This is an optimization exercise on Yosys and OpenROAD, whose aim is small area, not a production implementation.
RTL that was checked went through simulation tests only; none was proved equivalent to the original.
The series may have gaps, and a smaller design here may also do less where the tests do not look.
Only the layout flow was run in run 6; the RTL was not checked for function there.
Power is estimated from default activity; no workload was simulated.

--- flow/run.sh ---
#!/bin/bash
# synth_recipe.tcl (not shown) runs the flow's synth.tcl, then flattens the netlist and writes it again
# the make line also repeats each setting of config.mk as NAME=value (left out here)
make -C /OpenROAD-flow-scripts/flow DESIGN_CONFIG=/design/flow/config.mk WORK_HOME=/design/flow/orfs CLKGATE_MAP_FILE= SYNTH_SCRIPT=/design/flow/synth_recipe.tcl finish
--- flow/config.mk ---
export PLATFORM = sky130hd
export DESIGN_NAME = top_RISCV
export DESIGN_NICKNAME = top_RISCV
export VERILOG_FILES = /design/flow/design.v
export SDC_FILE = /design/flow/constraint.sdc
export NUM_CORES = 8
export LEC_CHECK = 0
export ABC_AREA = 1
export CAP_MARGIN = 20
export CORE_MARGIN = 2
export CORE_UTILIZATION = 40
export SLEW_MARGIN = 20
--- flow/constraint.sdc ---
create_clock -name core_clock -period 20.0 [get_ports {clk}]
set_input_delay 4.0000 -clock core_clock [delete_from_list [all_inputs] [get_ports {clk}]]
set_output_delay 4.0000 -clock core_clock [all_outputs]
set_load 0.01 [all_outputs]
--- flow/design.v ---
module top_RISCV #(
    parameter n = 10,
    parameter m = 32
)(
    input wire clk,
    input wire rst,
    output wire [n-1:0] addr,
    output wire [m-1:0] write_data,
    output wire memwr,
    input wire [31:0] read_data,
    output wire [31:0] PC,
    input wire [31:0] instr
);
reg  [2:0]  ph;          
reg         clr;         
reg  [31:1] pc_q;        
reg  [27:0] sr;          
reg  [11:0] lk;          
reg  [9:0]  addr_q;      
reg  [4:0]  rd_w;        
reg         we_w, ld_w, jl_w;
reg         cy, lc, neq;
assign PC = {pc_q, 1'b0};
assign addr = addr_q;
wire [6:0] op = instr[6:0];
wire is_b    = op[6] & ~op[2];
wire is_jalr = op[6] & op[2] & ~op[3];
wire is_jal  = op[6] & op[3];
wire is_r    = ~op[6] & op[5] & op[4];
wire is_i    = ~op[6] & ~op[5] & op[4];
wire is_ld   = ~op[6] & ~op[5] & ~op[4];
wire is_st   = ~op[6] & op[5] & ~op[4];
wire is_jl   = is_jal | is_jalr;
wire wr_rd   = is_r | is_i | is_ld | is_jl;
reg [31:0] imm;
always @* begin
    if (is_st)      imm = {{20{instr[31]}}, instr[31:25], instr[11:7]};
    else if (is_b)  imm = {{20{instr[31]}}, instr[7], instr[30:25], instr[11:8], 1'b0};
    else if (is_jal) imm = {{12{instr[31]}}, instr[19:12], instr[20], instr[30:21], 1'b0};
    else            imm = {{20{instr[31]}}, instr[31:20]};
end
wire [31:0] pc_full = {pc_q, 1'b0};
wire [3:0] immn = imm[ph*4 +: 4];
wire [3:0] pcn  = pc_full[ph*4 +: 4];
wire [2:0] rph  = ph + 3'd5;
wire [3:0] rdn  = read_data[rph*4 +: 4];
wire [3:0] tap [0:31];
assign tap[0] = 4'b0;
wire [3:0] wd;
genvar r;
generate
    for (r = 1; r < 32; r = r + 1) begin : g_reg
        reg [31:0] q;
        wire we = clr | (we_w & (rd_w == r));
        always @(posedge clk)
            q <= {q[3:0], q[31:24], we ? wd : q[23:20], q[19:4]};
        assign tap[r] = q[3:0];
    end
endgenerate
wire [3:0] rs1n = tap[instr[19:15]];
wire [3:0] rs2n = tap[instr[24:20]];
wire sub   = is_r & instr[30];
wire logic_op = ~op[6] & op[4] & instr[14];
wire [3:0] A = (is_b | is_jal) ? pcn : rs1n;
wire [3:0] B = is_r ? rs2n : immn;
wire cin = (ph == 3'd0) ? sub : cy;
wire [4:0] sum = A + (B ^ {4{sub}}) + cin;
wire [3:0] res = logic_op ? (instr[12] ? (A & B) : (A | B)) : sum[3:0];
wire [4:0] lsum = pcn + ((ph == 3'd0) ? 4'd4 : {3'b0, lc});
wire ne_now = |(rs1n ^ rs2n);
wire taken = is_b & ~((neq | ne_now) ^ instr[12]);
wire jump = is_jl | taken;
assign wd = clr ? 4'b0 : ld_w ? rdn : jl_w ? lk[11:8] : sr[19:16];
assign write_data = {rs2n, sr};
assign memwr = is_st & (ph == 3'd7) & ~clr;
always @(posedge clk) begin
    cy  <= sum[4];
    lc  <= lsum[4];
    neq <= (ph != 3'd0 & neq) | ne_now;
    sr  <= {is_st ? rs2n : res, sr[27:4]};
    lk  <= {lk[7:0], is_jl ? lsum[3:0] : res};
    if (ph == 3'd2) begin
        addr_q <= {res[1:0], lk[3:0], lk[7:4]};
        rd_w <= instr[11:7];
        we_w <= wr_rd & ~clr;
        ld_w <= is_ld;
        jl_w <= is_jl;
    end
end
always @(posedge clk or posedge rst) begin
    if (rst) begin
        ph <= 3'd0;
        clr <= 1'b1;
        pc_q <= 31'b0;
    end else begin
        ph <= ph + 3'd1;
        if (ph == 3'd7) begin
            clr <= 1'b0;
            if (!clr)
                pc_q <= jump ? {res, sr[27:1]} : {pc_q[31:2] + 30'd1, pc_q[1]};
        end
    end
end
endmodule
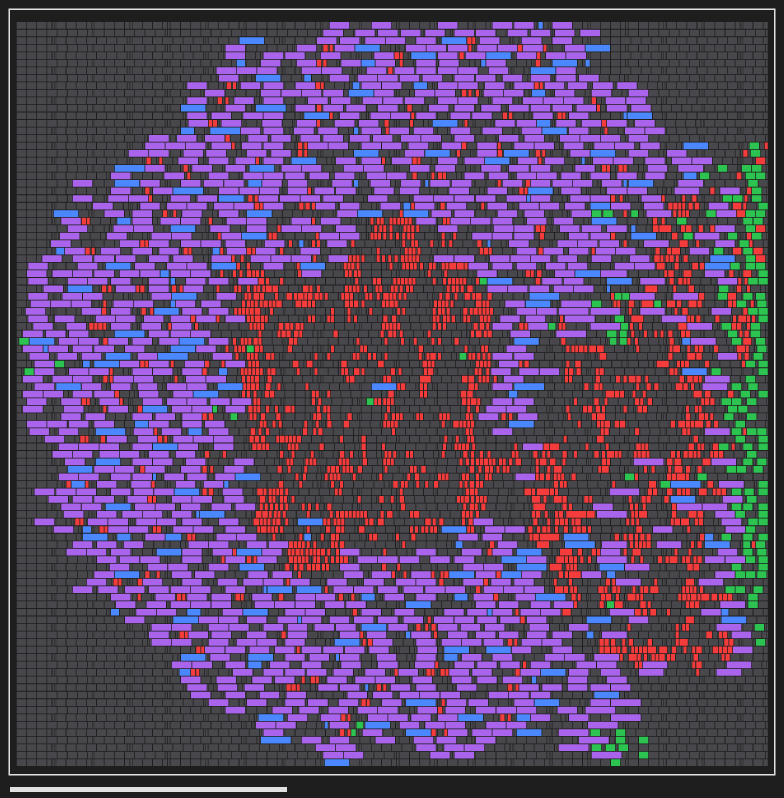
*Placed cells, one colour a class, run 1*
Bar = 100 um. Fill, decap, tap and diode cells in grey.
[purple] sequential cells | cells: 1,088 | share of their area: 64%
[blue] clock drivers and dummy loads | cells: 187 | share of their area: 11%
[green] remaining buffers and delay cells | cells: 154 | share of their area: 4.3%
[red] combinational and other logic | cells: 1,598 | share of their area: 21%
utilization after layout: 48.7%
core outline area: 0.0732 mm2
sequential share of cell area: 62.1%
Finished Cell Area: 0.0357 mm2

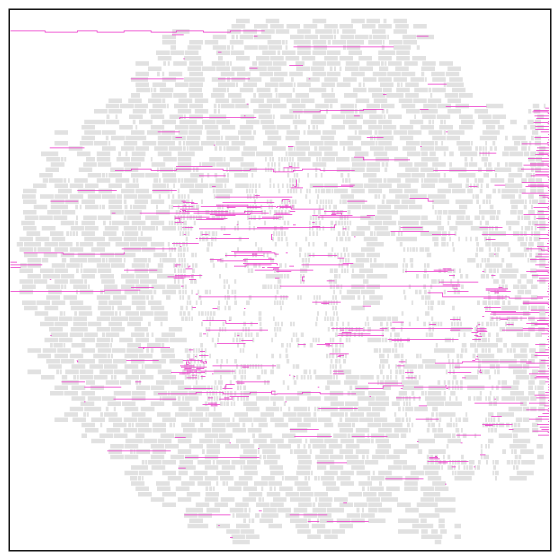
*Signal wires on met3, run 1*
Cells faint in the background.
wire length on this layer: 4,510 um
share of all routed wire: 5.8%
GRT met3 Usage: 3.91%
Final Routed Wirelength: 77,200 um

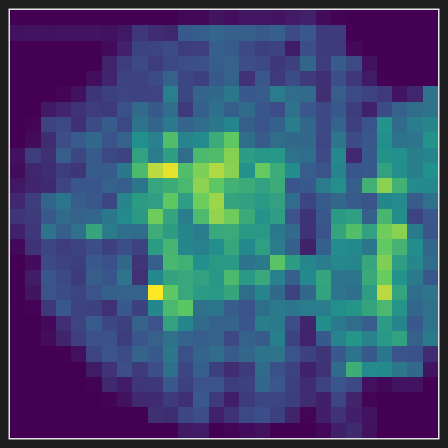
*Wire density map, run 1*
28 x 28 tiles, from dark purple (low) to yellow (high), scaled to the fullest tile. Values are wire area over tile area, all layers added.
densest ninth of the die: centre
emptiest ninth of the die: lower left
nearly empty tiles: 17%
tiles over half the peak: 15%
total global-route track usage: 20.1%
total number of vias: 19,100
Avg WL per Cell: 19.4 um

## run 1: sequential cells by signal, summed over array words and instances, names as in the netlist
register	cells
addr_q	10
clr	1
cy	1
g.q	992
jl_w	1
lc	1
ld_w	1
lk	12
neq	1
pc_q	31
ph	3
rd_w	5
sr	28
we_w	1
## run 1: per-stage QoR
stage / area, um2 / util, %
floorplan: 29600 / -
global placement: 32000 / 43.8
detailed placement: 32000 / 43.8
CTS: 35700 / 48.7
global route: 35700 / 48.7
finish: 35700 / 48.7
## run 1: metal layers
layer  track usage [%]  vias to the layer above  routed length [um]
li1                  -                     9235                   -
met1              26.6                     8968               34900
met2              32.7                      732               35200
met3              3.91                      169                4510
met4              7.58                        6                2580
met5                 0                        -                  41
## run 1: final cells by class
class | count | area, um2
Clock buffer | 135 | 2880
Clock inverter | 52 | 743
Fill cell | 6545 | 37500
Inverter | 167 | 627
Multi-Input combinational cell | 1431 | 6580
Sequential cell | 1088 | 22100
Tap cell | 959 | 1200
Timing Repair Buffer | 154 | 1490
## run 1: final timing paths
path                                 start               to  slack, ns
max                              instr[21]   write_data[29]       8.75
min                        g_reg[11].q[26]  g_reg[11].q[22]       0.30
max reg2reg                          ph[0]         pc_q[29]      15.45
min reg2reg                g_reg[11].q[26]  g_reg[11].q[22]       0.30
max in group asynchronous              rst              clr      15.85
min in group asynchronous              rst         pc_q[12]       3.79
## run 1: power breakdown
group,leakage [nW],total [mW],internal [mW],switching [mW]
Clock,1.76,2.01,1.20,0.808
Sequential,9.15,2.38,2.27,0.104
Combinational,4.33,0.345,0.158,0.188
## run 1: worst max-delay path, stage by stage
cell                              delay [ns]
sky130_fd_sc_hd__clkdlybuf4s50_1        0.83
sky130_fd_sc_hd__nand2_2                0.33
sky130_fd_sc_hd__nor2_1                 0.59
sky130_fd_sc_hd__nand2_1                0.15
sky130_fd_sc_hd__inv_1                  0.12
sky130_fd_sc_hd__nand2_1                0.06
sky130_fd_sc_hd__nand2_1                0.06
sky130_fd_sc_hd__nor2_1                 0.04
sky130_fd_sc_hd__nand2_1                0.08
sky130_fd_sc_hd__nor2_1                 0.10
sky130_fd_sc_hd__nand3_1                0.25
sky130_fd_sc_hd__clkdlybuf4s50_1        0.61
## run 1: cells by family (layout without fill, tap and decap cells)
kind of cell / after synthesis / count (layout) / synth area share [%]
mux: 4 / 4 / 0.135
other cells: 1 / 1 / 0.0126
buf+inv: 237 / 508 / 3.12
flops: 1088 / 1088 / 74.7
simple gates: 1132 / 1132 / 16.0
compound gates: 249 / 249 / 4.54
fa+ha+maj: 13 / 13 / 0.599
xor+xnor: 32 / 32 / 0.945
## run 1: synthesized netlist by cell type, drive strengths merged (8+ instances only)
cell type,n
inv,165
dfrtp,34
nor3,30
buf,24
nand3,174
o21ai,183
dfxtp,1035
nor2,221
o211ai,8
edfxtp,18
nand2,626
a21oi,31
ha,11
xor2,25
clkbuf,46
nand4,76
==> impl_metrics.toml, run 1 <==
[sta]
finalHoldWorstSlack_ns = 0.303
setup_total_negative_slack_ns = 0
setup_repair_after_global_routing_missed_its_margin = "false"
slew_headroom_pct = 26.0
max_slew.worst_pin.slew_ns = 1.11
timing.clock.skew_ns = 0.0334
postLayoutSetupSlackWorst_ns = 8.75
finalMaxSlewViolations = 0
clock.fmax_ghz = 0.0889
timing.final.crit_period_ns = 11.25
final.period_utilization_pct = 56.3
timing.final.hold_violations = 0
setup_viol = 0

[floorplanning]
fp.dieH_um = 276
die_area_mm2 = 0.0763
number_of_rows_created_at_floorplan = 99
floorplan.initialDensity_pct = 40.5
die-width_um = 276
number_of_primary_i_o_pins = 141

[clock_tree]
cts_hold_buf = 0
cts_sinks = 1088
cts_root_buf = "sky130_fd_sc_hd__clkbuf_16"
worstSkewPairLatency_ns = 0.67
cts_tree = "yes"
cts_buffer_depth = 3
clkSlewWorstSetupHoldPaths_ns = 0.06
post_cts.repair.setup_buffers = 0
cts_max_level = 3
numCtsBuffers = 100
post_cts_resize_count = 0

[placed_design]
place_ws_ns = 8.70
total_instance_count_after_detailed_placement = 3798
gp_congestion = 0.918
hpwl_um = 53900
io_buffer_count = 137

[critical_path]
critPathLaunchType = "input port"
ff2ff_path_depth = 15
highest_fanout_seen_on_the_critical_path = 9
end_kind = "output port"
worst_ep_arrival_time_ns = 7.25
worst_ep_required_time_ns = 16.00
crit_type = "in -> out"

[hold_path]
holdPathStages = 0
worstHoldPathType = "reg -> reg"

[synthesis]
synth_seq_area_share_pct = 74.7
synthesized_flop_and_latch_total = 1088
synth_fp_nets = 2835
mappedNetlistArea_mm2 = 0.0296
yosys_warning_count = 1
synth_enable_flop_cells = 18
synth_top_cell_by_area = "sky130_fd_sc_hd__dfxtp_1"
post_synth_main_area_contributors = "sky130_fd_sc_hd__dfxtp_1 (70%), sky130_fd_sc_hd__nand2_1 (7.9%), sky130_fd_sc_hd__o21ai_0 (3.1%), sky130_fd_sc_hd__nand3_1 (2.9%), sky130_fd_sc_hd__dfrtp_1 (2.9%)"
netlist-cell-type-count = 45
synth.avg_cell_area_um2 = 10.8
syn-instance-count = 2756
synth_top_cell_area_share_pct = 69.9
async_flop_share_pct = 3.22
synth_ff_type = "sky130_fd_sc_hd__dfxtp_1"

[power_and_ir_drop]
static-leakage-power_nw = 15.2
power_density_mw_per_mm2 = 133
report.power.total_mw = 4.73
peakVddDrop_v = 0.0000891

[grt]
grt_antenna_before_repair = 4
first_global_vias = 19100
global_route.overflow_total = 0
largest_net_degree_at_the_start_of_global_routing = 62
global_route_wire_length_before_repair_um = 116000

[drt]
postRouteAntennaNets = 0
remaining_drc_errors = 0
firstDrtPassIters = 5
viasPerCell = 4.79
initialDrtViolationCount = 1684

[finish]
layout.cells.most_common_list = "sky130_fd_sc_hd__dfxtp_1 (1,035), sky130_fd_sc_hd__nand2_1 (624), sky130_fd_sc_hd__nor2_1 (215)"
instances_no_fill = 3986
layout_commonest_cell = "sky130_fd_sc_hd__dfxtp_1"
final_net_count = 3021
post_route_cells_drive_above_1_share_pct = 6.90
areaGrowthSynthToFinish_pct = 20.3
antenna-diode-count = 0

[run_status]
outcome = "complete, no violations"

[flow_run]
max-cap-violations = 0
### The whole layout, all layers, run 1

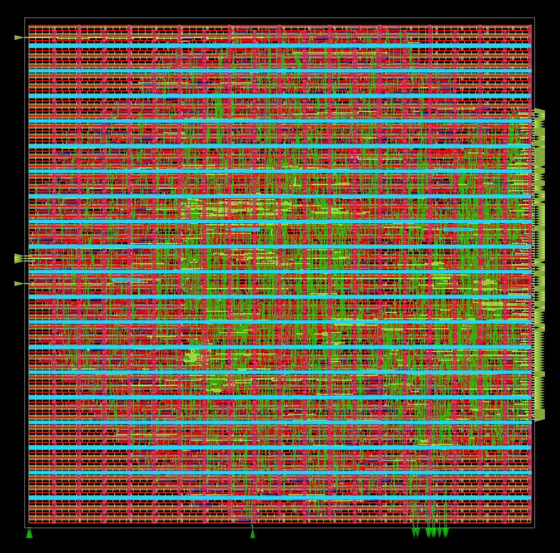

==> run 1 -> run 2 <==
--- a/flow/design.v
+++ b/flow/design.v
@@ -18,7 +18,7 @@
 reg  [11:0] lk;          
 reg  [9:0]  addr_q;      
 reg  [4:0]  rd_w;        
-reg         we_w, ld_w, jl_w;
+reg         we_w, ld_w;
 reg         cy, lc, neq;
 assign PC = {pc_q, 1'b0};
 assign addr = addr_q;
@@ -70,7 +70,7 @@
 wire ne_now = |(rs1n ^ rs2n);
 wire taken = is_b & ~((neq | ne_now) ^ instr[12]);
 wire jump = is_jl | taken;
-assign wd = clr ? 4'b0 : ld_w ? rdn : jl_w ? lk[11:8] : sr[19:16];
+assign wd = clr ? 4'b0 : ld_w ? rdn : lk[11:8];
 assign write_data = {rs2n, sr};
 assign memwr = is_st & (ph == 3'd7) & ~clr;
 always @(posedge clk) begin
@@ -84,7 +84,6 @@
         rd_w <= instr[11:7];
         we_w <= wr_rd & ~clr;
         ld_w <= is_ld;
-        jl_w <= is_jl;
     end
 end
 always @(posedge clk or posedge rst) begin
--- a/flow/config.mk
+++ b/flow/config.mk
@@ -9,4 +9,7 @@
 export CAP_MARGIN = 20
 export CORE_MARGIN = 2
 export CORE_UTILIZATION = 40
+export CTS_BUF_LIST = sky130_fd_sc_hd__clkbuf_8
+export CTS_CLUSTER_DIAMETER = 80
+export CTS_CLUSTER_SIZE = 16
 export SLEW_MARGIN = 20
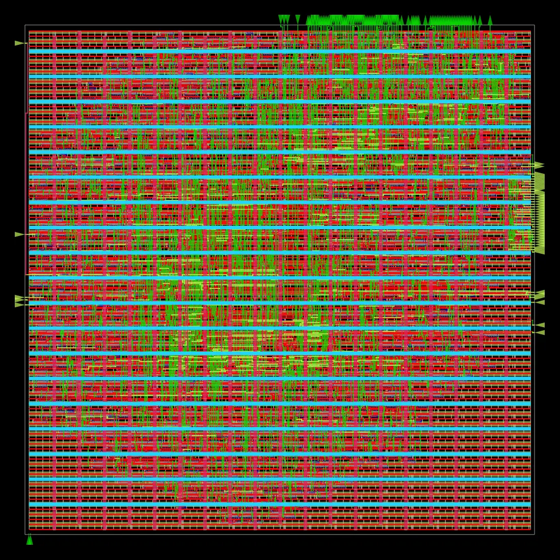
*The whole layout, all layers, run 2*
utilization after layout: 45.4%
Chip Width: 275 um
number of rows created at floorplan: 99
Finished Layout Cells: 3,835
die extent in y: 275 um

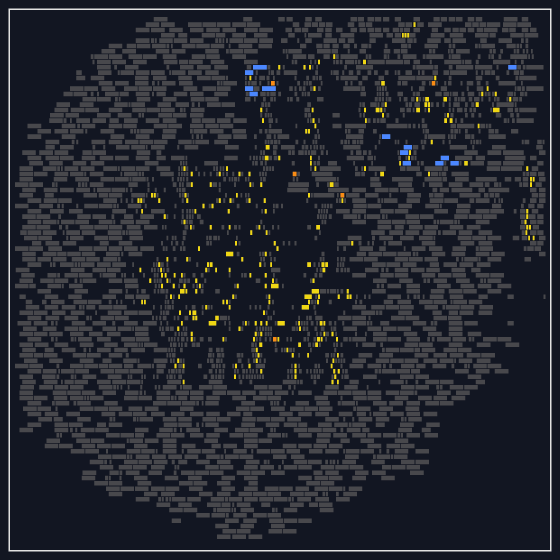
*Selected gate families, run 2*
[blue] fa/ha/maj cells | cells: 13
[orange] and/or cells | cells: 5
[yellow] nor cells | cells: 236
most common library cell in the layout ignoring fill and taps: sky130_fd_sc_hd__dfxtp_1
share of the final layout cell area in multi-input gates: 19.8%

==> impl_metrics.toml, run 2 <==
[finish]
largest_register = "g.q"
finalInstanceArea_mm2 = 0.0331
largest_registers = "g.q x992, pc_q x31, sr x28"
areaGrowthSynthToFinish_pct = 12.4
layout.cells.most_common_list = "sky130_fd_sc_hd__dfxtp_1 (1,035), sky130_fd_sc_hd__nand2_1 (618), sky130_fd_sc_hd__nor2_1 (199)"
fillCellCount = 6715
final_net_count = 2935
largest_reg_flops = 992
post_route_cells_drive_above_1_share_pct = 4.87

[synthesis]
synth.top_cells.by_count = "sky130_fd_sc_hd__dfxtp_1 (1,035), sky130_fd_sc_hd__nand2_1 (618), sky130_fd_sc_hd__nor2_1 (202), sky130_fd_sc_hd__o21ai_0 (191), sky130_fd_sc_hd__nand3_1 (152)"
synth_fp_nets = 2769
post_synth_main_area_contributors = "sky130_fd_sc_hd__dfxtp_1 (70%), sky130_fd_sc_hd__nand2_1 (7.9%), sky130_fd_sc_hd__o21ai_0 (3.2%), sky130_fd_sc_hd__dfrtp_1 (2.9%), sky130_fd_sc_hd__nand3_1 (2.6%)"
synth_seq_area_share_pct = 75.0
synth_top_cell_by_area = "sky130_fd_sc_hd__dfxtp_1"
async_flop_share_pct = 3.22
syn-instance-count = 2690
synthesized_flop_and_latch_total = 1087
netlist-cell-type-count = 48
synth.avg_cell_area_um2 = 11.0
synth_top_cell_area_share_pct = 70.3
yosys_warning_count = 1
mappedNetlistArea_mm2 = 0.0295
synth_most_common_cell = "sky130_fd_sc_hd__dfxtp_1"
synth_ff_type = "sky130_fd_sc_hd__dfxtp_1"
synth_enable_flop_cells = 17

[power_and_ir_drop]
static-leakage-power_nw = 14.0
peakVddDrop_v = 0.0000947
power_density_mw_per_mm2 = 113

[sta]
finalMaxSlewViolations = 0
clock.fmax_ghz = 0.0880
final.period_utilization_pct = 56.8
timing.final.hold_violations = 0
setup_viol = 0
slew_headroom_pct = 32.7
setup_repair_after_global_routing_missed_its_margin = "false"
timing.final.crit_period_ns = 11.37
setup_total_negative_slack_ns = 0
timing.clock.skew_ns = 0.0456
max_slew.worst_pin.slew_ns = 1.01

[drt]
remaining_drc_errors = 0
wire_per_inst_um = 19.7
routed_wirelength_um = 75500
viasPerCell = 4.82
firstDrtPassIters = 6
initialDrtViolationCount = 1638
vias = 18500
postRouteAntennaNets = 0

[placed_design]
gp_congestion = 0.959
placed_cell_area_mm2 = 0.0319
io_buffer_count = 137
total_instance_count_after_detailed_placement = 3734
hpwl_um = 53200

[grt]
grt_antenna_before_repair = 8
first_global_vias = 17800
track_usage_pct = 19.8
largest_net_degree_at_the_start_of_global_routing = 61
global_route.overflow_total = 0
global_route_wire_length_before_repair_um = 111000

[hold_path]
worstHoldPathType = "reg -> reg"

[clock_tree]
clkSlewWorstSetupHoldPaths_ns = 0.09
cts_max_level = 3
worstSkewPairLatency_ns = 0.72
numCtsBuffers = 79
post_cts.repair.setup_buffers = 0
cts_sinks = 1087
cts_root_buf = "sky130_fd_sc_hd__clkbuf_8"
post_cts_resize_count = 0
cts_hold_buf = 0
cts_tree = "yes"
cts_buffer_depth = 3

[critical_path]
worst_ep_required_time_ns = 16.00
critPathLaunchType = "input port"
highest_fanout_seen_on_the_critical_path = 22
end_kind = "output port"
worst_ep_arrival_time_ns = 7.37
crit_type = "in -> out"

[floorplanning]
number_of_primary_i_o_pins = 141
die_area_mm2 = 0.0758
design.core.area_mm2 = 0.0730
floorplan.initialDensity_pct = 40.4

[run_status]
outcome = "complete, no violations"

[flow_run]
max-cap-violations = 0
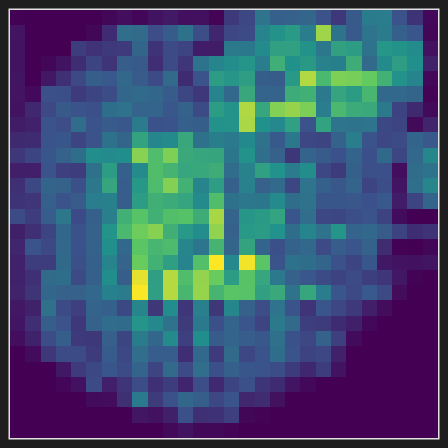
*Wire density map, run 2*
28 x 28 tiles, from dark purple (low) to yellow (high), scaled to the fullest tile. Values are wire area over tile area, all layers added.
emptiest ninth of the die: lower right
nearly empty tiles: 17%
tiles over half the peak: 17%
densest ninth of the die: centre
fullest tile: 0.56

-- run 2: routing by layer --
layer | global-route usage (%) | part of all wire, %
met2 | 30.9 | 45
met5 | 0 | 0
met4 | 5.86 | 2.5
met3 | 3.21 | 5.8
met1 | 28.3 | 47
-- run 2: area by class of cell --
type	instances	area [um2]	area share, %
Sequential cell	1087	22100	66.8
Multi-Input combinational cell	1404	6570	19.8
Timing Repair Buffer	155	1500	4.53
Tap cell	959	1200	3.62
Clock buffer	79	1090	3.28
Inverter	129	484	1.46
Clock inverter	18	150	0.453
Antenna cell	4	10.0	0.0302
-- run 2: worst paths after layout --
check	start	end	slack, ns	cells after the start
setup reg to reg	ph[1]	lk[1]	15.33	13
hold reg to reg	g_reg[7].q[10]	g_reg[7].q[6]	0.30	0
max in group asynchronous	rst	clr	15.93	3
setup / recovery	instr[24]	write_data[31]	8.63	12
min in group asynchronous	rst	pc_q[11]	3.69	3
hold / removal	g_reg[7].q[10]	g_reg[7].q[6]	0.30	0
-- run 2: cells by family after synthesis --
group / share of synthesized area (%)
AOI/OAI and AO/OA: 4.69
xor gates and xnor gates: 0.981
adders and majority gates: 0.603
buffers and inverters: 2.68
DFF: 75.0
muxes: 0.136
other: 0.0127
and+or+nand+nor: 15.9
-- run 2: report_power, final --
| part | internal, mW | switching [mW] | total, mW | leakage [nW] |
|---|---|---|---|---|
| clock network | 0.381 | 0.641 | 1.02 | 0.670 |
| logic | 0.162 | 0.196 | 0.358 | 4.17 |
| registers | 2.27 | 0.0981 | 2.37 | 9.15 |
-- run 2: critical path: stages --
cell	delay (ns)
sky130_fd_sc_hd__clkdlybuf4s50_1	0.45
sky130_fd_sc_hd__buf_4	0.30
sky130_fd_sc_hd__inv_1	0.48
sky130_fd_sc_hd__nand2_1	0.40
sky130_fd_sc_hd__nor2_1	0.14
sky130_fd_sc_hd__nand2_1	0.08
sky130_fd_sc_hd__nand2_1	0.05
sky130_fd_sc_hd__nor2_1	0.19
sky130_fd_sc_hd__nand2_1	0.09
sky130_fd_sc_hd__nor2_1	0.36
sky130_fd_sc_hd__nand2_1	0.24
sky130_fd_sc_hd__clkdlybuf4s50_1	0.54
-- run 2: stage by stage --
stage	setup WS [ns]	power, mW	utilization [%]	hold WS (ns)
floorplan	11.04	2.55	-	0.310
global placement	8.64	2.77	43.7	0.310
detailed placement	8.58	2.77	43.7	0.312
CTS	8.58	3.79	45.4	0.291
global route	8.56	3.91	45.4	0.305
finish	8.63	3.75	45.4	0.300
### Placed cells, one colour a class, run 2

Bar = 100 um. Fill, decap, tap and diode cells in grey.
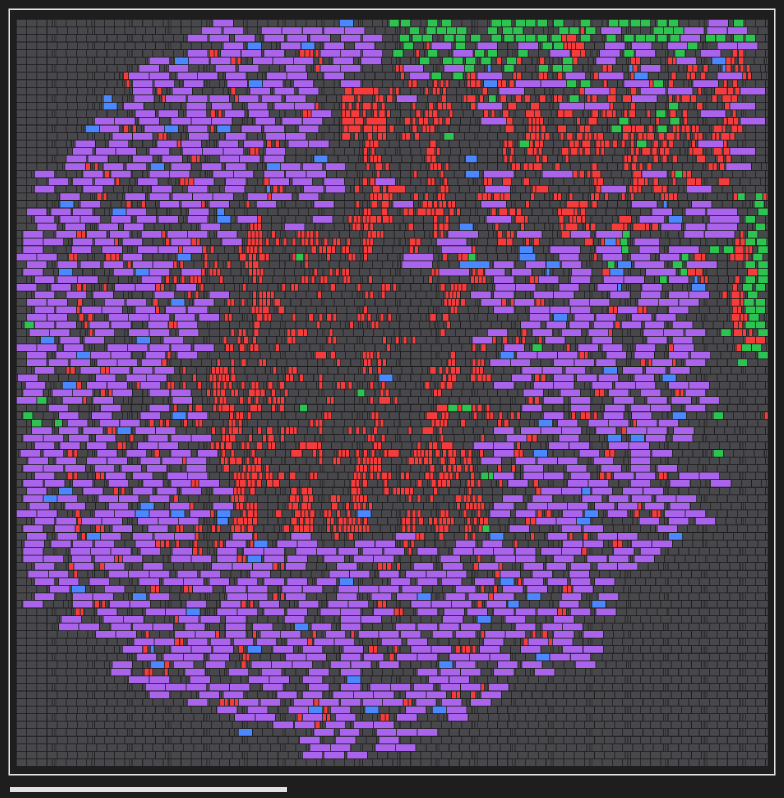

## Run 3: files that changed since run 2, shown whole
removed: flow/run.sh
==> flow/design.v <==
module top_RISCV #(
    parameter n = 10,
    parameter m = 32
)(
    input wire clk,
    input wire rst,
    output wire [n-1:0] addr,
    output wire [m-1:0] write_data,
    output wire memwr,
    input wire [31:0] read_data,
    output wire [31:0] PC,
    input wire [31:0] instr
);
reg  [2:0]  ph;          
reg         clr;         
reg  [31:1] pc_q;        
reg  [27:0] sr;          
reg  [11:0] lk;          
reg  [9:0]  addr_q;      
reg  [4:0]  rd_w;        
reg         we_w, ld_w;
reg         cy, lc, neq;
assign PC = {pc_q, 1'b0};
assign addr = addr_q;
wire [6:0] op = instr[6:0];
wire is_b    = op[6] & ~op[2];
wire is_jalr = op[6] & op[2] & ~op[3];
wire is_jal  = op[6] & op[3];
wire is_r    = ~op[6] & op[5] & op[4];
wire is_i    = ~op[6] & ~op[5] & op[4];
wire is_ld   = ~op[6] & ~op[5] & ~op[4];
wire is_st   = ~op[6] & op[5] & ~op[4];
wire is_jl   = is_jal | is_jalr;
wire wr_rd   = is_r | is_i | is_ld | is_jl;
reg [31:0] imm;
always @* begin
    if (is_st)      imm = {{20{instr[31]}}, instr[31:25], instr[11:7]};
    else if (is_b)  imm = {{20{instr[31]}}, instr[7], instr[30:25], instr[11:8], 1'b0};
    else if (is_jal) imm = {{12{instr[31]}}, instr[19:12], instr[20], instr[30:21], 1'b0};
    else            imm = {{20{instr[31]}}, instr[31:20]};
end
wire [31:0] pc_full = {pc_q, 1'b0};
wire [3:0] immn = imm[ph*4 +: 4];
wire [3:0] pcn  = pc_full[ph*4 +: 4];
wire [2:0] rph  = ph + 3'd5;
wire [3:0] rdn  = read_data[rph*4 +: 4];
wire [127:0] taps;    
assign taps[3:0] = 4'b0;
wire [3:0] wd;
genvar r;
generate
    for (r = 1; r < 32; r = r + 1) begin : g_reg
        reg [31:0] q;
        wire we  = we_w & (rd_w == r);
        wire web = ~(we | clr);
        always @(posedge clk)
            q <= {q[3:0], q[31:24], ({4{we}} & wd) | ({4{web}} & q[23:20]), q[19:4]};
        assign taps[4*r +: 4] = q[3:0];
    end
endgenerate
function [3:0] rd_port(input [4:0] a, input [127:0] t);
    reg [7:0] s;
    reg [3:0] g0, g1, g2, g3;
    integer i;
    begin
        s = 8'b1 << a[2:0];
        g0 = 4'b0; g1 = 4'b0; g2 = 4'b0; g3 = 4'b0;
        for (i = 0; i < 8; i = i + 1) begin
            g0 = g0 | ({4{s[i]}} & t[4*i +: 4]);
            g1 = g1 | ({4{s[i]}} & t[32 + 4*i +: 4]);
            g2 = g2 | ({4{s[i]}} & t[64 + 4*i +: 4]);
            g3 = g3 | ({4{s[i]}} & t[96 + 4*i +: 4]);
        end
        case (a[4:3])
            2'd0: rd_port = g0;
            2'd1: rd_port = g1;
            2'd2: rd_port = g2;
            default: rd_port = g3;
        endcase
    end
endfunction
wire [3:0] rs1n = rd_port(instr[19:15], taps);
wire [3:0] rs2n = rd_port(instr[24:20], taps);
wire sub   = is_r & instr[30];
wire logic_op = ~op[6] & op[4] & instr[14];
wire [3:0] A = (is_b | is_jal) ? pcn : rs1n;
wire [3:0] B = is_r ? rs2n : immn;
wire cin = (ph == 3'd0) ? sub : cy;
wire [4:0] sum = A + (B ^ {4{sub}}) + cin;
wire [3:0] res = logic_op ? (instr[12] ? (A & B) : (A | B)) : sum[3:0];
wire [4:0] lsum = pcn + ((ph == 3'd0) ? 4'd4 : {3'b0, lc});
wire ne_now = |(rs1n ^ rs2n);
wire taken = is_b & ~((neq | ne_now) ^ instr[12]);
wire jump = is_jl | taken;
assign wd = ld_w ? rdn : lk[11:8];
assign write_data = {rs2n, sr};
assign memwr = is_st & (ph == 3'd7) & ~clr;
always @(posedge clk) begin
    cy  <= sum[4];
    lc  <= lsum[4];
    neq <= (ph != 3'd0 & neq) | ne_now;
    sr  <= {is_st ? rs2n : res, sr[27:4]};
    lk  <= {lk[7:0], is_jl ? lsum[3:0] : res};
    if (ph == 3'd2) begin
        addr_q <= {res[1:0], lk[3:0], lk[7:4]};
        rd_w <= instr[11:7];
        ld_w <= is_ld;
    end
end
always @(posedge clk or posedge rst) begin
    if (rst) begin
        ph <= 3'd0;
        clr <= 1'b1;
        pc_q <= 31'b0;
        we_w <= 1'b0;
    end else begin
        ph <= ph + 3'd1;
        if (ph == 3'd2)
            we_w <= wr_rd & ~clr;
        if (ph == 3'd7) begin
            clr <= 1'b0;
            if (!clr)
                pc_q <= jump ? {res, sr[27:1]} : {pc_q[31:2] + 30'd1, pc_q[1]};
        end
    end
end
endmodule
==> flow/flow/run.sh <==
#!/bin/bash
# Layout flow: ORFS's own steps, with three changes that only affect how the
# layout is built: a different ABC mapping script in synthesis (registers are
# mapped before ABC, exactly as in the standard synthesis), the smallest buffer
# for the port buffers, and clock tree settings (leaf clustering, no dummy loads).
# Each tool's output goes to a log file in the work folder (orfs/logs/... for
# the ORFS steps).
set -euo pipefail
W=$(pwd)
F=$W/flow
{
  printf 'proc abc {args} {\n  set i [lsearch $args -script]\n  if {$i >= 0} { lset args [expr {$i + 1}] %s }\n  yosys abc {*}$args\n}\n' "$F/abc.script"
  cat "$W/synth_recipe.tcl"
} > "$W/own_synth.tcl"
. "$F/settings.sh"
make -C "$FLOW_HOME" DESIGN_CONFIG="$W/config.mk" WORK_HOME="$W/orfs" CLKGATE_MAP_FILE= \
  SYNTH_SCRIPT="$W/own_synth.tcl" \
  "BUFFER_PORTS_ARGS=$BUFFER_PORTS_ARGS" \
  "CTS_ARGS=$CTS_ARGS" \
  finish > "$W/make.log" 2>&1
R=$W/orfs/results/$FLOW_PLATFORM/top_RISCV/base
: # left out here: write the final layout as DEF
==> flow/flow/abc.script <==
strash
&get -n
&dch -f
&nf -R 1000
&put
topo
==> flow/flow/settings.sh <==
BUFFER_PORTS_ARGS="-buffer_cell sky130_fd_sc_hd__buf_1"
CTS_ARGS="-sink_clustering_enable -repair_clock_nets -dont_use_dummy_load -buf_list sky130_fd_sc_hd__clkbuf_8 -sink_clustering_size 16 -sink_clustering_max_diameter 80"
==> flow/standard.sh <==
#!/bin/bash
# synth_recipe.tcl (not shown) runs the flow's synth.tcl, then flattens the netlist and writes it again
# the make line also repeats each setting of config.mk as NAME=value (left out here)
make -C /OpenROAD-flow-scripts/flow DESIGN_CONFIG=/design/flow/config.mk WORK_HOME=/design/flow/orfs CLKGATE_MAP_FILE= SYNTH_SCRIPT=/design/flow/synth_recipe.tcl "${@:-finish}"
==> flow/config.mk <==
export PLATFORM = sky130hd
export DESIGN_NAME = top_RISCV
export DESIGN_NICKNAME = top_RISCV
export VERILOG_FILES = /design/flow/design.v
export SDC_FILE = /design/flow/constraint.sdc
export NUM_CORES = 8
export LEC_CHECK = 0
export ABC_AREA = 1
export CAP_MARGIN = 20
export CORE_MARGIN = 2
export CORE_UTILIZATION = 40
export SLEW_MARGIN = 20
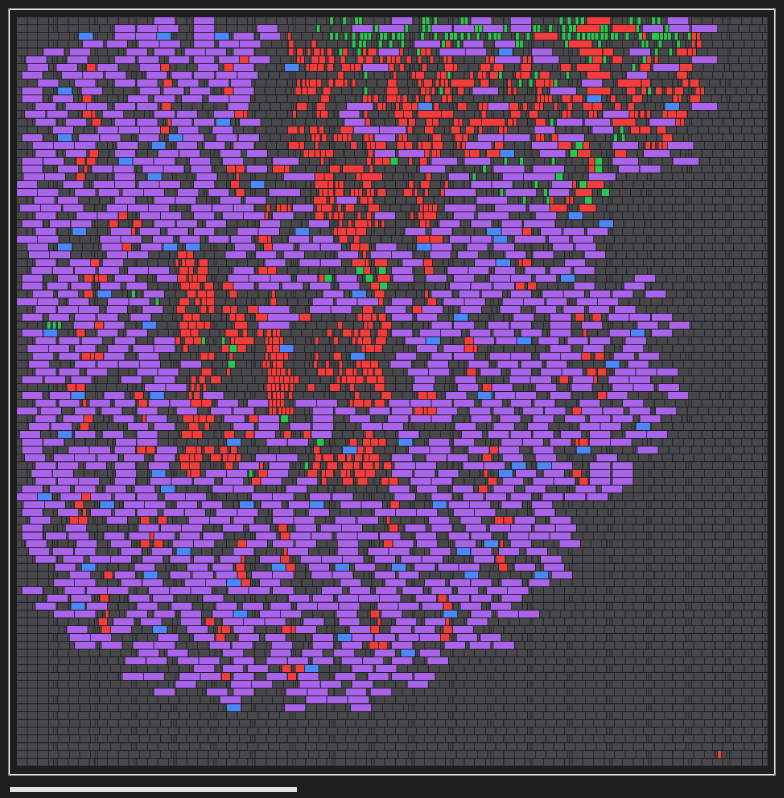
*Placed cells, one colour a class, run 3*
Bar = 100 um. Fill, decap, tap and diode cells in grey.
[purple] sequential cells | cells: 1,087 | share of their area: 75%
[red] combinational and other logic | cells: 781 | share of their area: 19%
[green] remaining buffers and delay cells | cells: 156 | share of their area: 2.2%
[blue] clock drivers | cells: 78 | share of their area: 3.7%

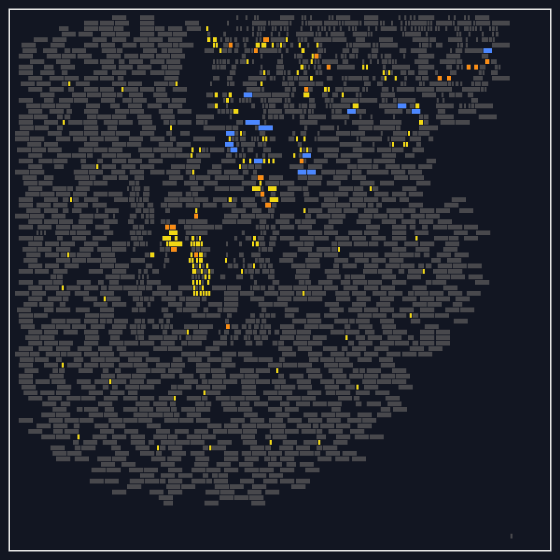
*Selected gate families, run 3*
[blue] fa/ha/maj cells | cells: 14 | where: top centre
[yellow] nor cells | cells: 143
[orange] and/or cells | cells: 21

==> impl_metrics.toml, run 3 <==
[power_and_ir_drop]
peakVddDrop_v = 0.0000822
report.power.total_mw = 3.65
static-leakage-power_nw = 11.8
power_density_mw_per_mm2 = 120

[synthesis]
mappedNetlistArea_mm2 = 0.0275
synthesized_flop_and_latch_total = 1087
syn-instance-count = 1869
post_synth_main_area_contributors = "sky130_fd_sc_hd__dfxtp_1 (75%), sky130_fd_sc_hd__a22o_1 (4.3%), sky130_fd_sc_hd__dfrtp_1 (3.2%), sky130_fd_sc_hd__edfxtp_1 (1.7%), sky130_fd_sc_hd__nor2_1 (1.5%)"
synth_enable_flop_cells = 16
netlist-cell-type-count = 46
synth_ff_type = "sky130_fd_sc_hd__dfxtp_1"
synth_top_cell_area_share_pct = 75.3
synth.top_cells.by_count = "sky130_fd_sc_hd__dfxtp_1 (1,035), sky130_fd_sc_hd__a22o_1 (135), sky130_fd_sc_hd__nor2_1 (110), sky130_fd_sc_hd__nand2_1 (86), sky130_fd_sc_hd__a21oi_1 (46)"
synth_most_common_cell = "sky130_fd_sc_hd__dfxtp_1"
synth.avg_cell_area_um2 = 14.7
synth_top_cell_by_area = "sky130_fd_sc_hd__dfxtp_1"
yosys_warning_count = 1
async_flop_share_pct = 3.31
synth_fp_nets = 1948
synth_seq_area_share_pct = 80.4

[clock_tree]
cts_sinks = 1087
worstSkewPairLatency_ns = 0.69
cts_hold_buf = 0
numCtsBuffers = 78
clkSlewWorstSetupHoldPaths_ns = 0.09
cts_max_level = 3
post_cts.repair.setup_buffers = 0
post_cts_resize_count = 0
cts_root_buf = "sky130_fd_sc_hd__clkbuf_8"
cts_tree = "yes"
cts_buffer_depth = 3

[sta]
setup_repair_after_global_routing_missed_its_margin = "false"
timing.final.hold_violations = 0
finalMaxSlewViolations = 0
finalHoldWorstSlack_ns = 0.294
timing.clock.skew_ns = 0.0859
slew_headroom_pct = 34.8
max_slew.worst_pin.slew_ns = 0.974
timing.final.crit_period_ns = 10.99
setup_viol = 0
clock.fmax_ghz = 0.0910
final.period_utilization_pct = 55.0
postLayoutSetupSlackWorst_ns = 9.01
setup_total_negative_slack_ns = 0

[finish]
post_route_cells_drive_above_1_share_pct = 5.85
layout_commonest_cell = "sky130_fd_sc_hd__dfxtp_1"
areaGrowthSynthToFinish_pct = 10.6
largest_registers = "g.q x992, pc_q x31, sr x28"
instances_no_fill = 2987
layout.cells.most_common_list = "sky130_fd_sc_hd__dfxtp_1 (1,035), sky130_fd_sc_hd__buf_1 (137), sky130_fd_sc_hd__a22o_1 (135)"
finalInstanceArea_mm2 = 0.0304
largest_register = "g.q"
final_net_count = 2183
largest_reg_flops = 992
final_core_util_pct = 44.5

[grt]
first_global_vias = 14500
grt_antenna_before_repair = 4
largest_net_degree_at_the_start_of_global_routing = 44
track_usage_pct = 17.3
global_route.overflow_total = 0
global_route_wire_length_before_repair_um = 91600

[floorplanning]
die-width_um = 266
fp.dieH_um = 266
die_area_mm2 = 0.0709
design.core.area_mm2 = 0.0683
number_of_rows_created_at_floorplan = 96
floorplan.initialDensity_pct = 40.2
number_of_primary_i_o_pins = 141

[drt]
initialDrtViolationCount = 1513
topRoutingLayerUsed = "met5"
route.met2.wl_um = 27700
wire_per_inst_um = 20.7
total_length_of_routed_met3_wires_um = 3430
remaining_drc_errors = 0
postRouteAntennaNets = 0
met1_wl_um = 28600
firstDrtPassIters = 7
viasPerCell = 5.07

[critical_path]
worst_ep_required_time_ns = 16.00
crit_path_max_incr_delay_ns = 0.79
highest_fanout_seen_on_the_critical_path = 16
critPathLaunchType = "input port"
critPathSlowestCell = "sky130_fd_sc_hd__and3b_1"
timing.critical_path.mode_cell = "sky130_fd_sc_hd__buf_1"
crit_path_cell_trace = "buf_1 -> and3b_1 -> a22o_1 -> a221oi_1 -> a31oi_1 -> a211oi_1 -> a21oi_1 -> buf_1"
crit_type = "in -> out"
worst_ep_arrival_time_ns = 6.99
end_kind = "output port"

[placed_design]
gp_congestion = 0.909
placed_cell_area_mm2 = 0.0293
total_instance_count_after_detailed_placement = 2906
hpwl_um = 41300
place_ws_ns = 9.08
io_buffer_count = 137

[run_status]
outcome = "complete, no violations"

[flow_run]
max-cap-violations = 0

[hold_path]
worstHoldPathType = "reg -> reg"
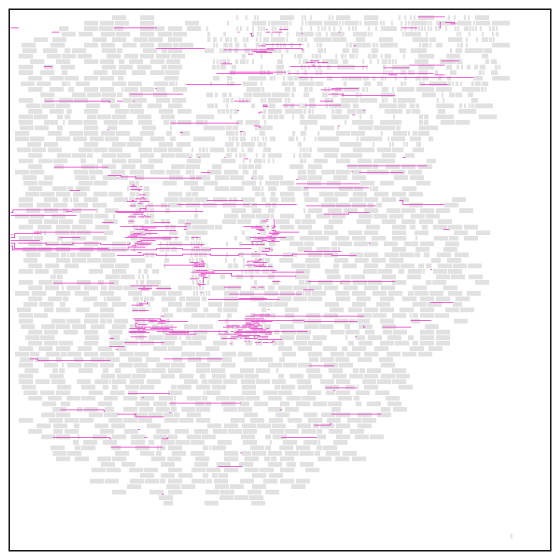
*Signal wires on met3, run 3*
Cells faint in the background.
wire length on this layer: 3,430 um
share of all routed wire: 5.6%
longest straight run: 86.0 um
Final Routed Wirelength: 61,800 um
total number of vias: 15,100

## run 3: area by class of cell
cell class,count,area [um2]
Fill cell,6104,37900
Sequential cell,1087,22100
Multi-Input combinational cell,767,5420
Tap cell,882,1100
Clock buffer,78,1070
Timing Repair Buffer,156,657
Inverter,14,52.6
Antenna cell,3,7.51
## run 3: worst paths after layout
kind / from / endpoint / slack (ns) / cells after the start
worst max-delay path: instr[20] / write_data[31] / 9.01 / 8
worst min register to register: g_reg[7].q[18] / g_reg[7].q[14] / 0.29 / 0
max in group asynchronous: rst / clr / 16.13 / 3
worst max register to register: ph[0] / lk[2] / 15.82 / 13
worst min-delay path: g_reg[7].q[18] / g_reg[7].q[14] / 0.29 / 0
min in group asynchronous: rst / pc_q[23] / 3.43 / 3
## run 3: power breakdown
| part | switching [mW] | internal (mW) |
|---|---|---|
| sequential | 0.106 | 2.29 |
| combinational | 0.179 | 0.113 |
| clock | 0.611 | 0.351 |
| total | 0.896 | 2.76 |
## run 3: cell families after synthesis
| group | after synthesis | synth area share [%] |
|---|---|---|
| flip-flops | 1087 | 80.4 |
| other | 1 | 0.0136 |
| XOR/XNOR | 41 | 1.31 |
| adder cells (fa/ha/maj) | 14 | 0.682 |
| buffers and inverters | 15 | 0.218 |
| AO/OA/AOI/OAI | 356 | 9.91 |
| AND/OR/NAND/NOR | 306 | 5.04 |
| multiplexers | 49 | 2.46 |
## run 3: routing by layer
metal | up-vias | track usage, %
li1 | 7022 | -
met1 | 7426 | 23.9
met2 | 517 | 26.9
met3 | 174 | 3.30
met4 | 4 | 6.64
met5 | - | 0
## run 3: critical path: cells and delay by family
family                 cells  cell delay [ns]
AO/OA/AOI/OAI              5             1.45
AND/OR/NAND/NOR            1             0.79
buffers and inverters      2             0.75
### Wire density map, run 3

27 x 27 tiles, from dark purple (low) to yellow (high), scaled to the fullest tile. Values are wire area over tile area, all layers added.
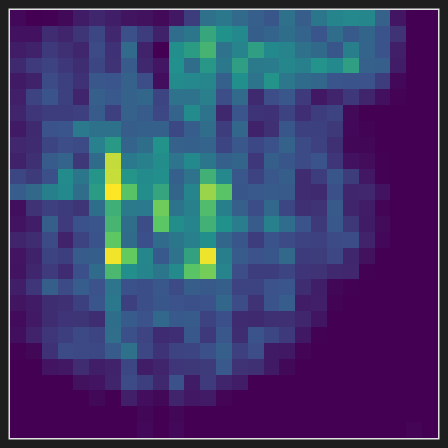

==> run 3 -> run 4 <==
--- a/flow/design.v
+++ b/flow/design.v
@@ -32,15 +32,21 @@
 wire is_st   = ~op[6] & op[5] & ~op[4];
 wire is_jl   = is_jal | is_jalr;
 wire wr_rd   = is_r | is_i | is_ld | is_jl;
-reg [31:0] imm;
+reg [3:0] immn;
+wire sgn = instr[31];
 always @* begin
-    if (is_st)      imm = {{20{instr[31]}}, instr[31:25], instr[11:7]};
-    else if (is_b)  imm = {{20{instr[31]}}, instr[7], instr[30:25], instr[11:8], 1'b0};
-    else if (is_jal) imm = {{12{instr[31]}}, instr[19:12], instr[20], instr[30:21], 1'b0};
-    else            imm = {{20{instr[31]}}, instr[31:20]};
+    case (ph)
+        3'd0: immn = is_st ? instr[10:7] : is_b ? {instr[10:8], 1'b0} :
+                     is_jal ? {instr[23:21], 1'b0} : instr[23:20];
+        3'd1: immn = (is_st | is_b) ? {instr[27:25], instr[11]} : instr[27:24];
+        3'd2: immn = is_b ? {instr[7], instr[30:28]} :
+                     is_jal ? {instr[20], instr[30:28]} : instr[31:28];
+        3'd3: immn = is_jal ? instr[15:12] : {4{sgn}};
+        3'd4: immn = is_jal ? instr[19:16] : {4{sgn}};
+        default: immn = {4{sgn}};
+    endcase
 end
 wire [31:0] pc_full = {pc_q, 1'b0};
-wire [3:0] immn = imm[ph*4 +: 4];
 wire [3:0] pcn  = pc_full[ph*4 +: 4];
 wire [2:0] rph  = ph + 3'd5;
 wire [3:0] rdn  = read_data[rph*4 +: 4];
==> flow/flow/abc.script (replaced) <==
strash
&get -n
&deepsyn -T 60
&dch -f
&nf -R 1000
&put
topo
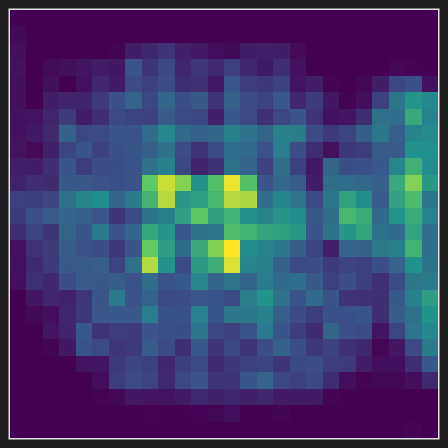
*Wire density map, run 4*
26 x 26 tiles, from dark purple (low) to yellow (high), scaled to the fullest tile. Values are wire area over tile area, all layers added.
tiles over half the peak: 8.4%
mean over tiles: 0.15
emptiest ninth of the die: lower left
densest ninth of the die: centre
Avg WL per Cell: 21.2 um
total global-route track usage: 17.7%
total number of vias: 15,100

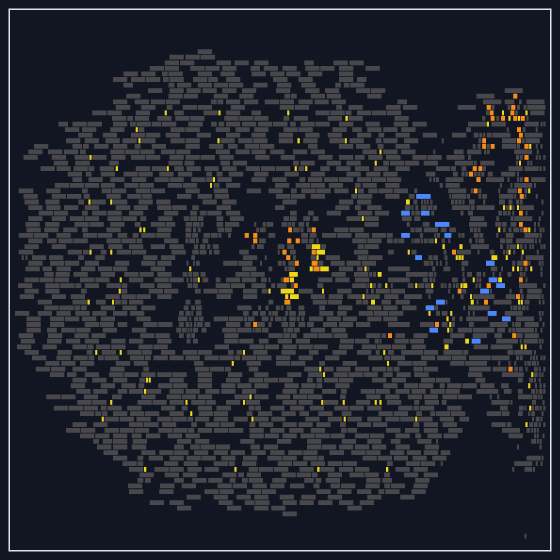
*Selected gate families, run 4*
[orange] and/or cells | cells: 56
[blue] fa/ha/maj cells | cells: 17 | where: middle right
[yellow] nor cells | cells: 130
Finished Layout Cells: 2,931
share of the final layout cell area in multi-input gates: 16.3%

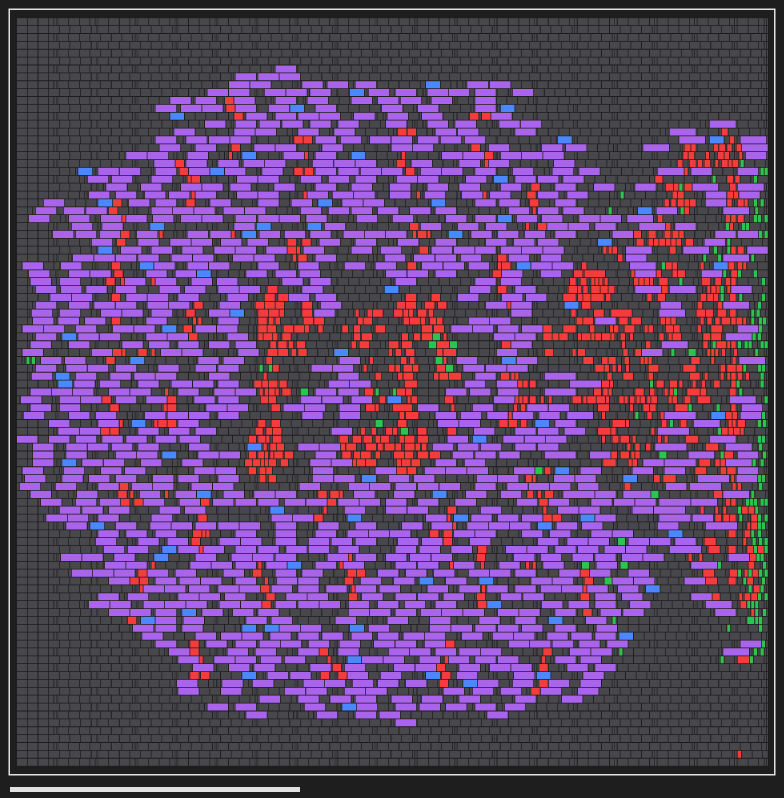
*Placed cells, one colour a class, run 4*
Bar = 100 um. Fill, decap, tap and diode cells in grey.
[green] remaining buffers and delay cells | cells: 154 | share of their area: 2.2%
[purple] sequential cells | cells: 1,087 | share of their area: 77%
[red] combinational and other logic | cells: 738 | share of their area: 17%
[blue] clock drivers | cells: 78 | share of their area: 3.7%

==> impl_metrics.toml, run 4 <==
[run_status]
outcome = "complete, no violations"

[synthesis]
syn-instance-count = 1826
async_flop_share_pct = 3.31
synth.avg_cell_area_um2 = 14.8
synth_enable_flop_cells = 16
synth_seq_area_share_pct = 81.9
post_synth_main_area_contributors = "sky130_fd_sc_hd__dfxtp_1 (77%), sky130_fd_sc_hd__a22o_1 (4.3%), sky130_fd_sc_hd__dfrtp_1 (3.2%), sky130_fd_sc_hd__edfxtp_1 (1.8%), sky130_fd_sc_hd__a222oi_1 (1.6%)"
synth_fp_nets = 1907
yosys_warning_count = 1
synth_top_cell_area_share_pct = 76.7
netlist-cell-type-count = 47
synth.top_cells.by_count = "sky130_fd_sc_hd__dfxtp_1 (1,035), sky130_fd_sc_hd__a22o_1 (133), sky130_fd_sc_hd__nor2_1 (112), sky130_fd_sc_hd__a21oi_1 (62), sky130_fd_sc_hd__nand2_1 (47)"
synth_top_cell_by_area = "sky130_fd_sc_hd__dfxtp_1"
mappedNetlistArea_mm2 = 0.0270
synth_most_common_cell = "sky130_fd_sc_hd__dfxtp_1"
synthesized_flop_and_latch_total = 1087
synth_ff_type = "sky130_fd_sc_hd__dfxtp_1"

[drt]
initialDrtViolationCount = 1728
viasPerCell = 5.14
remaining_drc_errors = 0
routed_wirelength_um = 62200
firstDrtPassIters = 14
postRouteAntennaNets = 0

[clock_tree]
post_cts.repair.setup_buffers = 0
clkSlewWorstSetupHoldPaths_ns = 0.09
numCtsBuffers = 78
cts_root_buf = "sky130_fd_sc_hd__clkbuf_8"
cts_max_level = 3
cts_tree = "yes"
worstSkewPairLatency_ns = 0.70
cts_buffer_depth = 3
cts_sinks = 1087
cts_hold_buf = 0
post_cts_resize_count = 0

[sta]
finalHoldWorstSlack_ns = 0.276
slew_headroom_pct = 39.9
max_slew.worst_pin.slew_ns = 0.901
setup_total_negative_slack_ns = 0
clock.fmax_ghz = 0.0931
finalMaxSlewViolations = 0
timing.final.hold_violations = 0
setup_repair_after_global_routing_missed_its_margin = "false"
setup_viol = 0
final.period_utilization_pct = 53.7
timing.clock.skew_ns = 0.0766
timing.final.crit_period_ns = 10.74
postLayoutSetupSlackWorst_ns = 9.26

[finish]
post_route_cells_drive_above_1_share_pct = 5.25
layout.cells.most_common_list = "sky130_fd_sc_hd__dfxtp_1 (1,035), sky130_fd_sc_hd__buf_1 (137), sky130_fd_sc_hd__a22o_1 (133)"
layout_commonest_cell = "sky130_fd_sc_hd__dfxtp_1"
final_core_util_pct = 44.5
areaGrowthSynthToFinish_pct = 10.5
largest_register = "g.q"
largest_registers = "g.q x992, pc_q x31, sr x28"
finalInstanceArea_mm2 = 0.0298
final_net_count = 2140
fillCellCount = 6054
largest_reg_flops = 992

[power_and_ir_drop]
logic_gate_share_of_total_power_pct = 7.2
power_density_mw_per_mm2 = 122
netSwitchingFraction_pct = 24.4
static-leakage-power_nw = 11.5
total_switching_power_mw = 0.887
pwr-share-seq_pct = 66.3
peakVddDrop_v = 0.0000755
p_int_mw = 2.75
report.power.total_mw = 3.63
clock_power_share_pct = 26.5

[flow_run]
max-cap-violations = 0

[placed_design]
gp_congestion = 0.936
total_instance_count_after_detailed_placement = 2852
place_ws_ns = 9.08
placed_cell_area_mm2 = 0.0288
hpwl_um = 41300
io_buffer_count = 137

[critical_path]
rrSetupSlack_ns = 15.18
crit_type = "in -> out"
timing.rr.end = "pc_q[31]"
ff2ff_path_depth = 20
end_kind = "output port"
worst_ep_required_time_ns = 16.00
critPathLaunch = "instr[21]"
regToRegStartpoint = "ph[0]"
highest_fanout_seen_on_the_critical_path = 9
worst_ep_arrival_time_ns = 6.74
critPathLaunchType = "input port"

[grt]
grt_antenna_before_repair = 5
global_route_wire_length_before_repair_um = 91700
largest_net_degree_at_the_start_of_global_routing = 60
global_route.overflow_total = 0
first_global_vias = 14700

[floorplanning]
number_of_primary_i_o_pins = 141
floorplan.initialDensity_pct = 40.3
number_of_rows_created_at_floorplan = 95
die_area_mm2 = 0.0696
die-width_um = 264
design.core.area_mm2 = 0.0670
fp.dieH_um = 264

[hold_path]
worstHoldEndpoint = "g_reg[12].q[13]"
worstHoldPathType = "reg -> reg"
holdPathStages = 0
worstHoldStart = "g_reg[12].q[17]"
==> run 4: kinds of logic after synthesis <==
| family | after synthesis | share of synthesized area [%] |
|---|---|---|
| adder cells (fa/ha/maj) | 17 | 0.825 |
| buffers and inverters | 22 | 0.320 |
| other | 1 | 0.0139 |
| multiplexers | 7 | 0.278 |
| AND/OR/NAND/NOR | 285 | 5.05 |
| XOR/XNOR | 18 | 0.584 |
| AO/OA/AOI/OAI | 389 | 11.1 |
| flip-flops | 1087 | 81.9 |
==> run 4: how the worst max path moves through the flow <==
stage / depth (start not counted) / end / slack, ns
2_1_floorplan: 5 / write_data[30] / 10.24
5_1_grt: 9 / write_data[29] / 9.19
6_report: 9 / write_data[30] / 9.26
4_1_cts: 8 / write_data[29] / 9.07
3_5_place_dp: 8 / write_data[29] / 9.08
3_3_place_gp: 8 / write_data[29] / 9.09
==> run 4: power by group through the flow <==
| stage | Sequential, mW | Combinational (mW) | Clock (mW) |
|---|---|---|---|
| 6_report | 2.41 | 0.261 | 0.963 |
| 3_5_place_dp | 2.46 | 0.259 | 0 |
| 4_1_cts | 2.41 | 0.260 | 1.00 |
| 2_1_floorplan | 2.44 | 0.121 | 0 |
| 3_3_place_gp | 2.45 | 0.255 | 0 |
| 5_1_grt | 2.42 | 0.283 | 1.08 |
==> run 4: cell type report <==
| class | count | area [um2] | share of cell area, % |
|---|---|---|---|
| multi-input cells | 717 | 4850 | 16.3 |
| clock buffers | 78 | 1070 | 3.60 |
| flip-flops and latches | 1087 | 22100 | 74.1 |
| well taps | 873 | 1090 | 3.66 |
| inverters | 21 | 78.8 | 0.264 |
| diodes | 1 | 2.50 | 0.00839 |
| repair buffers | 154 | 642 | 2.15 |
==> run 4: worst max-delay path, cell delays in order <==
cell	delay, ns
sky130_fd_sc_hd__buf_1	0.42
sky130_fd_sc_hd__nor3b_2	0.72
sky130_fd_sc_hd__buf_4	0.31
sky130_fd_sc_hd__a22oi_1	0.11
sky130_fd_sc_hd__nand4_1	0.16
sky130_fd_sc_hd__a221oi_1	0.07
sky130_fd_sc_hd__a21oi_1	0.24
sky130_fd_sc_hd__and3_1	0.42
sky130_fd_sc_hd__buf_1	0.28
==> run 4: layer usage <==
layer	track usage (%)	wire (um)	vias up
li1	-	-	6898
met1	24.5	28700	7281
met2	27.2	26600	711
met3	4.17	4800	180
met4	6.04	2010	6
met5	0	34	-
### The whole layout, all layers, run 4

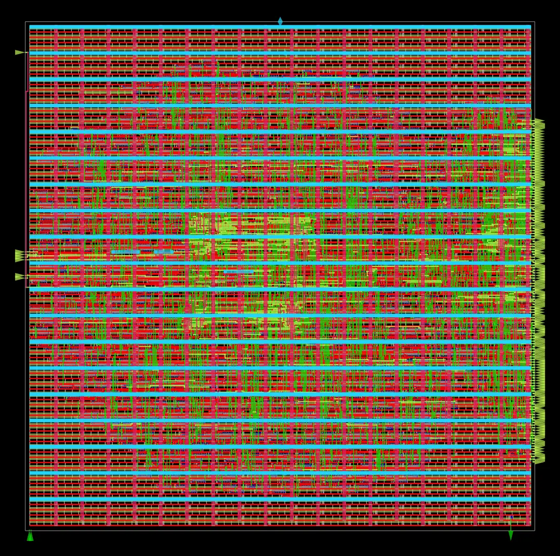

==> run 4 -> run 5 <==
==> flow/flow/settings.sh (replaced) <==
BUFFER_PORTS_ARGS="-buffer_cell sky130_fd_sc_hd__buf_1"
CTS_ARGS="-sink_clustering_enable -repair_clock_nets -dont_use_dummy_load -buf_list sky130_fd_sc_hd__clkbuf_8 -sink_clustering_size 20 -sink_clustering_max_diameter 60"
--- a/flow/config.mk
+++ b/flow/config.mk
@@ -8,5 +8,5 @@
 export ABC_AREA = 1
 export CAP_MARGIN = 20
 export CORE_MARGIN = 2
-export CORE_UTILIZATION = 40
+export CORE_UTILIZATION = 60
 export SLEW_MARGIN = 20
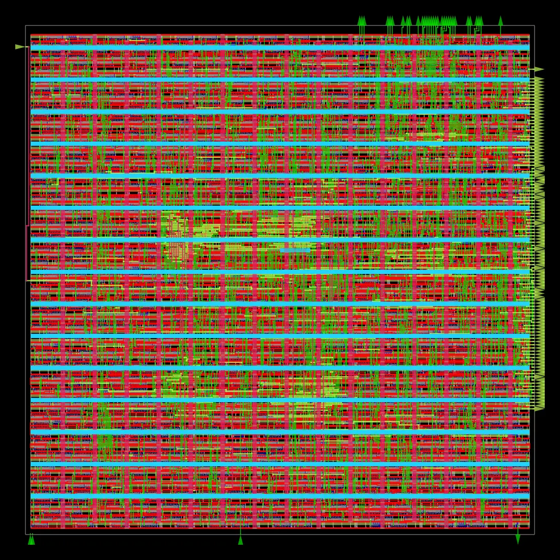
*The whole layout, all layers, run 5*
number of primary I/O pins: 141
Finished Layout Cells: 2,642
utilization after layout: 66.2%
Finished Cell Area: 0.0294 mm2
Final Routed Wirelength: 58,000 um

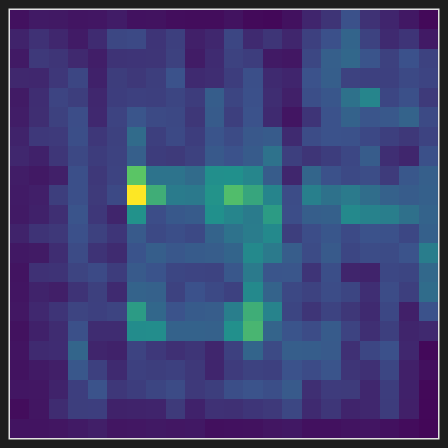
*Wire density map, run 5*
22 x 22 tiles, from dark purple (low) to yellow (high), scaled to the fullest tile. Values are wire area over tile area, all layers added.
nearly empty tiles: 0.20%
densest ninth of the die: centre
tiles over half the peak: 2.3%
mean over tiles: 0.20
total global-route track usage: 24.9%
Avg WL per Cell: 22.0 um
total number of vias: 14,600

==> impl_metrics.toml, run 5 <==
[clock_tree]
post_cts_resize_count = 0
post_cts.repair.setup_buffers = 0
cts_tree = "yes"
cts_hold_buf = 0
numCtsBuffers = 66
cts_buffer_depth = 3
cts_root_buf = "sky130_fd_sc_hd__clkbuf_8"
cts_max_level = 3
worstSkewPairLatency_ns = 0.67
cts_sinks = 1087
clkSlewWorstSetupHoldPaths_ns = 0.11

[synthesis]
synthesized_flop_and_latch_total = 1087
synth_most_common_cell = "sky130_fd_sc_hd__dfxtp_1"
synth_top_cell_by_area = "sky130_fd_sc_hd__dfxtp_1"
synth_fp_nets = 1907
synth_ff_type = "sky130_fd_sc_hd__dfxtp_1"
synth_top_cell_area_share_pct = 76.7
syn-instance-count = 1826
mappedNetlistArea_mm2 = 0.0270
yosys_warning_count = 1
netlist-cell-type-count = 47
synth_enable_flop_cells = 16
async_flop_share_pct = 3.31
synth.top_cells.by_count = "sky130_fd_sc_hd__dfxtp_1 (1,035), sky130_fd_sc_hd__a22o_1 (133), sky130_fd_sc_hd__nor2_1 (112), sky130_fd_sc_hd__a21oi_1 (62), sky130_fd_sc_hd__nand2_1 (47)"
post_synth_main_area_contributors = "sky130_fd_sc_hd__dfxtp_1 (77%), sky130_fd_sc_hd__a22o_1 (4.3%), sky130_fd_sc_hd__dfrtp_1 (3.2%), sky130_fd_sc_hd__edfxtp_1 (1.8%), sky130_fd_sc_hd__a222oi_1 (1.6%)"
synth_seq_area_share_pct = 81.9
synth.avg_cell_area_um2 = 14.8

[critical_path]
crit_family = "simple AND/OR/NAND/NOR gates"
highest_fanout_seen_on_the_critical_path = 16
worst_ep_arrival_time_ns = 6.82
critical_path.n_buffers_inverters = 2
crit_path_max_incr_delay_ns = 0.89
critPathSlowestCell = "sky130_fd_sc_hd__and3b_1"
crit_type = "in -> out"
end_kind = "output port"
worst_ep_required_time_ns = 16.00
crit_path_cell_trace = "buf_1 -> and3b_1 -> a22oi_1 -> nand4_1 -> a221oi_1 -> a31oi_1 -> and3_1 -> buf_1"
timing.critical_path.mode_cell = "sky130_fd_sc_hd__buf_1"
critPathLaunchType = "input port"

[power_and_ir_drop]
clock_power_share_pct = 25.1
total_switching_power_mw = 0.844
power_density_mw_per_mm2 = 121
report.power.total_mw = 3.54
netSwitchingFraction_pct = 23.8
static-leakage-power_nw = 11.5
peakVddDrop_v = 0.0000941
pwr-share-seq_pct = 67.6
p_int_mw = 2.70
logic_gate_share_of_total_power_pct = 7.3

[grt]
gr-usage-met2_pct = 37.1
global_route.usage.met3_pct = 4.93
global_route_hottest_layer = "met2"
global_route_wire_length_before_repair_um = 86100
largest_net_degree_at_the_start_of_global_routing = 60
gr-usage-met1_pct = 36.5
grt_antenna_before_repair = 3
first_global_vias = 14100
global_route.overflow_total = 0

[floorplanning]
design.core.area_mm2 = 0.0443
number_of_rows_created_at_floorplan = 77
fp.dieH_um = 216
die_area_mm2 = 0.0467
floorplan.initialDensity_pct = 60.9
die-width_um = 216

[flow_run]
max-cap-violations = 0

[sta]
final.period_utilization_pct = 54.1
timing.clock.skew_ns = 0.0667
clock.fmax_ghz = 0.0924
slew_headroom_pct = 23.3
finalMaxSlewViolations = 0
timing.final.crit_period_ns = 10.82
setup_total_negative_slack_ns = 0
setup_repair_after_global_routing_missed_its_margin = "false"
max_slew.worst_pin.slew_ns = 1.15
setup_viol = 0
timing.final.hold_violations = 0

[hold_path]
worstHoldPathType = "reg -> reg"

[finish]
layout_commonest_cell = "sky130_fd_sc_hd__dfxtp_1"
largest_register = "g.q"
largest_registers = "g.q x992, pc_q x31, sr x28"
final_net_count = 2132
largest_reg_flops = 992
multi_input_logic_area_mm2 = 0.00485
fillCellCount = 3298
post_route_cells_drive_above_1_share_pct = 4.93
layout.area.seq_mm2 = 0.0221
areaGrowthSynthToFinish_pct = 8.74
layout.cells.most_common_list = "sky130_fd_sc_hd__dfxtp_1 (1,035), sky130_fd_sc_hd__buf_1 (137), sky130_fd_sc_hd__a22o_1 (133)"

[run_status]
outcome = "complete, no violations"

[drt]
postRouteAntennaNets = 0
initialDrtViolationCount = 1308
firstDrtPassIters = 8
remaining_drc_errors = 0
viasPerCell = 5.54

[placed_design]
gp_congestion = 0.896
io_buffer_count = 137
total_instance_count_after_detailed_placement = 2575
hpwl_um = 37400
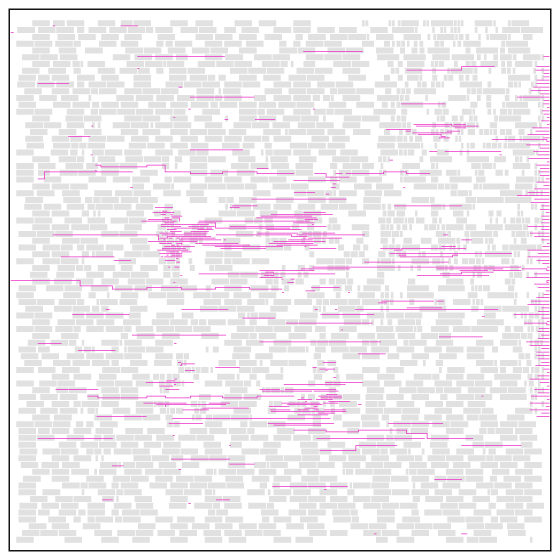
*Signal wires on met3, run 5*
Cells faint in the background.
longest straight run: 83.3 um
main direction: horizontal
share of all routed wire: 6.7%
wire length on this layer: 3,900 um

-- run 5: cell counts after synthesis --
No cell type changed its count.
-- run 5: logic make-up after synthesis --
group	after synthesis	share of synthesized area, %
fa+ha+maj	17	0.825
flops	1087	81.9
compound gates	389	11.1
buf+inv	22	0.320
xor+xnor	18	0.584
other cells	1	0.0139
mux	7	0.278
simple gates	285	5.05
-- run 5: worst paths after layout --
check	cells after the start	start	slack (ns)	to
min in group asynchronous	3	rst	3.42	we_w
max in group asynchronous	3	rst	16.18	clr
worst min-delay path	0	g_reg[13].q[17]	0.30	g_reg[13].q[13]
worst min register to register	0	g_reg[13].q[17]	0.30	g_reg[13].q[13]
worst max register to register	20	ph[0]	15.39	pc_q[31]
worst max-delay path	8	instr[22]	9.18	write_data[31]
-- run 5: power groups by stage --
stage | registers (mW) | clock network [mW] | logic [mW]
after global routing | 2.41 | 0.987 | 0.282
after global placement | 2.44 | 0 | 0.255
final | 2.39 | 0.889 | 0.257
after detailed placement | 2.44 | 0 | 0.257
after CTS | 2.39 | 0.913 | 0.259
after floorplan | 2.44 | 0 | 0.121
-- run 5: layout make-up --
cell class,instances,area share (%)
Sequential cell,1087,75.3
Inverter,21,0.269
Antenna cell,1,0.00852
Timing Repair Buffer,158,2.29
Tap cell,592,2.52
Clock buffer,66,3.09
Multi-Input combinational cell,717,16.5
-- run 5: per-stage QoR --
step	hold WS, ns	instance area, um2	util (%)	worst slack, ns
after floorplan	0.310	27000	-	10.24
after global placement	0.310	28400	64.2	9.36
after detailed placement	0.312	28400	64.2	9.33
after CTS	0.304	29400	66.2	9.32
after global routing	0.300	29400	66.2	9.16
final	0.304	29400	66.2	9.18
-- run 5: worst register-to-register path, delay by kind of cell (launching register included) --
family          cells  cell delay [ns]
compound gates      1             0.07
xor+xnor            1             0.16
fa+ha+maj           2             0.42
flops               1             0.54
simple gates       16             3.28
-- run 5: layer usage --
layer | vias up | wire length (um)
met5 | - | 11
met4 | 2 | 1660
met3 | 132 | 3900
met2 | 551 | 24600
met1 | 7065 | 27900
li1 | 6895 | -
### Selected gate families, run 5

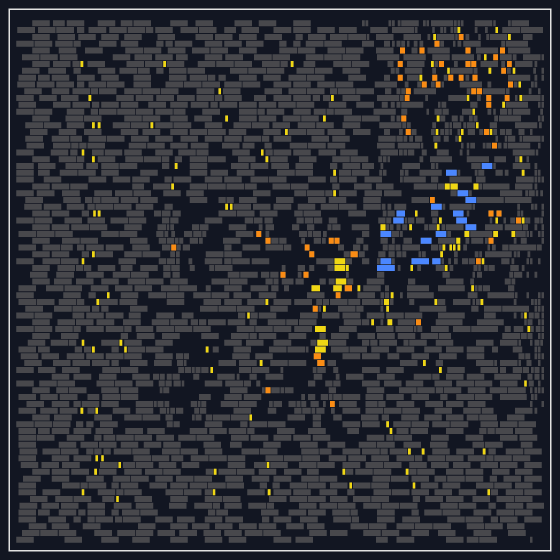

--- run 6 (changed files replaced; the others as in run 5) ---
removed: flow/flow/run.sh
removed: flow/flow/abc.script
removed: flow/flow/settings.sh
removed: flow/standard.sh
==> flow/design.v <==
module adder (
    input wire [31:0] in1,
    input wire [31:0] in2,
    output wire [31:0] out
);
assign out = in1 + in2;
endmodule
module mux2x1 #(parameter n = 32)(
    input wire sel,
    input wire [n-1:0] in0, in1,
    output reg [n-1:0] out
);
always @* begin
    out = (sel) ? in1 : in0;
end
endmodule
module mux3x1 #(parameter n = 32)(
    input wire [1:0] sel,
    input wire [n-1:0] in0, in1, in2,
    output reg [n-1:0] out
);
always @* begin
    case (sel)
        2'b10: out = in2;
        2'b01: out = in1;
        default: out = in0;
    endcase
end
endmodule
module flip_flop #(parameter n = 32) (
    input wire clk,
    input wire rst,
    input wire [n-1:0] d,
    output reg [n-1:0] q
);
always @(posedge clk or posedge rst) begin
    if (rst) begin
        q <= 'b0;
    end
    else begin
        q <= d; 
    end
end
endmodule
module Sign_ext (
    input wire [31:7] in,
    input wire [1:0] opcode,
    output reg [31:0] out
);
always @* begin
    case(opcode)
        2'b00: out = {{20{in[31]}}, in[31:20]};  
        2'b01: out = {{20{in[31]}}, in[31:25], in[11:7]};  
        2'b10: out = {{20{in[31]}}, in[7], in[30:25], in[11:8], 1'b0};  
        2'b11: out = {{12{in[31]}}, in[19:12], in[20], in[30:21], 1'b0};  
        default: out = 32'h00000000;  
    endcase
end
endmodule
module Reg_file (
    input wire clk,
    input wire rst,
    input wire [4:0] Addr1,
    input wire [4:0] Addr2,
    input wire [4:0] Addr3,
    input wire [31:0] wd3,
    input wire we3,
    output reg [31:0] rd1,
    output reg [31:0] rd2
);
reg [31:0] temp [0:31];
integer i;
always @(posedge clk or posedge rst) begin
    if (rst) begin
        for (i = 0; i < 32; i = i + 1) begin
            temp[i] <= 32'h0;
        end
    end
    else begin
        if (we3) begin
            temp[Addr3] <= wd3;
        end
    end
end
always @* begin
    rd1 = (Addr1 == 5'b0) ? 32'h0 : temp[Addr1];
    rd2 = (Addr2 == 5'b0) ? 32'h0 : temp[Addr2];
end
endmodule
module Alu (
    input wire [1:0] ALUctrl,
    input wire [31:0] A, B,
    output reg [31:0] ALUout,
    output wire zero
);
assign zero = (ALUout == 32'b0) ? 1'b1 : 1'b0;
always @(*)
begin
    case(ALUctrl)
        2'b00: ALUout = A + B;
        2'b01: ALUout = A - B;
        2'b10: ALUout = A & B;
        2'b11: ALUout = A | B;
        default: ALUout = 32'b0;
    endcase
end
endmodule
module Alu_decoder (
    input wire [1:0] ALUop,
    input wire [2:0] funct3,
    input wire        funct7_5,
    input wire        op_5,
    output reg [1:0] ALUctrl
);
always @(*)
begin
    case(ALUop)
        2'b00:  
            ALUctrl = 2'b00;
        2'b01:  
            ALUctrl = 2'b01;
        2'b10:  
            case(funct3)
                3'b000: 
                    if ({op_5, funct7_5} == 3'b11)
                        ALUctrl = 2'b01;  
                    else
                        ALUctrl = 2'b00;  
                3'b111: 
                    ALUctrl = 2'b10;  
                3'b110: 
                    ALUctrl = 2'b11;  
                default: 
                    ALUctrl = 2'b00;
            endcase
        default: 
            ALUctrl = 2'b00; 
    endcase
end
endmodule
module main_decoder (
    input wire [6:0] op,
    output reg jump,
    output reg jalr,
    output reg branch,
    output reg [1:0] immsrc,
    output reg ALUsrc,
    output reg [1:0] ALUop,
    output reg [1:0] resultsrc,
    output reg regwr,
    output reg memwr
);
reg [2:0] instr_type;
always @* begin
    instr_type[2] = (op[6] == 1'b1 && op[5:3] == 3'b000) ? 1 : 0;  
    instr_type[1] = (op == 7'b1100011) ? 1 : 0;  
    instr_type[0] = (op == 7'b1101111) ? 1 : 0;  
end
always@(*)
begin
  case(op)
    7'b0000011 :  
    begin
      regwr     = 1'b1  ;
      immsrc    = 2'b00 ;
      ALUsrc    = 1'b1  ;
      memwr     = 1'b0  ;
      resultsrc = 2'b01 ;
      branch    = 1'b0  ; 
      ALUop     = 2'b00 ;
      jump      = 1'b0  ;
      jalr      = 1'b0  ;
    end
    7'b0100011 :  
    begin
      regwr     = 1'b0  ;
      immsrc    = 2'b01 ;
      ALUsrc    = 1'b1  ;
      memwr     = 1'b1  ;
      resultsrc = 2'b00 ;
      branch    = 1'b0  ; 
      ALUop     = 2'b00 ;
      jump      = 1'b0  ;
      jalr      = 1'b0  ;
    end
    7'b0110011 :  
    begin
      regwr     = 1'b1  ;
      immsrc    = 2'b00 ;
      ALUsrc    = 1'b0  ;
      memwr     = 1'b0  ;
      resultsrc = 2'b00 ;
      branch    = 1'b0  ; 
      ALUop     = 2'b10 ;
      jump      = 1'b0  ;
      jalr      = 1'b0  ;
    end
    7'b1100011 :  
    begin
      regwr     = 1'b0  ;
      immsrc    = 2'b10 ;
      ALUsrc    = 1'b0  ;
      memwr     = 1'b0  ;
      resultsrc = 2'b00 ;
      branch    = 1'b1  ; 
      ALUop     = 2'b01 ;
      jump      = 1'b0  ;
      jalr      = 1'b0  ;
    end
    7'b0010011 :  
    begin
      regwr     = 1'b1  ;
      immsrc    = 2'b00 ;
      ALUsrc    = 1'b1  ;
      memwr     = 1'b0  ;
      resultsrc = 2'b00 ;
      branch    = 1'b0  ; 
      ALUop     = 2'b10 ;
      jump      = 1'b0  ;
      jalr      = 1'b0  ;
    end
    7'b1101111 :  
    begin
      regwr     = 1'b1  ;
      immsrc    = 2'b11 ;
      ALUsrc    = 1'b0  ;
      memwr     = 1'b0  ;
      resultsrc = 2'b10 ;
      branch    = 1'b0  ; 
      ALUop     = 2'b00 ;
      jump      = 1'b1  ;
      jalr      = 1'b0  ;
    end
    7'b1100111 :  
    begin
      regwr     = 1'b1  ;
      immsrc    = 2'b00 ;
      ALUsrc    = 1'b1  ;
      memwr     = 1'b0  ;
      resultsrc = 2'b10 ;
      branch    = 1'b0  ; 
      ALUop     = 2'b00 ;
      jump      = 1'b0  ;
      jalr      = 1'b1  ;
    end
    default : 
    begin
      regwr     = 1'b0  ;
      immsrc    = 2'b00 ;
      ALUsrc    = 1'b0  ;
      memwr     = 1'b0  ;
      resultsrc = 2'b00 ;
      branch    = 1'b0  ; 
      ALUop     = 2'b00 ;
      jump      = 1'b0  ;
      jalr      = 1'b0  ;
    end
  endcase
end
endmodule
module control_unit(
    input wire [6:0] op,
    input wire [2:0] funct3,
    input wire funct7_5,
    input wire zero,
    output wire [1:0] PCsrc,
    output wire [1:0] immsrc,
    output wire ALUsrc,
    output wire [1:0] ALUctrl,
    output wire [1:0] resultsrc,
    output wire regwr,
    output wire memwr
);
wire [1:0] ALUop;
wire jump;
wire jalr;
wire branch;
wire zero_new;
assign zero_new = (funct3[0] && op == 7'b1100011) ? !zero : zero;
assign PCsrc = {jalr, ((zero_new & branch) | jump)};
main_decoder u_md (
    .op(op),
    .jump(jump),
    .jalr(jalr),
    .branch(branch),
    .immsrc(immsrc),
    .ALUsrc(ALUsrc),
    .ALUop(ALUop), 
    .resultsrc(resultsrc),
    .regwr(regwr),
    .memwr(memwr)
);
Alu_decoder u_ad (
    .ALUop(ALUop),
    .funct3(funct3),
    .funct7_5(funct7_5),
    .op_5(op[5]),
    .ALUctrl(ALUctrl)
);
endmodule
module datapath (
    input wire clk,
    input wire rst,
    input wire [31:0] instr,
    input wire [31:0] read_data,
    input wire [1:0] PCsrc,
    input wire [1:0] immsrc,
    input wire ALUsrc,
    input wire [1:0] ALUctrl,
    input wire [1:0] resultsrc,
    input wire regwr,
    output wire [31:0] PC,
    output wire zero,
    output wire [31:0] ALUout,
    output wire [31:0] write_data
);
wire [31:0] PCnext, PCplus4, PCtarget;
wire [31:0] result;
wire [31:0] SrcA, SrcB;
wire [31:0] immext;
flip_flop #(32) u_ff(
    .clk(clk),
    .rst(rst),
    .d(PCnext), 
    .q(PC)
);
mux3x1 #(32) u_pcmux (
    .sel(PCsrc),
    .in0(PCplus4),
    .in1(PCtarget),
    .in2({ALUout[31:1], 1'b0}),
    .out(PCnext)
);
Reg_file u_regf (
    .clk(clk),
    .rst(rst),
    .Addr1(instr[19:15]),
    .Addr2(instr[24:20]),
    .Addr3(instr[11:7]),
    .wd3(result), 
    .we3(regwr),
    .rd1(SrcA), 
    .rd2(write_data)
);
Sign_ext u_signext(
    .in(instr[31:7]),
    .opcode(immsrc),
    .out(immext)
);
mux2x1 #(32) u_alumux (
    .sel(ALUsrc),
    .in0(write_data),
    .in1(immext),
    .out(SrcB)
);
adder u_adderplus4 (
    .in1(PC), 
    .in2(32'd4),
    .out(PCplus4)
);
adder u_addertarget (
    .in1(PC), 
    .in2(immext),
    .out(PCtarget)
);
Alu u_ALU (
    .ALUctrl(ALUctrl),
    .A(SrcA),
    .B(SrcB),
    .ALUout(ALUout),
    .zero(zero)
);
mux3x1 #(32) u_resultmux (
    .sel(resultsrc),
    .in0(ALUout),
    .in1(read_data),
    .in2(PCplus4),
    .out(result)
);
endmodule
module top_RISCV #(
    parameter n = 10,
    parameter m = 32
)(
    input wire clk,
    input wire rst,
    output wire [n-1:0] addr,
    output wire [m-1:0] write_data,
    output wire memwr,
    input wire [31:0] read_data,
    output wire [31:0] PC,
    input wire [31:0] instr
);
wire [1:0] PCsrc;
wire [1:0] immsrc;
wire ALUsrc;
wire [1:0] ALUctrl;
wire [1:0] resultsrc;
wire regwr;
wire zero;
wire [31:0] ALUout;
datapath u_dp (
    .clk(clk),
    .rst(rst),
    .instr(instr),
    .read_data(read_data),
    .PC(PC),
    .PCsrc(PCsrc),
    .immsrc(immsrc),
    .ALUsrc(ALUsrc),
    .ALUctrl(ALUctrl),
    .resultsrc(resultsrc),
    .regwr(regwr),
    .zero(zero),
    .ALUout(ALUout),
    .write_data(write_data)
);
control_unit u_cu (
    .op(instr[6:0]),
    .funct3(instr[14:12]),
    .funct7_5(instr[30]),
    .zero(zero),
    .PCsrc(PCsrc),
    .immsrc(immsrc),
    .ALUsrc(ALUsrc),
    .ALUctrl(ALUctrl),
    .resultsrc(resultsrc),
    .regwr(regwr),
    .memwr(memwr)
);
assign addr = ALUout[9:0];
endmodule
==> flow/run.sh <==
#!/bin/bash
# synth_recipe.tcl (not shown) runs the flow's synth.tcl, then flattens the netlist and writes it again
# the make line also repeats each setting of config.mk as NAME=value (left out here)
make -C /OpenROAD-flow-scripts/flow DESIGN_CONFIG=/design/flow/config.mk WORK_HOME=/design/flow/orfs CLKGATE_MAP_FILE= SYNTH_SCRIPT=/design/flow/synth_recipe.tcl finish
==> flow/config.mk <==
export PLATFORM = sky130hd
export DESIGN_NAME = top_RISCV
export DESIGN_NICKNAME = top_RISCV
export VERILOG_FILES = /design/flow/design.v
export SDC_FILE = /design/flow/constraint.sdc
export NUM_CORES = 8
export LEC_CHECK = 0
export ABC_AREA = 1
export CAP_MARGIN = 20
export CORE_MARGIN = 2
export CORE_UTILIZATION = 40
export SLEW_MARGIN = 20
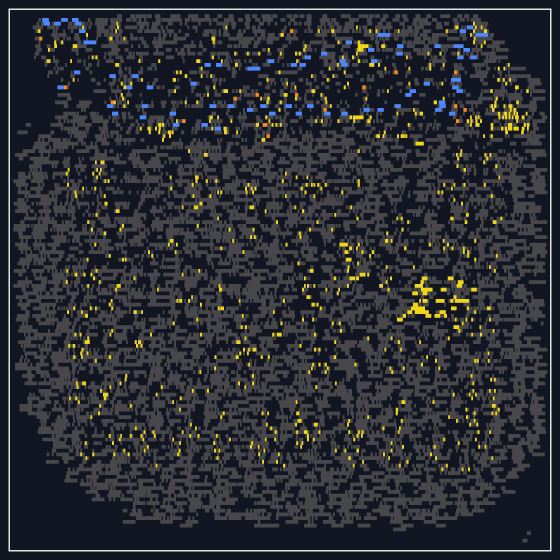
*Selected gate families, run 6*
[yellow] nor cells | cells: 807 | where: all over the die
[blue] fa/ha/maj cells | cells: 74 | where: a band across the top
[orange] and/or cells | cells: 17

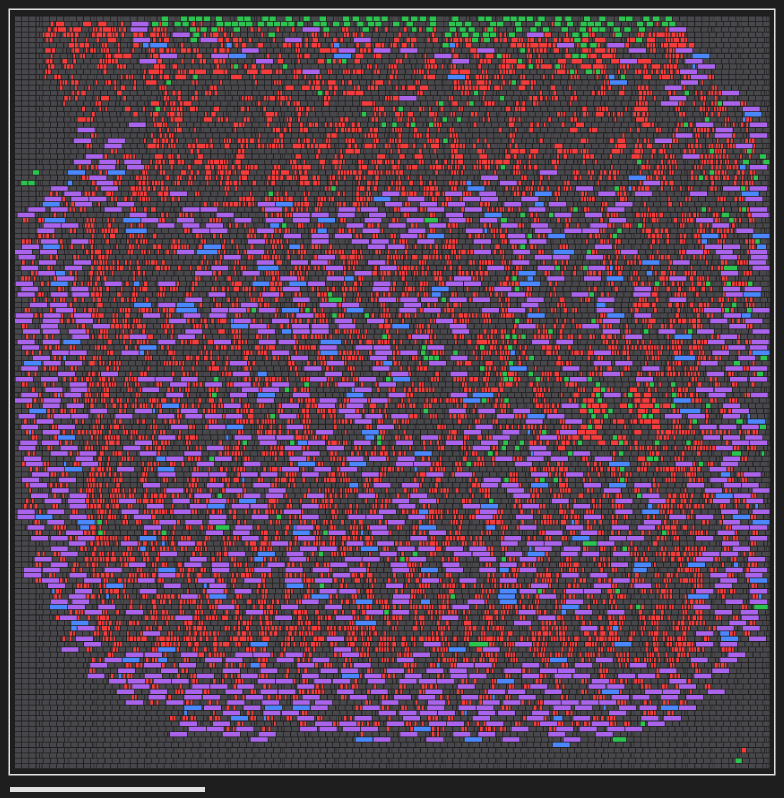
*Placed cells, one colour a class, run 6*
Bar = 100 um. Fill, decap, tap and diode cells in grey.
[green] remaining buffers and delay cells | cells: 331 | share of their area: 4.5%
[blue] clock drivers and dummy loads | cells: 216 | share of their area: 6.3%
[red] combinational and other logic | cells: 7,024 | share of their area: 50%
[purple] sequential cells | cells: 1,024 | share of their area: 39%

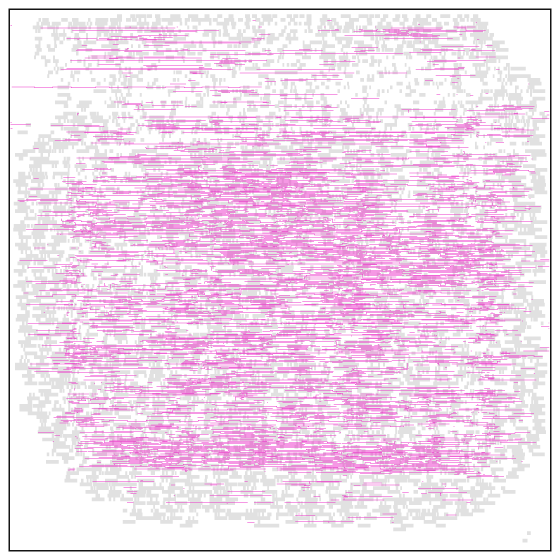
*Signal wires on met3, run 6*
Cells faint in the background.
wire length on this layer: 52.9 mm
main direction: horizontal
nets with wire on the layer: 1,199
share of all routed wire: 15%
longest straight run: 226 um

==> impl_metrics.toml, run 6 <==
[synthesis]
syn-instance-count = 8616
synth.avg_cell_area_um2 = 6.99
mappedNetlistArea_mm2 = 0.0603
synth_seq_area_share_pct = 42.5
yosys_warning_count = 9
synth_most_common_cell = "sky130_fd_sc_hd__nand2_1"
synth.top_cells.by_count = "sky130_fd_sc_hd__nand2_1 (2,951), sky130_fd_sc_hd__o21ai_0 (1,188), sky130_fd_sc_hd__dfrtp_1 (1,024), sky130_fd_sc_hd__nor2_1 (682), sky130_fd_sc_hd__inv_1 (475)"
synth_enable_flop_cells = 0
synthesized_flop_and_latch_total = 1024
synth_fp_nets = 8756
netlist-cell-type-count = 57
post_synth_main_area_contributors = "sky130_fd_sc_hd__dfrtp_1 (43%), sky130_fd_sc_hd__nand2_1 (18%), sky130_fd_sc_hd__o21ai_0 (9.9%), sky130_fd_sc_hd__nor2_1 (4.2%), sky130_fd_sc_hd__nand3_1 (3.9%)"
synth_top_cell_area_share_pct = 42.5
async_flop_share_pct = 100
synth_ff_type = "sky130_fd_sc_hd__dfrtp_1"
synth_top_cell_by_area = "sky130_fd_sc_hd__dfrtp_1"

[clock_tree]
cts_sinks = 1024
numCtsBuffers = 117
post_cts.repair.setup_buffers = 0
worstSkewPairLatency_ns = 0.80
cts_tree = "yes"
cts_buffer_depth = 3
cts_max_level = 3
post_cts_resize_count = 0
cts_hold_buf = 0
cts_root_buf = "sky130_fd_sc_hd__clkbuf_16"
clkSlewWorstSetupHoldPaths_ns = 0.06

[placed_design]
place_ws_ns = 5.13
placed_cell_area_mm2 = 0.0637
gp_congestion = 1.07
io_buffer_count = 140
total_instance_count_after_detailed_placement = 10400
hpwl_um = 224000

[sta]
timing.final.hold_violations = 0
setup_viol = 0
slew_headroom_pct = 15.1
clock.fmax_ghz = 0.0650
finalMaxSlewViolations = 0
timing.clock.skew_ns = 0.0476
postLayoutSetupSlackWorst_ns = 4.60
timing.final.crit_period_ns = 15.40
setup_total_negative_slack_ns = 0
final.period_utilization_pct = 77.0
finalHoldWorstSlack_ns = 0.486
max_slew.worst_pin.slew_ns = 1.27
setup_repair_after_global_routing_missed_its_margin = "false"

[drt]
remaining_drc_errors = 0
wire_per_inst_um = 32.8
initialDrtViolationCount = 12200
firstDrtPassIters = 13
postRouteAntennaNets = 0
vias = 67800
routed_wirelength_um = 349000
viasPerCell = 6.37

[floorplanning]
fp.dieH_um = 392
die_area_mm2 = 0.154
die-width_um = 392
floorplan.initialDensity_pct = 40.2
number_of_primary_i_o_pins = 141
design.core.area_mm2 = 0.150
number_of_rows_created_at_floorplan = 142

[flow_run]
max-cap-violations = 0

[critical_path]
crit_type = "in -> out"
regToRegStartpoint = "u_dp.u_regf.temp[28][5]"
critPathLaunchType = "input port"
timing.critical_path.mode_cell = "sky130_fd_sc_hd__nand2_1"
worst_ep_arrival_time_ns = 11.40
ff2ff_path_depth = 44
highest_fanout_seen_on_the_critical_path = 30
crit_path_max_incr_delay_ns = 0.81
timing.rr.end = "u_dp.u_ff.q[22]"
end_kind = "output port"
critPathSlowestCell = "sky130_fd_sc_hd__nand3_1"
rrSetupSlack_ns = 10.86
crit_family = "simple AND/OR/NAND/NOR gates"
worstSetupPathDepth = 27
critical_path.n_buffers_inverters = 5
worst_ep_required_time_ns = 16.00

[finish]
layout_commonest_cell = "sky130_fd_sc_hd__nand2_1"
areaGrowthSynthToFinish_pct = 12.7
layout.cells.most_common_list = "sky130_fd_sc_hd__nand2_1 (2,950), sky130_fd_sc_hd__o21ai_0 (1,162), sky130_fd_sc_hd__dfrtp_1 (1,024)"
largest_register = "u_dp.u_regf.temp"
largest_registers = "u_dp.u_regf.temp x992, u_dp.u_ff.q x32"
final_core_util_pct = 45.4
largest_reg_flops = 992
instances_no_fill = 10600
finalInstanceArea_mm2 = 0.0679
post_route_cells_drive_above_1_share_pct = 6.88
final_net_count = 8638

[power_and_ir_drop]
static-leakage-power_nw = 32.0
clock_power_share_pct = 40.1
netSwitchingFraction_pct = 34.4
pwr-share-seq_pct = 39.6
power_density_mw_per_mm2 = 86.1
total_switching_power_mw = 2.01
logic_gate_share_of_total_power_pct = 20.3
peakVddDrop_v = 0.0000807
p_int_mw = 3.83
report.power.total_mw = 5.85

[hold_path]
worstHoldStart = "u_dp.u_regf.temp[20][21]"
worstHoldPathType = "reg -> reg"
holdPathStages = 2
worstHoldEndpoint = "u_dp.u_regf.temp[20][21]"

[grt]
global_route_wire_length_before_repair_um = 480000
first_global_vias = 61100
track_usage_pct = 44.5
largest_net_degree_at_the_start_of_global_routing = 175
grt_antenna_before_repair = 34
global_route.overflow_total = 0

[run_status]
outcome = "complete, no violations"
==> run 6: changes by cell type in the layout (fill, tap and decap cells not counted), sizes merged, moves of 182 or more <==
cell   before   now
nor2      112   721
nand2      47  2972
inv         0   524
nand3      28   472
dfxtp    1035     0
dfrtp      35  1024
o21ai      35  1296
nand4      14   259
a21oi      62   244
==> run 6: metal layers <==
metal	up-vias	track usage [%]	part of all wire (%)
li1	28200	-	-
met1	32000	59.2	38
met2	5987	58.7	38
met3	1509	17.1	15
met4	27	30.7	8.6
met5	-	0.223	0.056
==> run 6: area by class of cell <==
class / count / area [um2]
clock buffer: 165 / 3400
fill: 15400 / 81800
multi-input combinational: 6495 / 30700
inverter: 529 / 2000
clock inverter: 51 / 698
sequential: 1024 / 25600
antenna: 32 / 80.1
timing repair buffer: 331 / 2950
tap: 2016 / 2520
==> run 6: worst max path at each step <==
stage,startpoint,end,slack [ns]
floorplan,rst,u_dp.u_ff.q[0],1.89
global placement,instr[21],addr[9],5.21
detailed placement,instr[21],addr[9],5.13
CTS,instr[21],addr[9],5.11
global route,instr[22],addr[9],4.55
finish,instr[21],addr[9],4.60
==> run 6: kinds of logic (layout without fill, tap and decap cells) <==
family          Yosys count  count (layout)  share of synthesized area [%]
simple gates           4530            4530                           31.1
compound gates         1833            1833                           16.7
buf+inv                1097            1076                           7.29
flops                  1024            1024                           42.5
fa+ha+maj                74              74                           1.56
xor+xnor                 58              58                          0.843
other cells               0              32                              0
==> run 6: worst reg2reg max path, delay by kind of cell, from the launching register on <==
family / cells / cell delay [ns]
XOR/XNOR: 1 / 0.15
flip-flops: 1 / 0.43
buffers and inverters: 4 / 1.38
adder cells (fa/ha/maj): 2 / 0.61
AND/OR/NAND/NOR: 32 / 5.72
AO/OA/AOI/OAI: 5 / 0.78
==> run 6: power by group through the flow <==
stage	Clock, mW	Sequential [mW]	Combinational, mW
after floorplan	0	2.31	0.623
after global placement	0	2.34	1.12
after detailed placement	0	2.34	1.13
after CTS	2.35	2.31	1.13
after global routing	2.43	2.32	1.26
final	2.35	2.31	1.19

## static timing again, ports no longer ideal
The flow's constraints put no driver on any port. The routed layouts listed below were extracted and timed again, unchanged, in two steps.
Step 1, drivers: a clkbuf_16 drives clk and a buf_2 each remaining input, both assumed.
Step 2 moves the port delays by t, midway between the first and last clock arrival at a register: inputs arrive t later, outputs are due t later. That takes back most of the time a late clock gives input paths.
a / b / c = ideal ports / drivers / drivers and shift; a / b = the first two.
| run | t (ns) | setup slack, ns | hold slack, ns | worst data-port slew with drivers (ns) |
|---|---|---|---|---|
| run 1 | 0.714 | 8.748 / 8.725 / 8.725 | 0.303 / 0.303 / 0.303 | 0.08 |
| run 2 | 0.754 | 8.635 / 8.611 / 8.611 | 0.300 / 0.300 / 0.300 | 0.12 |
| run 3 | 0.703 | 9.008 / 8.982 / 8.982 | 0.294 / 0.294 / 0.294 | 0.10 |
| run 4 | 0.714 | 9.256 / 9.125 / 9.125 | 0.276 / 0.276 / 0.276 | 0.15 |
| run 5 | 0.690 | 9.181 / 9.151 / 9.151 | 0.304 / 0.304 / 0.304 | 0.06 |
| run 6 | 0.859 | 4.605 / 4.544 / 4.544 | 0.486 / 0.486 / 0.486 | 0.12 |
After both steps every run listed still meets setup and hold. For run 4, which loses most, drivers alone change the setup slack by -0.131 ns; drivers and shift together by -0.131 ns.
